This is an optimization exercise on Yosys and OpenROAD, whose aim is small area, a short achievable clock period and few clock cycles, not a production implementation.
RTL that was checked went through simulation tests only; none was proved equivalent to the original.
Not every run is shown, and edits may drop behaviour that the tests do not exercise.
The RTL of run 4 was laid out without a check of its function.
No activity file was given, so power comes from the tool's default toggle rates.

File: flow/standard.sh
#!/bin/bash
# synth_recipe.tcl (not shown) runs the flow's synth.tcl, then flattens the netlist and writes it again
# the make line also repeats each setting of config.mk as NAME=value (left out here)
make -C /OpenROAD-flow-scripts/flow DESIGN_CONFIG=/design/flow/config.mk WORK_HOME=/design/flow/orfs CLKGATE_MAP_FILE= SYNTH_SCRIPT=/design/flow/synth_recipe.tcl "${@:-finish}"
File: flow/constraint.sdc
create_clock -name core_clock -period 15.0 [get_ports {clk}]
set_input_delay 3.0000 -clock core_clock [delete_from_list [all_inputs] [get_ports {clk}]]
set_output_delay 3.0000 -clock core_clock [all_outputs]
set_load 0.01 [all_outputs]
File: flow/design.v
module GRF (
    input         clk,
    input         reset,
    input  [ 4:0] ra1,
    input  [ 4:0] ra2,
    input  [ 4:0] wa,
    input  [31:0] wd,
    output [31:0] rd1,
    output [31:0] rd2
);
    wire [31:0] q[0:31];
    wire [31:0] wdr = wd & {32{~reset}};
    assign q[0] = 32'd0;
    genvar i;
    generate
        for (i = 1; i < 32; i = i + 1) begin : r
            reg [31:0] val;
            always @(posedge clk) begin
                if (reset | (wa == i)) val <= wdr;
            end
            assign q[i] = val;
        end
    endgenerate
    assign rd1 = q[ra1];
    assign rd2 = q[ra2];
endmodule
module ALU (
    input  [31:0] a,         
    input  [31:0] b,         
    input  [15:0] imm,
    input  [31:0] addr,      
    input  [ 4:0] shamt,
    input         sub,       
    input         op_add,    
    input         op_addi,
    input         op_and,
    input         op_or,
    input         op_andi,
    input         op_ori,
    input         op_lui,
    input         op_sll,
    input         op_slt,
    input         op_sltu,
    output [31:0] out
);
    wire [32:0] s33 = {1'b0, a} + {1'b0, sub ? ~b : b} + {32'd0, sub};
    wire lt_s = (a[31] ^ b[31]) ? a[31] : s33[31];
    wire lt_u = ~s33[32];
    assign out = ({32{op_add}} & s33[31:0])
               | ({32{op_addi}} & addr)
               | ({32{op_and}} & (a & b))
               | ({32{op_or}} & (a | b))
               | ({32{op_andi}} & {16'd0, a[15:0] & imm})
               | ({32{op_ori}} & {a[31:16], a[15:0] | imm})
               | ({32{op_lui}} & {imm, 16'd0})
               | ({32{op_sll}} & (b << shamt))
               | {31'd0, op_slt & lt_s}
               | {31'd0, op_sltu & lt_u};
endmodule
module MD #(
    parameter K = 4
) (
    input clk,
    input reset,
    input        start,      
    input        sgn,        
    input        mthi,
    input        mtlo,
    input [31:0] rs,
    input [31:0] rt,
    output        busy,
    output        busy_next,   
    output [31:0] hi,
    output [31:0] lo
);
    localparam STEPS = 32 / K;
    reg [31:0] hi_r, lo_r, mc;
    reg        s;
    reg [ 5:0] cnt;
    assign busy = cnt != 6'd0;
    assign busy_next = start | (cnt > 6'd1);
    assign hi   = hi_r;
    assign lo   = lo_r;
    reg                neg;    
    wire [K-1:0]       d = lo_r[K-1:0];
    wire [33+K:0] hx = {{(K+2){s & hi_r[31]}}, hi_r};
    wire [33+K:0] mx = {{(K+2){s & mc[31]}}, mc};
    reg  [33+K:0] t;
    integer j;
    always @(*) begin
        t = hx;
        for (j = 0; j < K - 1; j = j + 1)
            t = t + ((mx & {(34+K){d[j]}}) << j);
        t = t + (((mx ^ {(34+K){neg}}) & {(34+K){d[K-1]}}) << (K - 1)) + ({{(33+K){1'b0}}, neg & d[K-1]} << (K - 1));
    end
    always @(posedge clk) begin
        if (reset) begin
            neg  <= 1'b0;
            cnt  <= 6'd0;
            hi_r <= 32'd0;
            lo_r <= 32'd0;
        end else if (busy) begin
            neg  <= s & (cnt == 6'd2);
            cnt  <= cnt - 6'd1;
            hi_r <= t[K+31:K];
            lo_r <= {t[K-1:0], lo_r[31:K]};
        end else if (start) begin
            neg  <= sgn & (STEPS == 1);
            cnt  <= STEPS;
            hi_r <= 32'd0;
            lo_r <= rt;
        end else begin
            if (mthi) hi_r <= rs;
            if (mtlo) lo_r <= rs;
        end
    end
    always @(posedge clk) begin
        if (start) begin
            mc <= rs;
            s  <= sgn;
        end
    end
endmodule
module mips (
    input clk,
    input reset,
    output [31:0] i_inst_addr,
    input  [31:0] i_inst_rdata,
    input  [31:0] m_data_rdata,
    output [31:0] m_data_addr,
    output [31:0] m_data_wdata,
    output [ 3:0] m_data_byteen,
    output [31:0] m_inst_addr,
    output        w_grf_we,
    output [ 4:0] w_grf_addr,
    output [31:0] w_grf_wdata,
    output [31:0] w_inst_addr
);
    wire [31:0] fi = i_inst_rdata;
    wire [ 5:0] f_op = fi[31:26];
    wire [ 5:0] f_fn = fi[5:0];
    wire        f_R = f_op == 6'b000000;
    wire f_add   = f_R & (f_fn == 6'b100000);
    wire f_sub   = f_R & (f_fn == 6'b100010);
    wire f_and   = f_R & (f_fn == 6'b100100);
    wire f_or    = f_R & (f_fn == 6'b100101);
    wire f_slt   = f_R & (f_fn == 6'b101010);
    wire f_sltu  = f_R & (f_fn == 6'b101011);
    wire f_sll   = f_R & (f_fn == 6'b000000);
    wire f_jr    = f_R & (f_fn == 6'b001000);
    wire f_mult  = f_R & (f_fn == 6'b011000);
    wire f_multu = f_R & (f_fn == 6'b011001);
    wire f_mfhi  = f_R & (f_fn == 6'b010000);
    wire f_mflo  = f_R & (f_fn == 6'b010010);
    wire f_mthi  = f_R & (f_fn == 6'b010001);
    wire f_mtlo  = f_R & (f_fn == 6'b010011);
    wire f_ori   = f_op == 6'b001101;
    wire f_lui   = f_op == 6'b001111;
    wire f_addi  = f_op == 6'b001000;
    wire f_andi  = f_op == 6'b001100;
    wire f_lw    = f_op == 6'b100011;
    wire f_lh    = f_op == 6'b100001;
    wire f_lb    = f_op == 6'b100000;
    wire f_sw    = f_op == 6'b101011;
    wire f_sh    = f_op == 6'b101001;
    wire f_sb    = f_op == 6'b101000;
    wire f_lwm   = f_op == 6'b101100;
    wire f_beq   = f_op == 6'b000100;
    wire f_bne   = f_op == 6'b000101;
    wire f_btheq = f_op == 6'b101111;
    wire f_jal   = f_op == 6'b000011;
    wire f_load  = f_lw | f_lh | f_lb;
    wire f_store = f_sw | f_sh | f_sb;
    wire f_md    = f_mult | f_multu | f_mfhi | f_mflo | f_mthi | f_mtlo;
    wire [4:0] f_wa = (f_add | f_sub | f_and | f_or | f_slt | f_sltu | f_sll | f_mfhi | f_mflo) ? fi[15:11] :
                      (f_ori | f_lui | f_addi | f_andi | f_load) ? fi[20:16] :
                      f_jal ? 5'd31 : 5'd0;
    wire f_use_rs = f_add | f_sub | f_and | f_or | f_slt | f_sltu | f_jr | f_mult | f_multu |
                    f_mthi | f_mtlo | f_ori | f_addi | f_andi | f_load | f_store | f_lwm |
                    f_beq | f_bne | f_btheq;
    wire f_use_rt = f_add | f_sub | f_and | f_or | f_slt | f_sltu | f_sll | f_mult | f_multu |
                    f_beq | f_bne | f_btheq;
    localparam NC = 24;
    wire [NC-1:0] f_ctl = {
        f_sub | f_slt | f_sltu,              
        f_add | f_sub,                       
        f_addi,                              
        f_and, f_or, f_andi, f_ori, f_lui, f_sll, f_slt, f_sltu,   
        f_lh, f_lb, f_load,                  
        f_sw, f_sh, f_sb, f_lwm,             
        f_beq, f_bne, f_btheq, f_jal, f_jr,  
        f_mult                               
    };
    reg  [31:0] pc_F;
    reg  [31:0] pc_X;
    reg  [25:0] ir;
    reg  [NC-1:0] ctl;
    reg         x_mthi, x_mtlo, x_md, x_mstart, x_mfhi, x_mflo;
    reg  [ 4:0] x_wa;
    reg  [31:0] opA;
    reg  [31:0] opB;
    reg  [31:0] pc_M;
    reg  [31:0] m_val;    
    reg  [31:0] m_b;
    reg  [ 4:0] m_wa;
    reg  [ 3:0] m_be;
    reg         m_lh, m_lb, m_load, m_lwm;
    reg  [ 4:0] wa_T;
    reg  [31:0] wd_T;
    reg  [31:0] pc_T;
    wire c_sub   = ctl[23];
    wire op_add  = ctl[22];
    wire op_addi = ctl[21];
    wire op_and  = ctl[20];
    wire op_or   = ctl[19];
    wire op_andi = ctl[18];
    wire op_ori  = ctl[17];
    wire op_lui  = ctl[16];
    wire op_sll  = ctl[15];
    wire op_slt  = ctl[14];
    wire op_sltu = ctl[13];
    wire lh      = ctl[12];
    wire lb      = ctl[11];
    wire load    = ctl[10];
    wire sw      = ctl[9];
    wire sh_     = ctl[8];
    wire sb      = ctl[7];
    wire lwm     = ctl[6];
    wire beq     = ctl[5];
    wire bne     = ctl[4];
    wire btheq   = ctl[3];
    wire jal     = ctl[2];
    wire jr      = ctl[1];
    wire msigned = ctl[0];
    wire [15:0] imm = ir[15:0];
    wire [ 4:0] sh  = ir[10:6];
    wire [31:0] a = opA;
    wire [31:0] b = opB;
    wire md_busy, md_busy_next;
    wire x_ld   = load & (x_wa != 5'd0);
    wire f_wait = (f_md & md_busy_next) | (lwm & (f_use_rs | f_use_rt)) |
                  (x_ld & ((f_use_rs & (fi[25:21] == x_wa)) | (f_use_rt & (fi[20:16] == x_wa))));
    reg         refetch;
    wire        x_cti = beq | bne | btheq | jal | jr;
    wire [31:0] rf_a, rf_b;
    wire [ 4:0] ra1 = fi[25:21];
    wire [ 4:0] ra2 = fi[20:16];
    wire [ 4:0] wa_M;    
    wire [31:0] wd_M;
    wire [ 4:0] wa_X;    
    wire [31:0] wd_X;
    GRF u_GRF (
        .clk  (clk),
        .reset(reset),
        .ra1  (ra1),
        .ra2  (ra2),
        .wa   (wa_T),
        .wd   (wd_T),
        .rd1  (rf_a),
        .rd2  (rf_b)
    );
    function m_writes(input [4:0] r);
        m_writes = (r != 5'd0) && (m_lwm ? (m_data_rdata[4:0] == r + m_b[4:0]) : (m_wa == r));
    endfunction
    wire        hXa = wa_X != 5'd0 && wa_X == ra1;
    wire        hMa = m_writes(ra1);
    wire        hTa = wa_T != 5'd0 && wa_T == ra1;
    wire        hXb = wa_X != 5'd0 && wa_X == ra2;
    wire        hMb = m_writes(ra2);
    wire        hTb = wa_T != 5'd0 && wa_T == ra2;
    wire [31:0] bypA = hXa ? wd_X : hMa ? wd_M : wd_T;
    wire [31:0] bypB = hXb ? wd_X : hMb ? wd_M : wd_T;
    wire [31:0] opA_n = (hXa | hMa | hTa) ? bypA : rf_a;
    wire [31:0] opB_n = (hXb | hMb | hTb) ? bypB : rf_b;
    wire [31:0] addr = a + {{16{imm[15]}}, imm};
    wire [31:0] alu_out;
    ALU u_ALU (
        .a      (a),
        .b      (b),
        .imm    (imm),
        .addr   (addr),
        .shamt  (sh),
        .sub    (c_sub),
        .op_add (op_add),
        .op_addi(op_addi),
        .op_and (op_and),
        .op_or  (op_or),
        .op_andi(op_andi),
        .op_ori (op_ori),
        .op_lui (op_lui),
        .op_sll (op_sll),
        .op_slt (op_slt),
        .op_sltu(op_sltu),
        .out    (alu_out)
    );
    wire [31:0] hi, lo;
    MD u_MD (
        .clk  (clk),
        .reset(reset),
        .start(x_mstart),
        .sgn  (msigned),
        .mthi (x_mthi),
        .mtlo (x_mtlo),
        .rs   (a),
        .rt   (b),
        .busy (md_busy),
        .busy_next(md_busy_next),
        .hi   (hi),
        .lo   (lo)
    );
    wire [31:0] link = pc_X + 32'd8;
    assign wd_X = jal ? link :
                  x_mfhi ? hi :
                  x_mflo ? lo : alu_out;
    assign wa_X = load ? 5'd0 : x_wa;
    wire taken = (beq & (a == b)) | (bne & (a != b)) | (btheq & ((a & b) > (a ^ b)));
    wire [31:0] pc_seq = pc_F + 32'd4;
    wire [31:0] pc_br  = pc_F + {{14{imm[15]}}, imm, 2'b00};
    wire [31:0] next_pc = jr ? a :
                          jal ? {pc_F[31:28], ir[25:0], 2'b00} :
                          taken ? pc_br : pc_seq;
    assign m_data_addr   = m_val;
    assign m_inst_addr   = pc_M;
    assign m_data_byteen = m_be;
    assign m_data_wdata  = m_b;
    wire [15:0] half = m_val[1] ? m_data_rdata[31:16] : m_data_rdata[15:0];
    wire [ 7:0] byte_ = m_val[0] ? half[15:8] : half[7:0];
    wire [31:0] ld = m_lb ? {{24{byte_[7]}}, byte_} :
                     m_lh ? {{16{half[15]}}, half} : m_data_rdata;
    wire [ 4:0] lwm_dst = m_data_rdata[4:0] - m_b[4:0];
    assign wd_M = (m_load | m_lwm) ? ld : m_val;
    assign wa_M = m_lwm ? lwm_dst : m_wa;
    wire [31:0] b_fw = m_writes(ir[20:16]) ? wd_M : b;
    wire [31:0] pc_Fi = refetch ? pc_X : pc_F;    
    always @(posedge clk) begin
        if (reset) begin
            pc_F     <= 32'h3000;
            refetch  <= 1'b0;
            ctl      <= {NC{1'b0}};
            x_mthi   <= 1'b0;
            x_mtlo   <= 1'b0;
            x_md     <= 1'b0;
            x_mstart <= 1'b0;
            x_mfhi   <= 1'b0;
            x_mflo   <= 1'b0;
            x_wa     <= 5'd0;
            m_wa     <= 5'd0;
            m_load   <= 1'b0;
            m_lwm    <= 1'b0;
            m_be     <= 4'd0;
            wa_T     <= 5'd0;
        end else begin
            if (f_wait) begin
                if (x_cti) begin
                    pc_F    <= next_pc;
                    refetch <= 1'b1;
                end
            end else begin
                if (!refetch) pc_F <= next_pc;
                refetch <= 1'b0;
            end
            ctl      <= f_wait ? {NC{1'b0}} : f_ctl;
            x_mthi   <= f_mthi & ~f_wait;
            x_mtlo   <= f_mtlo & ~f_wait;
            x_md     <= f_md & ~f_wait;
            x_mstart <= (f_mult | f_multu) & ~f_wait;
            x_mfhi   <= f_mfhi & ~f_wait;
            x_mflo   <= f_mflo & ~f_wait;
            x_wa     <= f_wait ? 5'd0 : f_wa;
            m_wa     <= x_wa;
            m_load   <= load;
            m_lwm    <= lwm;
            m_be     <= sw ? 4'b1111 :
                        sh_ ? (addr[1] ? 4'b1100 : 4'b0011) :
                        sb ? (4'b0001 << addr[1:0]) : 4'b0000;
            wa_T     <= wa_M;
        end
    end
    always @(posedge clk) begin
        pc_X   <= pc_Fi;
        ir     <= fi[25:0];
        opA    <= opA_n;
        opB    <= opB_n;
        pc_M   <= pc_X;
        m_val  <= (load | lwm | sw | sh_ | sb) ? addr : wd_X;
        m_b    <= sh_ ? {2{b_fw[15:0]}} : sb ? {4{b_fw[7:0]}} : b_fw;
        m_lh   <= lh;
        m_lb   <= lb;
        wd_T   <= wd_M;
        pc_T   <= pc_M;
    end
    assign i_inst_addr = pc_Fi;
    assign w_grf_we    = 1'b1;
    assign w_grf_addr  = wa_T;
    assign w_grf_wdata = wd_T;
    assign w_inst_addr = pc_T;
endmodule
File: flow/config.mk
export PLATFORM = sky130hd
export DESIGN_NAME = mips
export DESIGN_NICKNAME = mips
export VERILOG_FILES = /design/flow/design.v
export SDC_FILE = /design/flow/constraint.sdc
export NUM_CORES = 4
export LEC_CHECK = 0
export CAP_MARGIN = 20
export CORE_MARGIN = 2
export CORE_UTILIZATION = 40
export PLACE_DENSITY = 0.6
export SLEW_MARGIN = 20
File: flow/flow/run.sh
#!/bin/bash
# Standard synthesis and layout, with these changes to how the layout is made:
# - timing repair aims for a setup slack of SETUP_SLACK_MARGIN ns below the design's clock
#   period instead of just meeting it, working on the worst path only (TNS_END_PERCENT=0);
# - resizing may change a cell's footprint (MATCH_CELL_FOOTPRINT=0);
# - every input and output port still gets a buffer, a buf_4 instead of the default delay cell.
# Each step's full output goes to its own log file here; ORFS keeps its logs under orfs/logs.
set -euo pipefail
bash standard.sh synth > synth.log 2>&1
bash standard.sh SETUP_SLACK_MARGIN=10 TNS_END_PERCENT=0 MATCH_CELL_FOOTPRINT=0 \
  'BUFFER_PORTS_ARGS=-inputs -outputs -buffer_cell sky130_fd_sc_hd__buf_4' \
  finish > layout.log 2>&1
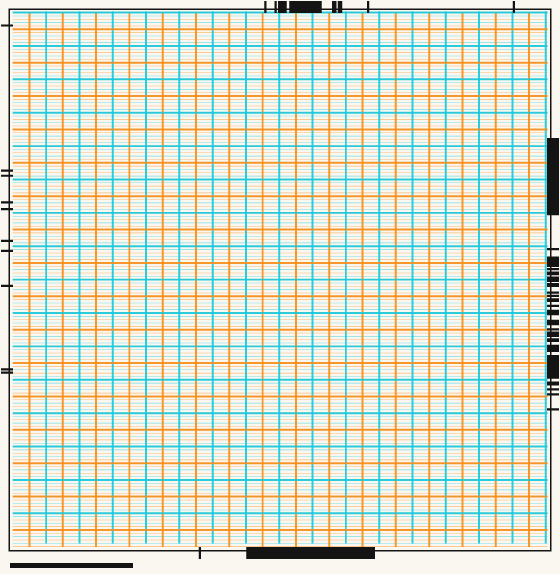
*Supply network, run 1*
Scale bar: 100 um. Pins as bars on the die edge.
legend:
  cyan:
    net: VDD
  orange:
    net: VSS
met4 straps: 32
met1 rails: 161
chip width: 440 um
core outline area: 190000 sq um
maximum vdd drop: 0.0932 mV
die height: 440 um

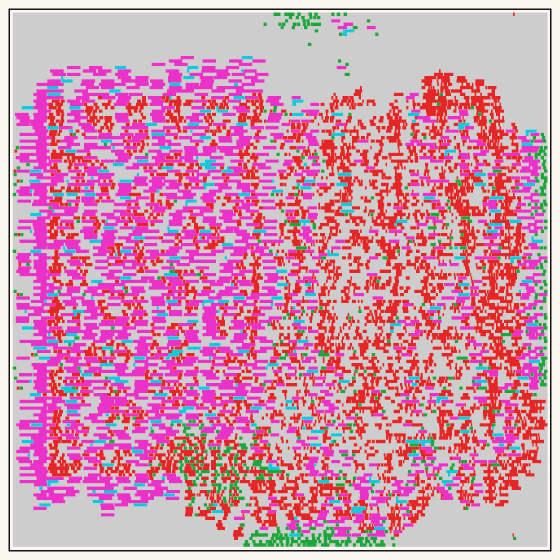
*Placement by cell class, run 1*
Fill, decap, tap and diode cells in grey.
legend:
  cyan:
    class: clock drivers and dummy loads
    cells: 287
  green:
    class: other buffers and delay cells
    cells: 597
  magenta:
    class: flops
    cells: 1463
  red:
    class: all other logic
    cells: 4834

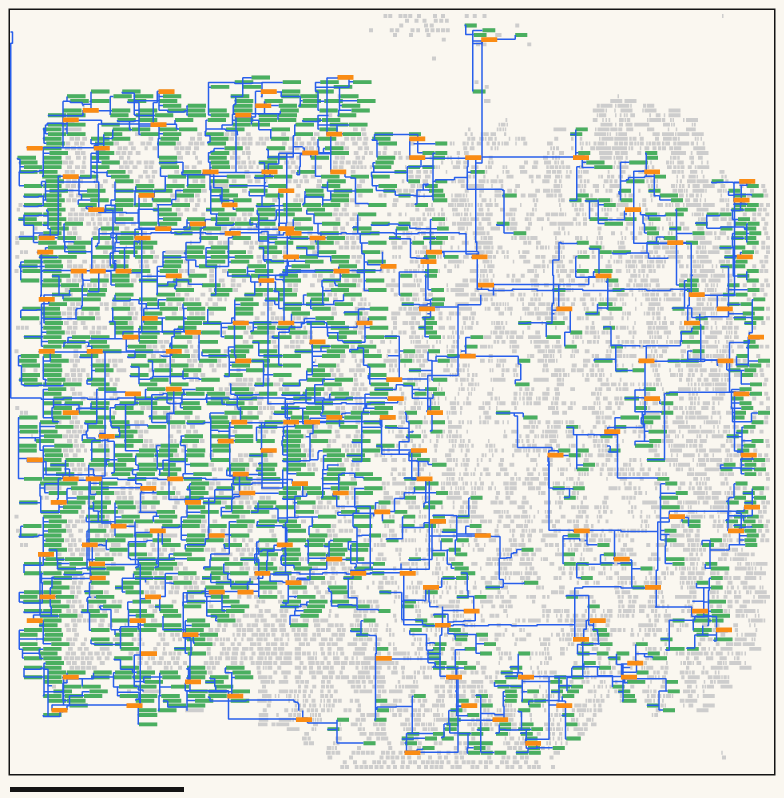
*Clock wires, drivers and flops, run 1*
Scale bar: 100 um.
legend:
  blue:
    item: clock wires
    length: 18900 um
  orange:
    item: cells driving clock nets
    count: 159
  green:
    item: flip-flops
    count: 1463
flops lie: spread over the die

run 1: cells by family after synthesis:
logic type      Yosys count  share of synthesized area, %
compound gates         2177                          21.3
simple gates           1537                          9.59
flops                  1463                          52.0
buf+inv                 734                          3.66
fa+ha+maj               380                          7.31
xor+xnor                259                          2.98
mux                     213                          3.19
other cells               1                       0.00493
run 1: metal layers:
| layer | vias up | part of all wire [%] | wire length, um |
|---|---|---|---|
| met5 | - | 0.062 | 244 |
| met4 | 22 | 11 | 42400 |
| met3 | 2137 | 14 | 57000 |
| met2 | 6753 | 42 | 165000 |
| met1 | 33374 | 33 | 130000 |
| li1 | 26979 | - | - |
run 1: path summary, 6_finish.rpt:
| check | startpoint | slack (ns) | to |
|---|---|---|---|
| setup / recovery | i_inst_rdata[24] | 9.69 | opA[18]$_DFF_P_ |
| hold reg to reg | ctl[12]$_SDFF_PP0_ | 0.34 | m_lh$_DFF_P_ |
| hold / removal | ctl[12]$_SDFF_PP0_ | 0.34 | m_lh$_DFF_P_ |
| setup reg to reg | ctl[23]$_SDFF_PP0_ | 9.72 | opA[18]$_DFF_P_ |
==> summary.md, run 1 <==
| Metric | Value |
|---|---|
| Status | `complete, but fails checks` |
| SO Viols | `capacitance limit` |
| H-Tree Depth | `4` |
| TritonCTS clock tree | `built` |
| Grt met3 use | `between 10% and 20%` |
| Worst Max-Slew Pin Slew | `roughly 1.5 ns` |
| Port buffer count | `roughly 270` |
| Clock tree sinks | `around 1.5k` |
| Final setup vio count | `0` |
| PostCTS Resize Cnt | `316` |
| Top-area cell type share of the netlist area | `between 40% and 50%` |
| Max-cap violations | `1` |
| Area leader, netlist | `edfxtp_1` |
| Final wirelength | `between 300000 and 400000 um` |
| Final HPWL DP | `about 240000 um` |
| Initial antenna violation count | `23` |
| Clock distribution power | `roughly 4.1 mW` |
| Starting Density | `40.1%` |
| Final Wtd Congestion | `1.03` |
| Cts bufs inserted | `159` |
| Multi-input gate area | `approximately 36000 sq um` |
| DRC | `0` |
| Max FFs per register | `roughly 990` |
| DR pass1 iterations | `13` |
| Fin crit period | `5.31 ns` |
| Max_slew headroom | `-3.69%` |
| Register area share after synthesis | `52.0%` |
| Top delay family on crit path | `simple AND/OR/NAND/NOR gates` |
| Postcts setup bufs | `between 50 and 60` |
| Fraction of layout cells with a size suffix above 1 | `approximately 18%` |
| Crit share post-route | `between 30% and 40%` |
| # hold bufs at CTS | `0` |
| Post-synth top flop | `edfxtp_1` |
| Fillers | `17.1k` |
| Register with the most flip-flops | `u_GRF.r.val` |
| Most frequent cells in the layout | `edfxtp_1, buf_4, nand2_1` |
| Antenna cell count | `13` |
| Met2 Usage GRT | `about 58%` |
| Crit. End Element | `register` |
| Non-clock buffer count | `597` |
| Post-Syn Area per Cell | `~11 sq um` |
| Post-synth cell types | `95` |
| # Taps | `2511` |
| Fmax | `between 0.15 and 0.2 GHz` |
| CLK BUF | `194` |
| Top Ports | `between 200 and 300` |
| Clock buf/inv share | `around 6%` |
| Sequential share of power | `39.7%` |
| Number of vias per cell | `~7.1` |
| Sw Share | `around a third` |
| Setup Crit Path Kind | `input port to register` |
| Grt ovf | `0` |
| Worst path cell trace | `buf_4, nor2b_1, nand2b_2, nor2_4, buf_4, a221oi_1, nand4_1, o21ai_1, o211ai_1` |
| Top Usage Layer GRT | `met2` |
| Seq_cells | `1463` |
| Post-synth ARST share | `0%` |
| Pleak | `~34 nW` |
| Vias in the first global route | `around 65k` |
| WP depth | `9` |
| Critical Path RT | `15.66 ns` |
| Place WS | `just over 8 ns` |
| Final Power | `roughly 13 mW` |
| Final worst hold slack | `roughly 0.34 ns` |
| First-pass GRT wire length | `about 530000 um` |
| Cell count after placement | `about 9.3k` |
| Combinational power share | `~28%` |
| Final setup margin | `around 9.7 ns` |
| Top cell category | `registers` |
| Clock transition at path regs | `about 0.06 ns` |
| Setup crit start kind | `input port` |
| Post-route cell area | `roughly 90000 sq um` |
| Full die area | `about 190000 sq um` |
| Clk root buf | `clkbuf_16` |
| NonClk Buf Share | `around 5.4%` |
| FF+latch count, synth | `roughly 1.5k` |
| Total number of vias | `about 69k` |
| Hold Path Depth | `0` |
| Count leader, synth | `edfxtp_1` |
| Multi-input comb cells | `around 4.6k` |
| Worst hold path class | `register to register` |
| Final non-filler cell total | `roughly 9.7k` |
| Critical path's most frequent cell | `buf_4` |
| Post-synth EDFFs | `1025` |
| Util after Layout | `47.3%` |
| Setup tns final | `0 ns` |
| Worst-case clock skew | `0.0519 ns` |
| Critical path arrival | `between 5 and 6 ns` |
| Rows | `160` |
| Hold violation total from the final report | `0` |
| RSZ-0062 raised after global routing | `true` |
| P per Cell Area | `roughly 140 nW/um^2` |
| Critical path buffers and inverters | `2` |
| Area Overhead vs Synth | `18.0%` |
| Clock Tree Buf Depth | `3` |
| Largest net degree at the start of global routing | `84` |
| Post-place instance area | `~80000 sq um` |
| Crit Path Max Fanout | `23` |
| Commonest cells post-synth | `edfxtp_1, nand2_1, a221oi_1` |
| CP max-delay cell | `buf_4` |
| Synthesized area | `76000 sq um` |
| FF-to-FF path depth | `13` |
| GRT Total Usage | `39.3%` |
| Inverters | `265` |
| Most common library cell in the layout ignoring fill and taps | `edfxtp_1` |
| Clk latency of the worst-skew pair | `0.86 ns` |
| Clock share of power | `about a third` |
Testbench counts for the RTL of run 1, summed over its fixed seeds: cycles 13,976.
### Wires after detailed routing, run 1

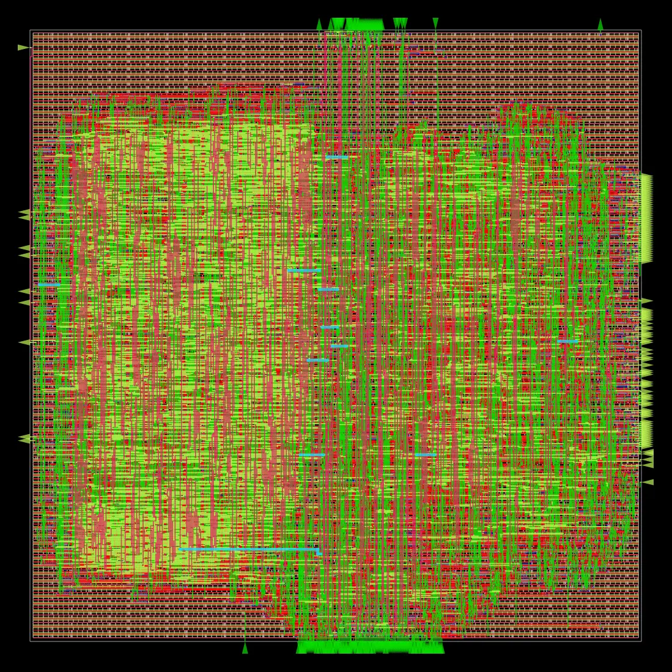

--- run 2 (diff from run 1) ---
--- a/flow/flow/run.sh
+++ b/flow/flow/run.sh
@@ -5,2 +5,3 @@
 # - resizing may change a cell's footprint (MATCH_CELL_FOOTPRINT=0);
+# - repair keeps 35% below the max-capacitance and max-slew limits (default 20%);
 # - every input and output port still gets a buffer, a buf_4 instead of the default delay cell.
@@ -9,3 +10,3 @@
 bash standard.sh synth > synth.log 2>&1
-bash standard.sh SETUP_SLACK_MARGIN=10 TNS_END_PERCENT=0 MATCH_CELL_FOOTPRINT=0 \
+bash standard.sh SETUP_SLACK_MARGIN=10 TNS_END_PERCENT=0 MATCH_CELL_FOOTPRINT=0 CAP_MARGIN=35 SLEW_MARGIN=35 \
   'BUFFER_PORTS_ARGS=-inputs -outputs -buffer_cell sky130_fd_sc_hd__buf_4' \
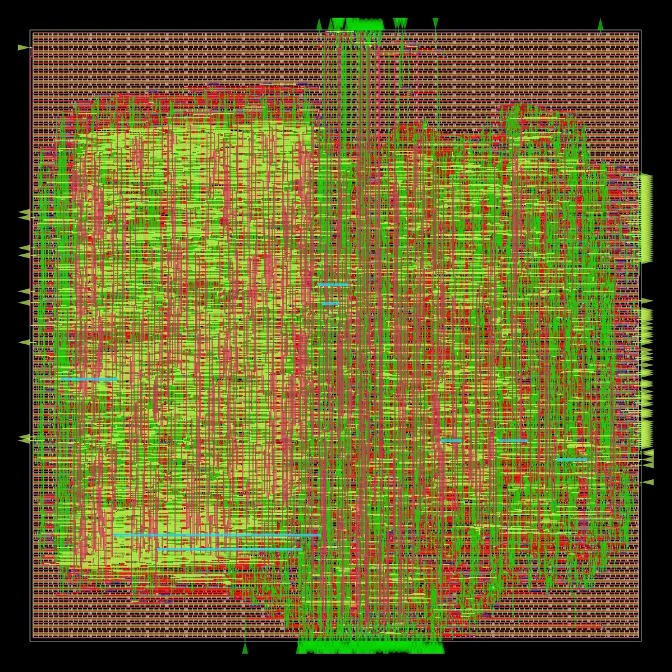
*Wires after detailed routing, run 2*
GRT Total Usage: 39.1%
met2 wire length: 168000 um
top sig layer: met5

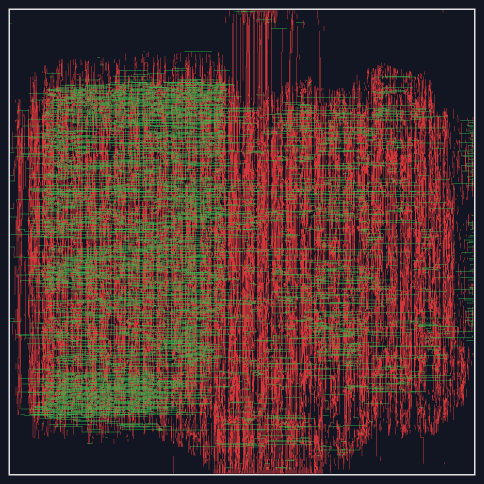
*Signal wires by layer, run 2*
Two of the layers only.
legend:
  red:
    layer: met2
    wire_length: 168 mm
  green:
    layer: met3
    wire_length: 55.6 mm
WL/cell: 40.7 um
final wirelength: 396000 um
total number of vias: 69.8k

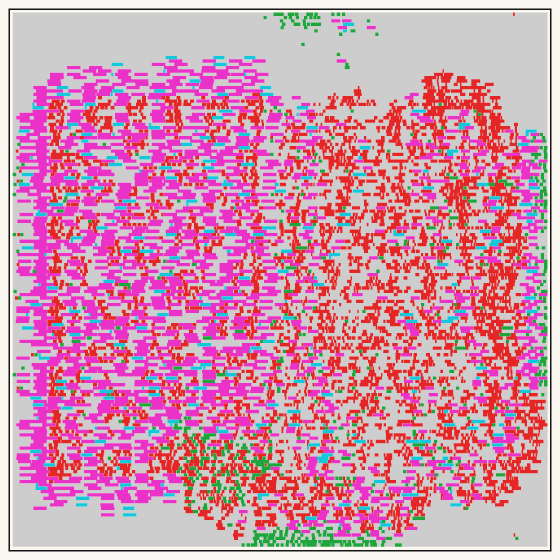
*Placement by cell class, run 2*
Fill, decap, tap and diode cells in grey.
legend:
  red:
    class: all other logic
    cells: 4834
  cyan:
    class: clock drivers and dummy loads
    cells: 300
  magenta:
    class: flops
    cells: 1463
  green:
    class: other buffers and delay cells
    cells: 613
Util after Layout: 47.7%
post-route cell area: 90400 sq um
Rows: 160
register share of the cell area: 43.9%

==> run 2 against run 1 <==
Compared with the run above:
- the layout fails its checks (capacitance limit, slew limit)
- critical path depth unchanged
- clock-buffer cell count rose by 6
- global-route usage shrank 0.16 points
- cell area increased by 0.74%
- first-iteration DRC count grew 0.68%
- non-clock buffer count is 16 higher
- sequential share of layout area shrank 0.34 points
- critical endpoint is now opA[2]$_DFF_P_
==> summary.md, run 2 <==
| Metric | Value |
|---|---|
| Critical path's most frequent cell | `buf_4` |
| Sequential share of power | `39.3% (-0.4 points)` |
| Final Power | `12.7 mW (+0.99%)` |
| Largest net degree at the start of global routing | `84 (unchanged)` |
| Final setup margin | `9.60 ns (-0.0849 ns)` |
| Most common library cell in the layout ignoring fill and taps | `edfxtp_1` |
| Area leader, netlist | `edfxtp_1` |
| Max-cap violations | `1 (unchanged)` |
| SO Viols | `capacitance limit, slew limit` |
| Clock Tree Buf Depth | `3 (unchanged)` |
| Worst-case clock skew | `0.0521 ns (+0.000184 ns)` |
| # hold bufs at CTS | `0 (unchanged)` |
| Cell count after placement | `9309 (+0.086%)` |
| Fraction of layout cells with a size suffix above 1 | `18.7% (+0.40 points)` |
| Final Wtd Congestion | `1.03 (unchanged)` |
| Most frequent cells in the layout | `edfxtp_1, buf_4, nand2_1` |
| Postcts setup bufs | `42 (-28%)` |
| CP max-delay cell | `nor2_4` |
| P per Cell Area | `140 nW/um^2 (+0.25%)` |
| Setup crit start kind | `input port` |
| NonClk Buf Share | `5.83% (+0.40 points)` |
| Final worst hold slack | `0.341 ns (+0.00231 ns)` |
| Maximum vdd drop | `0.0976 mV (+4.7%)` |
| Final setup vio count | `0 (unchanged)` |
| Status | `complete, but fails checks` |
| Top cell category | `registers` |
| Seq_cells | `1463 (unchanged)` |
| Grt ovf | `0 (unchanged)` |
| Post-synth top flop | `edfxtp_1` |
| Crit Path Max Fanout | `20 (-13%)` |
| Antenna cell count | `13 (unchanged)` |
| Worst Max-Slew Pin Slew | `1.69 ns (+0.146 ns)` |
| Pins Over Slew Limit | `5` |
| Pleak | `34.3 nW (+0.98%)` |
| PostCTS Resize Cnt | `273 (-14%)` |
| Clk latency of the worst-skew pair | `0.86 ns (about the same)` |
| Register with the most flip-flops | `u_GRF.r.val` |
| Clock share of power | `33.3% (+0.7 points)` |
| Post-Syn Area per Cell | `11.2 sq um (unchanged)` |
| Combinational power share | `27.4% (-0.3 points)` |
| Full die area | `194000 sq um (unchanged)` |
| Vias in the first global route | `64.8k (-0.28%)` |
| Post-synth ARST share | `0% (unchanged)` |
| Critical path arrival | `6.08 ns (+0.11 ns)` |
| Post-synth cell types | `95 (unchanged)` |
| Clock transition at path regs | `0.06 ns (about the same)` |
[run 2: changes by cell type in the layout (fill, tap and decap cells not counted), moves of 7 or more]
cell / change
dfxtp_2: +7
buf_6: +7
buf_12: +12
clkinv_2: +9
buf_4: -10
[run 2: cell families after synthesis]
family,share of synthesized area (%)
other cells,0.00493
flops,52.0
xor+xnor,2.98
simple gates,9.59
fa+ha+maj,7.31
mux,3.19
compound gates,21.3
buf+inv,3.66
[run 2: path summary, 6_finish.rpt]
kind	depth (start not counted)	slack, ns	from	to
worst max-delay path	9	9.60	i_inst_rdata[22]	opA[2]$_DFF_P_
worst max register to register	13	9.74	ir[1]$_DFF_P_	opB[27]$_DFF_P_
worst min register to register	0	0.34	ctl[12]$_SDFF_PP0_	m_lh$_DFF_P_
worst min-delay path	0	0.34	ctl[12]$_SDFF_PP0_	m_lh$_DFF_P_
[run 2: layer usage]
layer / vias up / routed length [um] / GRT usage (%)
li1: 27028 / - / -
met2: 6925 / 168000 / 58.4
met1: 33705 / 130000 / 44.8
met3: 2149 / 55600 / 14.2
met4: 16 / 42000 / 32.2
met5: - / 368 / 0.571
### Clock wires, drivers and flops, run 2

Scale bar: 100 um.
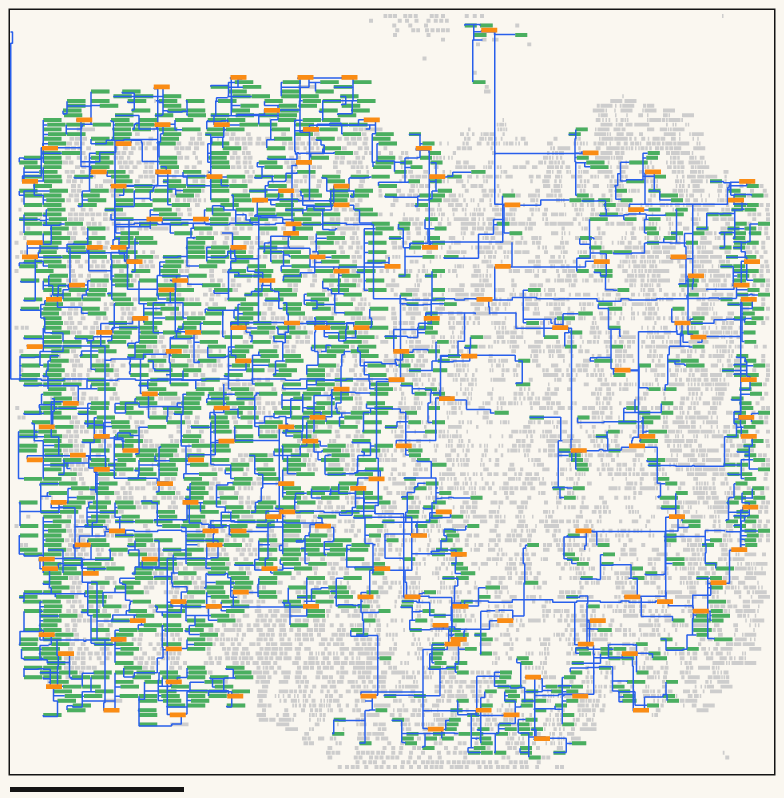

--- run 3 (diff from run 2) ---
--- a/flow/design.v
+++ b/flow/design.v
@@ -177,7 +177,4 @@
                       f_jal ? 5'd31 : 5'd0;
-    wire f_use_rs = f_add | f_sub | f_and | f_or | f_slt | f_sltu | f_jr | f_mult | f_multu |
-                    f_mthi | f_mtlo | f_ori | f_addi | f_andi | f_load | f_store | f_lwm |
-                    f_beq | f_bne | f_btheq;
-    wire f_use_rt = f_add | f_sub | f_and | f_or | f_slt | f_sltu | f_sll | f_mult | f_multu |
-                    f_beq | f_bne | f_btheq;
+    wire f_use_rt = f_R | f_beq | f_bne | f_btheq;
+    wire f_md_w   = f_R & (f_fn[5:4] == 2'b01);
     localparam NC = 24;
@@ -240,4 +237,4 @@
     wire x_ld   = load & (x_wa != 5'd0);
-    wire f_wait = (f_md & md_busy_next) | (lwm & (f_use_rs | f_use_rt)) |
-                  (x_ld & ((f_use_rs & (fi[25:21] == x_wa)) | (f_use_rt & (fi[20:16] == x_wa))));
+    wire f_wait = (f_md_w & md_busy_next) | lwm |
+                  (x_ld & ((fi[25:21] == x_wa) | (f_use_rt & (fi[20:16] == x_wa))));
     reg         refetch;
@@ -332,3 +329,3 @@
     assign wa_M = m_lwm ? lwm_dst : m_wa;
-    wire [31:0] b_fw = m_writes(ir[20:16]) ? wd_M : b;
+    wire [31:0] b_fw = (m_wa != 5'd0 && m_wa == ir[20:16]) ? wd_M : b;
     wire [31:0] pc_Fi = refetch ? pc_X : pc_F;    
--- a/flow/flow/run.sh
+++ b/flow/flow/run.sh
@@ -5,3 +5,2 @@
 # - resizing may change a cell's footprint (MATCH_CELL_FOOTPRINT=0);
-# - repair keeps 35% below the max-capacitance and max-slew limits (default 20%);
 # - every input and output port still gets a buffer, a buf_4 instead of the default delay cell.
@@ -10,3 +9,3 @@
 bash standard.sh synth > synth.log 2>&1
-bash standard.sh SETUP_SLACK_MARGIN=10 TNS_END_PERCENT=0 MATCH_CELL_FOOTPRINT=0 CAP_MARGIN=35 SLEW_MARGIN=35 \
+bash standard.sh SETUP_SLACK_MARGIN=10 TNS_END_PERCENT=0 MATCH_CELL_FOOTPRINT=0 \
   'BUFFER_PORTS_ARGS=-inputs -outputs -buffer_cell sky130_fd_sc_hd__buf_4' \
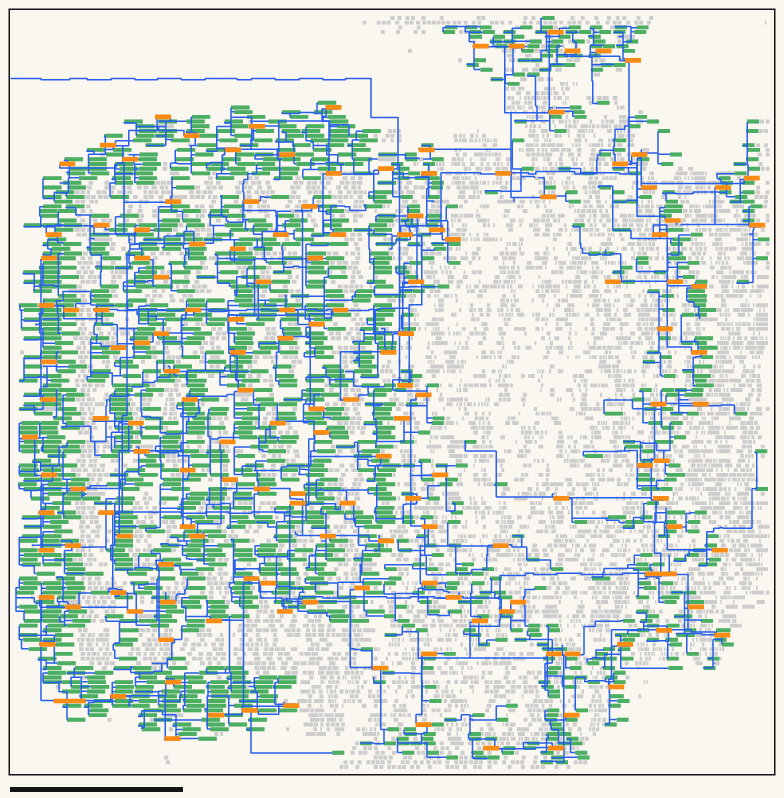
*Clock wires, drivers and flops, run 3*
Scale bar: 100 um.
legend:
  orange:
    item: cells driving clock nets
    count: 159
  blue:
    item: clock wires
    length: 18500 um
  green:
    item: flip-flops
    count: 1463
flops lie: spread over the die

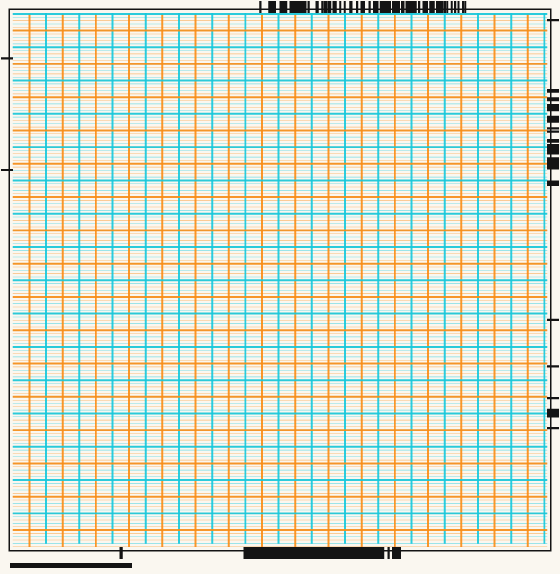
*Supply network, run 3*
Scale bar: 100 um. Pins as bars on the die edge.
legend:
  orange:
    net: VSS
  cyan:
    net: VDD
met5 straps: 32
rows: 160
met1 rails: 161
core outline area: 190000 sq um
maximum vdd drop: 0.131 mV
chip width: 441 um

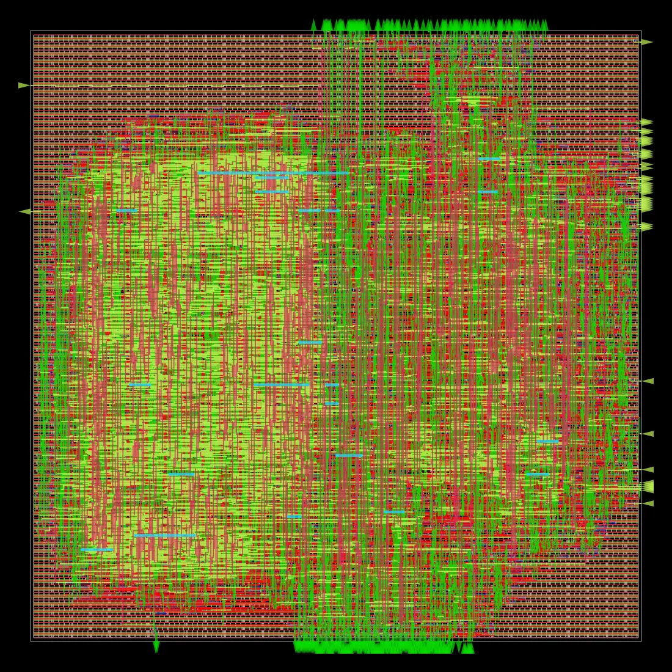
*Wires after detailed routing, run 3*
GRT Total Usage: 39.4%
total number of vias: 69.5k

==> run 3 against run 2 <==
Compared with the run above:
- wire length increased by 0.14%
- synthesized area grew 0.51%
- now clean on timing, DRC and antenna
- die area increased by 0.51%
- critical endpoint is now opB[12]$_DFF_P_
- setup slack better by 0.10 ns
- critical path type unchanged
- global-route usage rose by 0.29 points
- critical path depth is the same
==> summary.md, run 3 <==
| Metric | Value |
|---|---|
| Clock transition at path regs | `0.06 ns (about the same)` |
| Post-synth cell types | `108 (+14%)` |
| Top post-synthesis cells by area | `edfxtp_1, dfxtp_1, a221oi_1` |
| Largest net degree at the start of global routing | `98 (+17%)` |
| P per Cell Area | `140 nW/um^2 (-0.29%)` |
| Final setup margin | `9.70 ns (+0.101 ns)` |
| # hold bufs at CTS | `0 (unchanged)` |
| Sequential share of power | `39.6% (+0.3 points)` |
| Cell count after placement | `9278 (-0.33%)` |
| Area leader, netlist | `edfxtp_1` |
| Fraction of layout cells with a size suffix above 1 | `17.8% (-0.90 points)` |
| Fmax | `~0.19 GHz` |
| Full die area | `195000 sq um (+0.51%)` |
| Vias in the first global route | `65.1k (+0.44%)` |
| Pleak | `34.2 nW (-0.39%)` |
| FF-to-FF Start | `ir[7]$_DFF_P_` |
| Final setup vio count | `0 (unchanged)` |
| Hold Path Depth | `0 (unchanged)` |
| Clk latency of the worst-skew pair | `0.87 ns (about the same)` |
| Clock share of power | `33.6% (+0.3 points)` |
| R2r endpoint | `opB[31]$_DFF_P_` |
| Final Power | `12.5 mW (-1.1%)` |
| Combinational power share | `26.8% (-0.6 points)` |
| Postcts setup bufs | `12 (-71%)` |
| WL/cell | `41.1 um (+0.90%)` |
| Final worst hold slack | `0.325 ns (-0.0155 ns)` |
| Util after Layout | `47.2% (-0.50 points)` |
| Place WS | `a little over 8 ns` |
| Main combinational cell family by area after synthesis | `compound AO/OA/AOI/OAI gates` |
| Hold Startpoint | `ctl[12]$_SDFF_PP0_` |
| Synth Area in Compound Gates | `21.0% (-0.31 points)` |
| Max-cap violations | `0 (-1)` |
| Final wirelength | `397000 um (+0.14%)` |
| Grt ovf | `0 (unchanged)` |
| PostCTS Resize Cnt | `108 (-60%)` |
| Post-Syn Area per Cell | `11.3 sq um (+0.88%)` |
| Multi-input gate area | `approximately 36000 sq um` |
| Most frequent cells in the layout | `edfxtp_1, buf_4, a221oi_1` |
| Mux cell area share after synthesis | `3.64% (+0.45 points)` |
| Rows | `160 (unchanged)` |
| CP max-delay cell | `buf_4` |
| Worst Max-Slew Pin Slew | `1.39 ns (-0.300 ns)` |
| Clock tree sinks | `approximately 1.5k` |
| Setup crit start kind | `input port` |
| Crit path launch | `i_inst_rdata[18]` |
| Slack of the worst reg-to-reg path | `9.71 ns (-0.03 ns)` |
| Register with the most flip-flops | `u_GRF.r.val` |
| Crit Path Max Fanout | `25 (+25%)` |
| Critical path's most frequent cell | `buf_4` |
| WHS Endpoint | `m_lh$_DFF_P_` |
| Post-Synth Adder-Cell Area | `7.42% (+0.12 points)` |
| Most common library cell in the layout ignoring fill and taps | `edfxtp_1` |
| Status | `complete, no violations` |
| Worst Setup EP | `opB[12]$_DFF_P_` |
| Clock Tree Buf Depth | `3 (unchanged)` |
| Post-route cell area | `89700 sq um (-0.83%)` |
| Max FFs per register | `992` |
| Worst-case clock skew | `0.0687 ns (+0.0166 ns)` |
| Pins Over Slew Limit | `0 (-5)` |
| Critical path arrival | `6.06 ns (-0.02 ns)` |
| Post-synth top flop | `edfxtp_1` |
| Hold violation total from the final report | `0` |
| Final Wtd Congestion | `1.08 (+5.3%)` |
| Simple-gate share of the synthesized area | `9.72% (+0.14 points)` |
Testbench counts for the RTL of run 3, summed over its fixed seeds: cycles 13,989.
## run 3: cell count changes in the layout (fill, tap and decap cells not counted), moves of 18 or more
cell,delta
nand2_1,-71
o211ai_1,-52
a22oi_1,+44
nor3_1,+36
o21ai_0,-34
ha_1,+22
nor2_1,+19
o21ai_2,-19
and2_1,+18
dfxtp_1,+18
## run 3: final cells by class
class	instances	area share, %
clock inverters	108	1.56
diodes	15	0.0419
well taps	2511	3.50
inverters	260	1.11
clock buffers	185	4.66
flip-flops and latches	1463	44.2
repair buffers	571	5.11
multi-input cells	4548	39.8
## run 3: cell families (layout without fill, tap and decap cells)
| kind of cell | after synthesis | in the layout |
|---|---|---|
| DFF | 1463 | 1463 |
| buffers and inverters | 729 | 1124 |
| and+or+nand+nor | 1557 | 1558 |
| other | 1 | 16 |
| xor gates and xnor gates | 245 | 245 |
| muxes | 226 | 226 |
| AOI/OAI and AO/OA | 2128 | 2128 |
| adders and majority gates | 390 | 390 |
## run 3: metal layers
metal / vias to the layer above / part of all wire, % / global-route usage [%]
li1: 26903 / - / -
met1: 33508 / 33 / 44.9
met2: 6780 / 41 / 57.2
met3: 2273 / 15 / 16.3
met4: 42 / 11 / 33.6
met5: - / 0.11 / 0.220
--- run 4: outline of the changes from run 3 ---
flow/design.v: 394 -> 1227 lines; modules unchanged: 0
  MUX_4: new, 19 lines
  MUX_8: new, 27 lines
  PC: new, 51 lines
  D_reg: new, 28 lines
  CU_D: new, 115 lines
  EXT: new, 15 lines
  GRF: edited, 26 -> 27 lines
  E_reg: new, 47 lines
  CU_E: new, 100 lines
  ALU: edited, 33 -> 27 lines
  MD: edited, 64 -> 61 lines
  M_reg: new, 58 lines
  CU_M: new, 110 lines
  BE: new, 45 lines
  W_reg: new, 58 lines
  CU_W: new, 73 lines
  mips: edited, 271 -> 366 lines
==> module GRF as of run 4 <==
module GRF (
    input         reset,
    input         clk,
    input  [31:0] pc,
    input  [ 4:0] rs,
    input  [ 4:0] rt,
    input  [ 4:0] reg_addr,
    input  [31:0] reg_data,
    output [31:0] rs_data,
    output [31:0] rt_data
);
    reg [31:0] registers[31:0];
    assign rs_data = (reg_addr == rs & rs != 5'd0) ? reg_data : registers[rs];
    assign rt_data = (reg_addr == rt & rt != 5'd0) ? reg_data : registers[rt];
    integer i;
    always @(posedge clk) begin
        if (reset) begin
            for (i = 0; i < 32; i = i + 1) begin
                registers[i] <= 0;
            end
        end else begin
            if (reg_addr != 5'd0) begin
                registers[reg_addr] <= reg_data;
            end
        end
    end
endmodule
==> module CU_E as of run 4 <==
module CU_E (
    input [31:0] instr,
    output [25:21] rs,
    output [20:16] rt,
    output [15:11] rd,
    output [ 10:6] shamt,
    output [ 15:0] imm,
    output [ 25:0] j_address,
    output reg [3:0] alu_op,   
    output reg [3:0] md_op,    
    output reg [4:0] reg_addr,   
    input [4:0] reg_addr_M,
    input [4:0] reg_addr_W,
    input [1:0] Tnew_M,
    output reg [1:0] fwd_rs_data_E_op,
    output reg [1:0] fwd_rt_data_E_op,
    output lwm
);
    wire [5:0] op = instr[31:26];
    assign rs    = instr[25:21];
    assign rt    = instr[20:16];
    assign rd    = instr[15:11];
    assign shamt = instr[10:6];
    wire [5:0] func = instr[5:0];
    assign imm       = instr[15:0];
    assign j_address = instr[25:0];
    wire R = (op == 6'b000000);
    wire add = R & (func == 6'b100000);
    wire sub = R & (func == 6'b100010);
    wire jr = R & (func == 6'b001000);
    wire sll = R & (func == 6'b000000);
    wire ori = (op == 6'b001101);
    wire lw = (op == 6'b100011);
    wire sw = (op == 6'b101011);
    wire beq = (op == 6'b000100);
    wire lui = (op == 6'b001111);
    wire jal = (op == 6'b000011);
    wire instr_and = R & (func == 6'b100100);
    wire instr_or = R & (func == 6'b100101);
    wire slt = R & (func == 6'b101010);
    wire sltu = R & (func == 6'b101011);
    wire andi = (op == 6'b001100);
    wire addi = (op == 6'b001000);
    wire lb = (op == 6'b100000);
    wire lh = (op == 6'b100001);
    wire sb = (op == 6'b101000);
    wire sh = (op == 6'b101001);
    wire bne = (op == 6'b000101);
    wire mult = R & (func == 6'b011000);
    wire multu = R & (func == 6'b011001);
    wire div = R & (func == 6'b011010);
    wire divu = R & (func == 6'b011011);
    wire mfhi = R & (func == 6'b010000);
    wire mflo = R & (func == 6'b010010);
    wire mthi = R & (func == 6'b010001);
    wire mtlo = R & (func == 6'b010011);
    wire bds = R & (func == 6'b001010);
    assign lwm = (op == 6'b101100);
    wire btheq = (op == 6'b101111);
    wire cal_r = (add | sub | sll | instr_and | instr_or | slt | sltu);
    wire cal_i = (ori | lui | addi | andi);
    wire load = (lw | lb | lh);
    wire store = (sw | sb | sh);
    wire md = (mult | multu | div | divu | bds);
    always @(*) begin
        if (add) alu_op = 4'd0;
        else if (sub) alu_op = 4'd1;
        else if (ori) alu_op = 4'd2;
        else if (load | store | lwm) alu_op = 4'd3;
        else if (lui) alu_op = 4'd4;
        else if (sll) alu_op = 4'd5;
        else if (addi) alu_op = 4'd6;
        else if (instr_and) alu_op = 4'd7;
        else if (instr_or) alu_op = 4'd8;
        else if (slt) alu_op = 4'd9;
        else if (sltu) alu_op = 4'd10;
        else if (andi) alu_op = 4'd11;
        else alu_op = 4'd0;
        if (mult) md_op = 4'd1;
        else if (multu) md_op = 4'd2;
        else if (div) md_op = 4'd3;
        else if (divu) md_op = 4'd4;
        else if (mfhi) md_op = 4'd5;
        else if (mflo) md_op = 4'd6;
        else if (mthi) md_op = 4'd7;
        else if (mtlo) md_op = 4'd8;
        else if (bds) md_op = 4'd9;
        else md_op = 4'd0;
        if (cal_r | mfhi | mflo) reg_addr = rd;   
        else if (load | cal_i) reg_addr = rt;   
        else if (jal) reg_addr = 5'd31;   
        else reg_addr = 5'd0;   
        if (rs == reg_addr_M & rs != 5'd0 & Tnew_M == 2'b00) fwd_rs_data_E_op = 2'd2;
        else if (rs == reg_addr_W & rs != 5'd0) fwd_rs_data_E_op = 2'd1;
        else fwd_rs_data_E_op = 2'd0;
        if (rt == reg_addr_M & rt != 5'd0 & Tnew_M == 2'b00) fwd_rt_data_E_op = 2'd2;
        else if (rt == reg_addr_W & rt != 5'd0) fwd_rt_data_E_op = 2'd1;
        else fwd_rt_data_E_op = 2'd0;
    end
endmodule
==> module D_reg as of run 4 <==
module D_reg (
    input clk,
    input reset,
    input [31:0] in_pc,
    input [31:0] in_instr,
    input stall,
    output [31:0] out_pc,
    output [31:0] out_instr
);
    reg [31:0] pc_D;
    reg [31:0] instr_D;
    assign out_pc    = pc_D;
    assign out_instr = instr_D;
    always @(posedge clk) begin
        if (reset) begin
            pc_D    <= 32'h3000;
            instr_D <= 32'b0;
        end else begin
            if (stall) begin
                pc_D    <= pc_D;
                instr_D <= instr_D;
            end else begin
                pc_D    <= in_pc;
                instr_D <= in_instr;
            end
        end
    end
endmodule
==> module MUX_8 as of run 4 <==
module MUX_8 #(
    parameter DATA_WIDTH = 32
) (
    input [2:0] sel,
    input [DATA_WIDTH-1:0] data0,
    input [DATA_WIDTH-1:0] data1,
    input [DATA_WIDTH-1:0] data2,
    input [DATA_WIDTH-1:0] data3,
    input [DATA_WIDTH-1:0] data4,
    input [DATA_WIDTH-1:0] data5,
    input [DATA_WIDTH-1:0] data6,
    input [DATA_WIDTH-1:0] data7,
    output reg [DATA_WIDTH-1:0] ans
);
    always @(*) begin
        case (sel)
            3'b000: ans = data0;
            3'b001: ans = data1;
            3'b010: ans = data2;
            3'b011: ans = data3;
            3'b100: ans = data4;
            3'b101: ans = data5;
            3'b110: ans = data6;
            3'b111: ans = data7;
        endcase
    end
endmodule
==> module CU_M as of run 4 <==
module CU_M (
    input [31:0] instr,
    output [25:21] rs,
    output [20:16] rt,
    output [15:11] rd,
    output [ 10:6] shamt,
    output [ 15:0] imm,
    output [ 25:0] j_address,
    input      [31:0] mem_addr,
    input      [31:0] fwd_rt_data,
    output reg [ 2:0] dm_op,
    output reg [ 3:0] m_data_byteen,
    output reg [31:0] m_data_wdata,
    output reg [4:0] reg_addr,   
    output reg [1:0] give_M_op,
    input      [4:0] reg_addr_W,
    output reg       fwd_rt_data_M_op,
    output lwm
);
    wire [5:0] op = instr[31:26];
    assign rs    = instr[25:21];
    assign rt    = instr[20:16];
    assign rd    = instr[15:11];
    assign shamt = instr[10:6];
    wire [5:0] func = instr[5:0];
    assign imm       = instr[15:0];
    assign j_address = instr[25:0];
    wire R = (op == 6'b000000);
    wire add = R & (func == 6'b100000);
    wire sub = R & (func == 6'b100010);
    wire jr = R & (func == 6'b001000);
    wire sll = R & (func == 6'b000000);
    wire ori = (op == 6'b001101);
    wire lw = (op == 6'b100011);
    wire sw = (op == 6'b101011);
    wire beq = (op == 6'b000100);
    wire lui = (op == 6'b001111);
    wire jal = (op == 6'b000011);
    wire instr_and = R & (func == 6'b100100);
    wire instr_or = R & (func == 6'b100101);
    wire slt = R & (func == 6'b101010);
    wire sltu = R & (func == 6'b101011);
    wire andi = (op == 6'b001100);
    wire addi = (op == 6'b001000);
    wire lb = (op == 6'b100000);
    wire lh = (op == 6'b100001);
    wire sb = (op == 6'b101000);
    wire sh = (op == 6'b101001);
    wire bne = (op == 6'b000101);
    wire mult = R & (func == 6'b011000);
    wire multu = R & (func == 6'b011001);
    wire div = R & (func == 6'b011010);
    wire divu = R & (func == 6'b011011);
    wire mfhi = R & (func == 6'b010000);
    wire mflo = R & (func == 6'b010010);
    wire mthi = R & (func == 6'b010001);
    wire mtlo = R & (func == 6'b010011);
    wire bds = R & (func == 6'b001010);
    assign lwm = (op == 6'b101100);
    wire btheq = (op == 6'b101111);
    wire cal_r = (add | sub | sll | instr_and | instr_or | slt | sltu);
    wire cal_i = (ori | lui | addi | andi);
    wire load = (lw | lb | lh);
    wire store = (sw | sb | sh);
    wire md = (mult | multu | div | divu | bds);
    always @(*) begin
        if (0) dm_op = 3'd1;   
        else if (lb) dm_op = 3'd2;   
        else if (0) dm_op = 3'd3;   
        else if (lh) dm_op = 3'd4;   
        else dm_op = 3'd0;   
        if (sw) m_data_byteen = 4'b1111;
        else if (sh) m_data_byteen = mem_addr[1] ? 4'b1100 : 4'b0011;
        else if (sb) begin
            case (mem_addr[1:0])
                2'b00:   m_data_byteen = 4'b0001;
                2'b01:   m_data_byteen = 4'b0010;
                2'b10:   m_data_byteen = 4'b0100;
                2'b11:   m_data_byteen = 4'b1000;
                default: m_data_byteen = 4'b0000;
            endcase
        end else m_data_byteen = 4'b0000;
        if (sb) begin   
            case (mem_addr[1:0])
                2'b00:   m_data_wdata = fwd_rt_data << 5'd0;
                2'b01:   m_data_wdata = fwd_rt_data << 5'd8;
                2'b10:   m_data_wdata = fwd_rt_data << 5'd16;
                2'b11:   m_data_wdata = fwd_rt_data << 5'd24;
                default: m_data_wdata = fwd_rt_data;
            endcase
        end else if (sh) begin   
            case (mem_addr[1])
                1'b0:    m_data_wdata = fwd_rt_data << 5'd0;
                1'b1:    m_data_wdata = fwd_rt_data << 5'd16;
                default: m_data_wdata = fwd_rt_data;
            endcase
        end else if (sw) m_data_wdata = fwd_rt_data;
        else m_data_wdata = fwd_rt_data;
        if (jal) give_M_op = 2'd0;   
        else if (cal_r | cal_i) give_M_op = 2'd1;   
        else if (mfhi | mflo) give_M_op = 2'd2;   
        else give_M_op = 2'd0;
        if (cal_r | mfhi | mflo) reg_addr = rd;   
        else if (load | cal_i) reg_addr = rt;   
        else if (jal) reg_addr = 5'd31;   
        else reg_addr = 5'd0;   
        if (rt == reg_addr_W & rt != 5'd0) fwd_rt_data_M_op = 1'd1;
        else fwd_rt_data_M_op = 1'd0;
    end
endmodule
==> module MUX_4 as of run 4 <==
module MUX_4 #(
    parameter DATA_WIDTH = 32
) (
    input [1:0] sel,
    input [DATA_WIDTH-1:0] data0,
    input [DATA_WIDTH-1:0] data1,
    input [DATA_WIDTH-1:0] data2,
    input [DATA_WIDTH-1:0] data3,
    output reg [DATA_WIDTH-1:0] ans
);
    always @(*) begin
        case (sel)
            3'b000: ans = data0;
            3'b001: ans = data1;
            3'b010: ans = data2;
            3'b011: ans = data3;
        endcase
    end
endmodule
==> module CU_W as of run 4 <==
module CU_W (
    input [31:0] instr,
    output [25:21] rs,
    output [20:16] rt,
    output [15:11] rd,
    output [ 10:6] shamt,
    output [ 15:0] imm,
    output [ 25:0] j_address,
    output reg [4:0] reg_addr,
    output reg [2:0] give_W_op,
    input [31:0] dm_lwm,
    input [31:0] rt_data
);
    wire [5:0] op = instr[31:26];
    assign rs    = instr[25:21];
    assign rt    = instr[20:16];
    assign rd    = instr[15:11];
    assign shamt = instr[10:6];
    wire [5:0] func = instr[5:0];
    assign imm       = instr[15:0];
    assign j_address = instr[25:0];
    wire R = (op == 6'b000000);
    wire add = R & (func == 6'b100000);
    wire sub = R & (func == 6'b100010);
    wire jr = R & (func == 6'b001000);
    wire sll = R & (func == 6'b000000);
    wire ori = (op == 6'b001101);
    wire lw = (op == 6'b100011);
    wire sw = (op == 6'b101011);
    wire beq = (op == 6'b000100);
    wire lui = (op == 6'b001111);
    wire jal = (op == 6'b000011);
    wire instr_and = R & (func == 6'b100100);
    wire instr_or = R & (func == 6'b100101);
    wire slt = R & (func == 6'b101010);
    wire sltu = R & (func == 6'b101011);
    wire andi = (op == 6'b001100);
    wire addi = (op == 6'b001000);
    wire lb = (op == 6'b100000);
    wire lh = (op == 6'b100001);
    wire sb = (op == 6'b101000);
    wire sh = (op == 6'b101001);
    wire bne = (op == 6'b000101);
    wire mult = R & (func == 6'b011000);
    wire multu = R & (func == 6'b011001);
    wire div = R & (func == 6'b011010);
    wire divu = R & (func == 6'b011011);
    wire mfhi = R & (func == 6'b010000);
    wire mflo = R & (func == 6'b010010);
    wire mthi = R & (func == 6'b010001);
    wire mtlo = R & (func == 6'b010011);
    wire bds = R & (func == 6'b001010);
    wire lwm = (op == 6'b101100);
    wire btheq = (op == 6'b101111);
    wire cal_r = (add | sub | sll | instr_and | instr_or | slt | sltu);
    wire cal_i = (ori | lui | addi | andi);
    wire load = (lw | lb | lh);
    wire store = (sw | sb | sh);
    wire md = (mult | multu | div | divu | bds);
    always @(*) begin
        if (cal_r | mfhi | mflo) reg_addr = rd;   
        else if (load | cal_i) reg_addr = rt;   
        else if (jal) reg_addr = 5'd31;   
        else if (lwm) begin
            reg_addr = dm_lwm - rt_data;
        end else reg_addr = 5'd0;   
        if (jal) give_W_op = 3'd0;   
        else if (cal_r | cal_i) give_W_op = 3'd1;   
        else if (mfhi | mflo) give_W_op = 3'd2;   
        else if (load | lwm) give_W_op = 3'd3;   
        else give_W_op = 3'd0;   
    end
endmodule
==> module CU_D as of run 4 <==
module CU_D (
    input [31:0] instr,
    output [25:21] rs,
    output [20:16] rt,
    output [15:11] rd,
    output [ 10:6] shamt,
    output [ 15:0] imm,
    output [ 25:0] j_address,
    output reg [2:0] next_pc_op,   
    output reg [2:0] ext_op,       
    input [4:0] reg_addr_E,   
    input [4:0] reg_addr_M,
    input [4:0] reg_addr_W,
    input      [1:0] Tnew_E,
    input      [1:0] Tnew_M,
    output reg [1:0] Tnew,
    input start,
    input busy,
    output reg stall,
    output reg [1:0] fwd_rs_data_D_op,
    output reg [1:0] fwd_rt_data_D_op,
    input lwm_E,
    input lwm_M
);
    wire [5:0] op = instr[31:26];
    assign rs    = instr[25:21];
    assign rt    = instr[20:16];
    assign rd    = instr[15:11];
    assign shamt = instr[10:6];
    wire [5:0] func = instr[5:0];
    assign imm       = instr[15:0];
    assign j_address = instr[25:0];
    wire R = (op == 6'b000000);
    wire add = R & (func == 6'b100000);
    wire sub = R & (func == 6'b100010);
    wire jr = R & (func == 6'b001000);
    wire sll = R & (func == 6'b000000);
    wire ori = (op == 6'b001101);
    wire lw = (op == 6'b100011);
    wire sw = (op == 6'b101011);
    wire beq = (op == 6'b000100);
    wire lui = (op == 6'b001111);
    wire jal = (op == 6'b000011);
    wire instr_and = R & (func == 6'b100100);
    wire instr_or = R & (func == 6'b100101);
    wire slt = R & (func == 6'b101010);
    wire sltu = R & (func == 6'b101011);
    wire addi = (op == 6'b001000);
    wire andi = (op == 6'b001100);
    wire lb = (op == 6'b100000);
    wire lh = (op == 6'b100001);
    wire sb = (op == 6'b101000);
    wire sh = (op == 6'b101001);
    wire bne = (op == 6'b000101);
    wire mult = R & (func == 6'b011000);
    wire multu = R & (func == 6'b011001);
    wire div = R & (func == 6'b011010);
    wire divu = R & (func == 6'b011011);
    wire mfhi = R & (func == 6'b010000);
    wire mflo = R & (func == 6'b010010);
    wire mthi = R & (func == 6'b010001);
    wire mtlo = R & (func == 6'b010011);
    wire bds = R & (func == 6'b001010);
    wire lwm = (op == 6'b101100);
    wire btheq = (op == 6'b101111);
    wire cal_r = (add | sub | sll | instr_and | instr_or | slt | sltu);
    wire cal_i = (ori | lui | addi | andi);
    wire load = (lw | lb | lh);
    wire store = (sw | sb | sh);
    wire md = (mult | multu | div | divu | bds);
    ;
    reg [1:0] Tuse_rs;
    reg [1:0] Tuse_rt;
    reg       stall_rs_E;
    reg       stall_rs_M;
    reg       stall_rt_E;
    reg       stall_rt_M;
    always @(*) begin
        if (beq) next_pc_op = 3'd1;
        else if (jal) next_pc_op = 3'd2;
        else if (jr) next_pc_op = 3'd3;
        else if (bne) next_pc_op = 3'd4;
        else if (btheq) next_pc_op = 3'd5;
        else next_pc_op = 3'd0;
        if (load | store | addi | lwm) ext_op = 3'd0;   
        else if (ori | lui | andi) ext_op = 3'd1;   
        else if (sll) ext_op = 3'd2;   
        else ext_op = 3'd3;   
        if (beq | jr | bne | btheq) Tuse_rs = 2'd0;
        else if ((cal_r & ~sll) | cal_i | load | store | md | mthi | mtlo | lwm) Tuse_rs = 2'd1;
        else Tuse_rs = 2'd3;   
        if (beq | bne | btheq) Tuse_rt = 2'd0;
        else if (cal_r | md) Tuse_rt = 2'd1;
        else if (store) Tuse_rt = 2'd2;
        else Tuse_rt = 2'd3;   
        if (beq | jr | jal | bne | btheq) Tnew = 2'd0;   
        else if (cal_r | cal_i | mfhi | mflo) Tnew = 2'd1;
        else if (load) Tnew = 2'd2;
        else if (lwm) Tnew = 2'd3;
        else Tnew = 2'd0;   
        stall_rs_E = (Tuse_rs < Tnew_E) & (rs != 5'd0 & rs == reg_addr_E);   
        stall_rs_M = (Tuse_rs < Tnew_M) & (rs != 5'd0 & rs == reg_addr_M);
        stall_rt_E = (Tuse_rt < Tnew_E) & (rt != 5'd0 & rt == reg_addr_E);
        stall_rt_M = (Tuse_rt < Tnew_M) & (rt != 5'd0 & rt == reg_addr_M);
        stall      = (lwm_E | lwm_M) | (stall_rs_E | stall_rs_M) | (stall_rt_E | stall_rt_M) | ((busy | start) & (md | mfhi | mflo | mthi | mtlo));
        if (rs == reg_addr_E & rs != 5'd0 & Tnew_E == 2'b00) fwd_rs_data_D_op = 2'd3;
        else if (rs == reg_addr_M & rs != 5'd0 & Tnew_M == 2'b00) fwd_rs_data_D_op = 2'd2;
        else if (rs == reg_addr_W & rs != 5'd0) fwd_rs_data_D_op = 2'd1;
        else fwd_rs_data_D_op = 2'd0;
        if (rt == reg_addr_E & rt != 5'd0 & Tnew_E == 2'b00) fwd_rt_data_D_op = 2'd3;
        else if (rt == reg_addr_M & rt != 5'd0 & Tnew_M == 2'b00) fwd_rt_data_D_op = 2'd2;
        else if (rt == reg_addr_W & rt != 5'd0) fwd_rt_data_D_op = 2'd1;
        else fwd_rt_data_D_op = 2'd0;
    end
endmodule
==> flow/run.sh (new file) <==
#!/bin/bash
# synth_recipe.tcl (not shown) runs the flow's synth.tcl, then flattens the netlist and writes it again
# the make line also repeats each setting of config.mk as NAME=value (left out here)
make -C /OpenROAD-flow-scripts/flow DESIGN_CONFIG=/design/flow/config.mk WORK_HOME=/design/flow/orfs CLKGATE_MAP_FILE= SYNTH_SCRIPT=/design/flow/synth_recipe.tcl finish
removed: flow/flow/run.sh
removed: flow/standard.sh
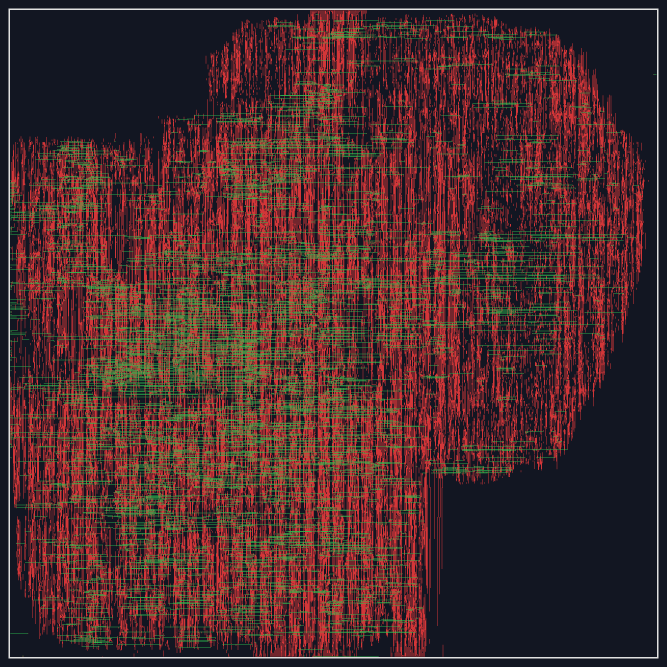
*Signal wires by layer, run 4*
Two of the layers only.
legend:
  green:
    layer: met3
    wire_length: 64.0 mm
  red:
    layer: met2
    wire_length: 261 mm
GRT Total Usage: 32.5%
final wirelength: 600000 um
total number of vias: 115k
WL/cell: 31.1 um

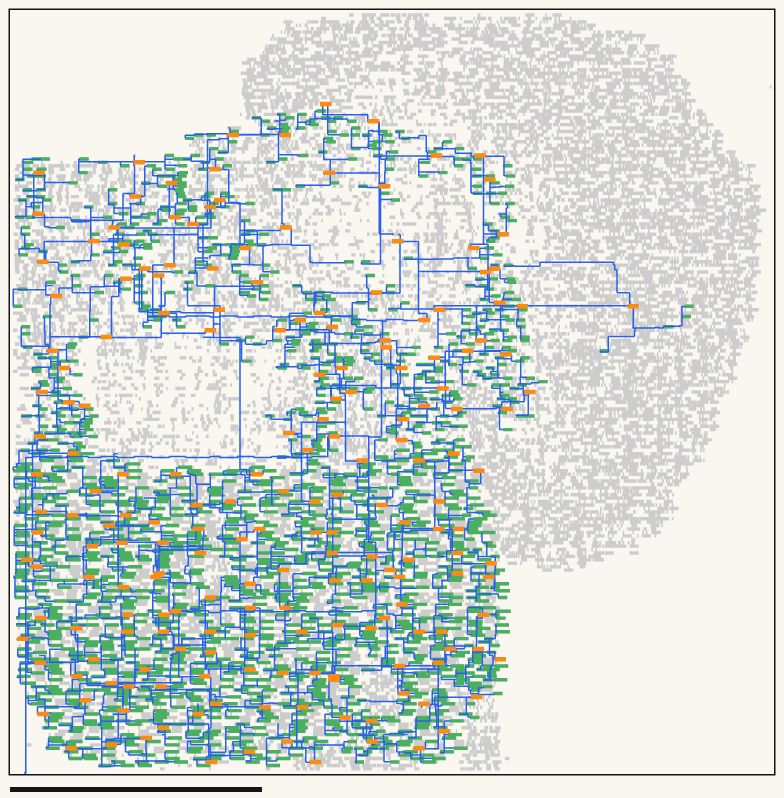
*Clock wires, drivers and flops, run 4*
Scale bar: 200 um.
legend:
  green:
    item: flip-flops
    count: 1715
  blue:
    item: clock wires
    length: 24.0 mm
  orange:
    item: cells driving clock nets
    count: 197
routed clock nets: 198
clock distribution power: 5.01 mW
clock share of power: 21.8%
worst-case clock skew: 0.104 ns

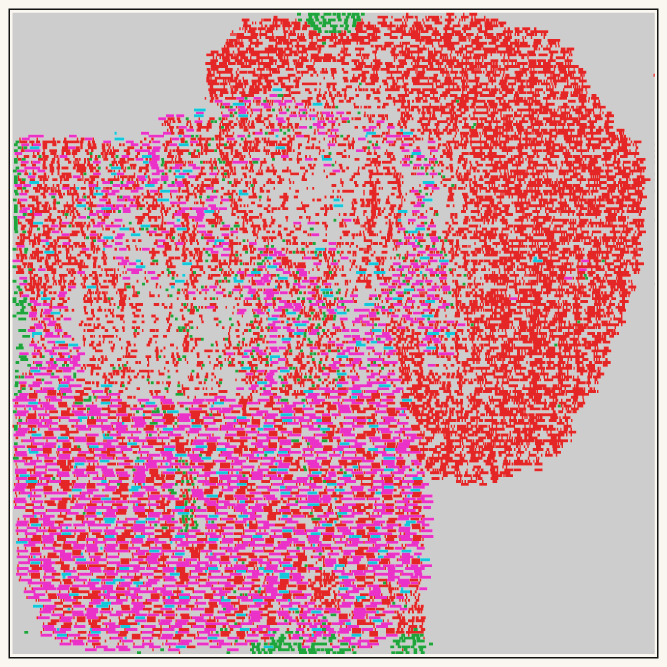
*Placement by cell class, run 4*
Fill, decap, tap and diode cells in grey.
legend:
  cyan:
    class: clock drivers and dummy loads
    cells: 355
  magenta:
    class: flops
    cells: 1715
  red:
    class: all other logic
    cells: 11688
  green:
    class: other buffers and delay cells
    cells: 706
core outline area: 362000 sq um
register share of the cell area: 27.7%

==> run 4 against run 3 <==
Compared with the run above:
- still clean
- utilization down 2.7 points
- clock skew up 0.035 ns
- clock-buffer cell count up 77
- cell area up 80%
- wire length up 51%
- critical endpoint is now u_M_reg.alu_out_M[31]$_SDFF_PP0_
==> summary.md, run 4 <==
| Metric | Value |
|---|---|
| Most common library cell in the layout ignoring fill and taps | `inv_1` |
| Met2 wire length | `261000 um (+60%)` |
| Post-Syn Instances | `approximately 14k` |
| Met2 Usage GRT | `48.8% (-8.4 points)` |
| Final non-filler cell total | `around 19k` |
| TritonCTS clock tree | `built` |
| Top sig layer | `met5` |
| Internal power | `12.2 mW` |
| Chip width | `606 um (+37%)` |
| Top Ports | `about 270` |
| Port buffer count | `266` |
| Worst Setup EP | `u_M_reg.alu_out_M[31]$_SDFF_PP0_` |
| Critical path arrival | `11.53 ns (+5.47 ns)` |
| Post-synth ARST share | `0%` |
| Area leader, netlist | `edfxtp_1` |
| Cell count after placement | `18.9k (+100%)` |
| Final Wtd Congestion | `1.07 (-1.1%)` |
| Synth Area in Compound Gates | `8.57% (-12 points)` |
| RSZ-0062 raised after global routing | `false` |
| Post-synth EDFFs | `1024` |
| Util after Layout | `44.5% (-2.7 points)` |
| Pins Over Slew Limit | `0 (unchanged)` |
| WL met1 | `225000 um (+74%)` |
| Status | `complete, no violations` |
| Largest net degree at the start of global routing | `95 (-3.1%)` |
| Sequential share of power | `25.7% (-14 points)` |
| Slack of the worst reg-to-reg path | `4.18 ns (-5.53 ns)` |
| Combinational power share | `52.5% (+26 points)` |
| Hold violation total from the final report | `0 (unchanged)` |
| Top post-synthesis cells by area | `edfxtp_1, fa_1, mux4_2` |
| Hold Path Depth | `1 (+1)` |
| Register with the most flip-flops | `u_GRF.registers` |
| Worst hold path class | `register to register` |
| Critical path's most frequent cell | `a21oi_1` |
| Hold Startpoint | `u_D_reg.pc_D[22]$_SDFFE_PP0N_` |
| Grt ovf | `0 (unchanged)` |
| Post-route cell area | `161000 sq um (+80%)` |
| Postcts setup bufs | `0 (-12)` |
| Fmax | `0.0924 GHz (-51%)` |
| Final worst hold slack | `0.390 ns (+0.0644 ns)` |
| # hold bufs at CTS | `0 (unchanged)` |
| Fin crit period | `10.82 ns` |
| Commonest cells post-synth | `inv_1, nor2_1, fa_1` |
| Count leader, synth | `inv_1` |
| Area Overhead vs Synth | `11.0%` |
| Post-synth top flop | `edfxtp_1` |
| DRC | `0` |
| Simple-gate share of the synthesized area | `13.9% (+4.2 points)` |
| CP max-delay cell | `o41ai_1` |
| Top Usage Layer GRT | `met2` |
| H-Tree Depth | `4` |
| Clock transition at path regs | `0.06 ns (about the same)` |
| Cts bufs inserted | `approximately 200` |
| Sw Share | `46.8%` |
| P per Cell Area | `143 nW/um^2 (+2.2%)` |
| Crit path launch | `u_W_reg.dm_out_W[0]$_SDFF_PP0_` |
| Fillers | `34.3k` |
| Clk latency of the worst-skew pair | `0.92 ns (+0.05 ns)` |
| Pleak | `64.9 nW (+90%)` |
| First-pass GRT wire length | `between 800000 and 900000 um` |
| FF+latch count, synth | `between 1.5k and 2k` |
| Top delay family on crit path | `compound AO/OA/AOI/OAI gates` |
| Max FFs per register | `1024 (+3.2%)` |
| FF-to-FF path depth | `37` |
| Crit. End Element | `register` |
| Final HPWL DP | `between 400000 and 500000 um` |
| Setup crit start kind | `register` |
| Met1 GRT Util | `41.7% (-3.2 points)` |
| Mux cell area share after synthesis | `12.3% (+8.7 points)` |
| Critical Path RT | `around 16 ns` |
| Clock Tree Buf Depth | `4 (+1)` |
| Top-area cell type share of the netlist area | `between 20% and 30%` |
| Post-synth cell types | `114 (+5.6%)` |
| Setup tns final | `0 ns` |
| Post-Syn Area per Cell | `10.1 sq um (-11%)` |
| Met3 WL | `64000 um (+10%)` |
| Setup Crit Path Kind | `register to register` |
| Fraction of layout cells with a size suffix above 1 | `11.8% (-6.1 points)` |
| Crit Path Max Fanout | `63 (+150%)` |
| Initial antenna violation count | `57` |
| DR pass1 iterations | `10` |
| DRT iter0 DRCs | `15.1k` |
| Rows | `221 (+38%)` |
| Post-Synth Adder-Cell Area | `24.6% (+17 points)` |
| Number of vias per cell | `~6` |
| Final Power | `23.0 mW (+84%)` |
| Clock tree sinks | `1715 (+17%)` |
| Final setup margin | `4.18 ns (-5.52 ns)` |
| Starting Density | `40.1%` |
| R2r endpoint | `u_M_reg.alu_out_M[31]$_SDFF_PP0_` |
| FF-to-FF Start | `u_W_reg.dm_out_W[0]$_SDFF_PP0_` |
| Full die area | `368000 sq um (+89%)` |
| Main combinational cell family by area after synthesis | `adder cells` |
| Place WS | `4.49 ns (-3.79 ns)` |
| WHS Endpoint | `u_E_reg.pc_E[22]$_SDFF_PP0_` |
| Final ANT Viol Nets | `0` |
| Die height | `606 um` |
| Switching pwr | `10.8 mW` |
| PostCTS Resize Cnt | `0 (-100%)` |
| Vias in the first global route | `114k (+75%)` |
| Most frequent cells in the layout | `inv_1, nor2_1, fa_1` |
| Multi-input gate area | `90400 sq um (+150%)` |
| Max-cap violations | `0 (unchanged)` |
| Maximum vdd drop | `0.203 mV (+55%)` |
| Register cell area after layout | `about 45000 sq um` |
| Grt met3 use | `7.88% (-8.4 points)` |
| Final setup vio count | `0 (unchanged)` |
| Worst Max-Slew Pin Slew | `1.34 ns (-0.0466 ns)` |
==> run 4: changes by cell type in the layout (fill, tap and decap cells not counted), sizes merged, moves of 389 or more <==
cell    change
a221oi    -393
nor2     +1394
inv      +1704
a22o      -389
nand2     +877
fa       +1370
mux4      +618
==> run 4: area by class of cell <==
cell class	instances	area share (%)
Sequential cell	1715	27.7
Clock inverter	93	0.661
Inverter	1967	4.58
Clock buffer	262	3.40
Tap cell	4794	3.72
Multi-Input combinational cell	9721	56.1
Antenna cell	44	0.0683
Timing Repair Buffer	706	3.77
==> run 4: logic make-up after synthesis <==
family / Yosys count
multiplexers: 964
flip-flops: 1715
AO/OA/AOI/OAI: 1894
AND/OR/NAND/NOR: 4488
XOR/XNOR: 372
adder cells (fa/ha/maj): 1970
buffers and inverters: 2934
other: 2
==> run 4: power by group through the flow <==
| stage | combinational, mW | sequential, mW | clock, mW |
|---|---|---|---|
| 2_1_floorplan | 6.71 | 5.65 | 0 |
| 3_3_place_gp | 11.5 | 5.97 | 0 |
| 3_5_place_dp | 11.5 | 5.98 | 0 |
| 4_1_cts | 11.5 | 5.88 | 5.02 |
| 5_1_grt | 12.3 | 5.93 | 5.20 |
| 6_report | 12.1 | 5.91 | 5.01 |

[afterwards: timing with drivers on the ports]
How much do the figures lean on ideal ports? The routed layouts below were timed once more, with nothing changed but the port constraints. Step 1 (the two cells are an assumption about what drives the block):
set clk [get_ports {clk}]
set_driving_cell -lib_cell sky130_fd_sc_hd__clkbuf_16 $clk
set_driving_cell -lib_cell sky130_fd_sc_hd__buf_2 [delete_from_list [all_inputs] $clk]
Step 2 adds t to the input delays and takes it off the output delays; t is the mean of the earliest and latest rising clock arrival at the registers after step 1. Input paths then give back, and output paths get back, about the clock's delay inside the block. Three values: ideal ports, drivers, drivers and shift; two values: the first two.
run	t, ns	slack for setup (ns)	latest minus earliest clock arrival (ns)
run 1	0.923	9.686 / 9.723 / 8.824	0.055 / 0.054
run 2	0.920	9.601 / 9.660 / 8.740	0.060 / 0.060
run 3	0.928	9.702 / 9.714 / 8.817	0.086 / 0.086
run 4	0.976	4.179 / 4.179 / 4.179	0.106 / 0.106
For run 3, which loses most, drivers alone change the setup slack by +0.012 ns; drivers and shift together by -0.885 ns.
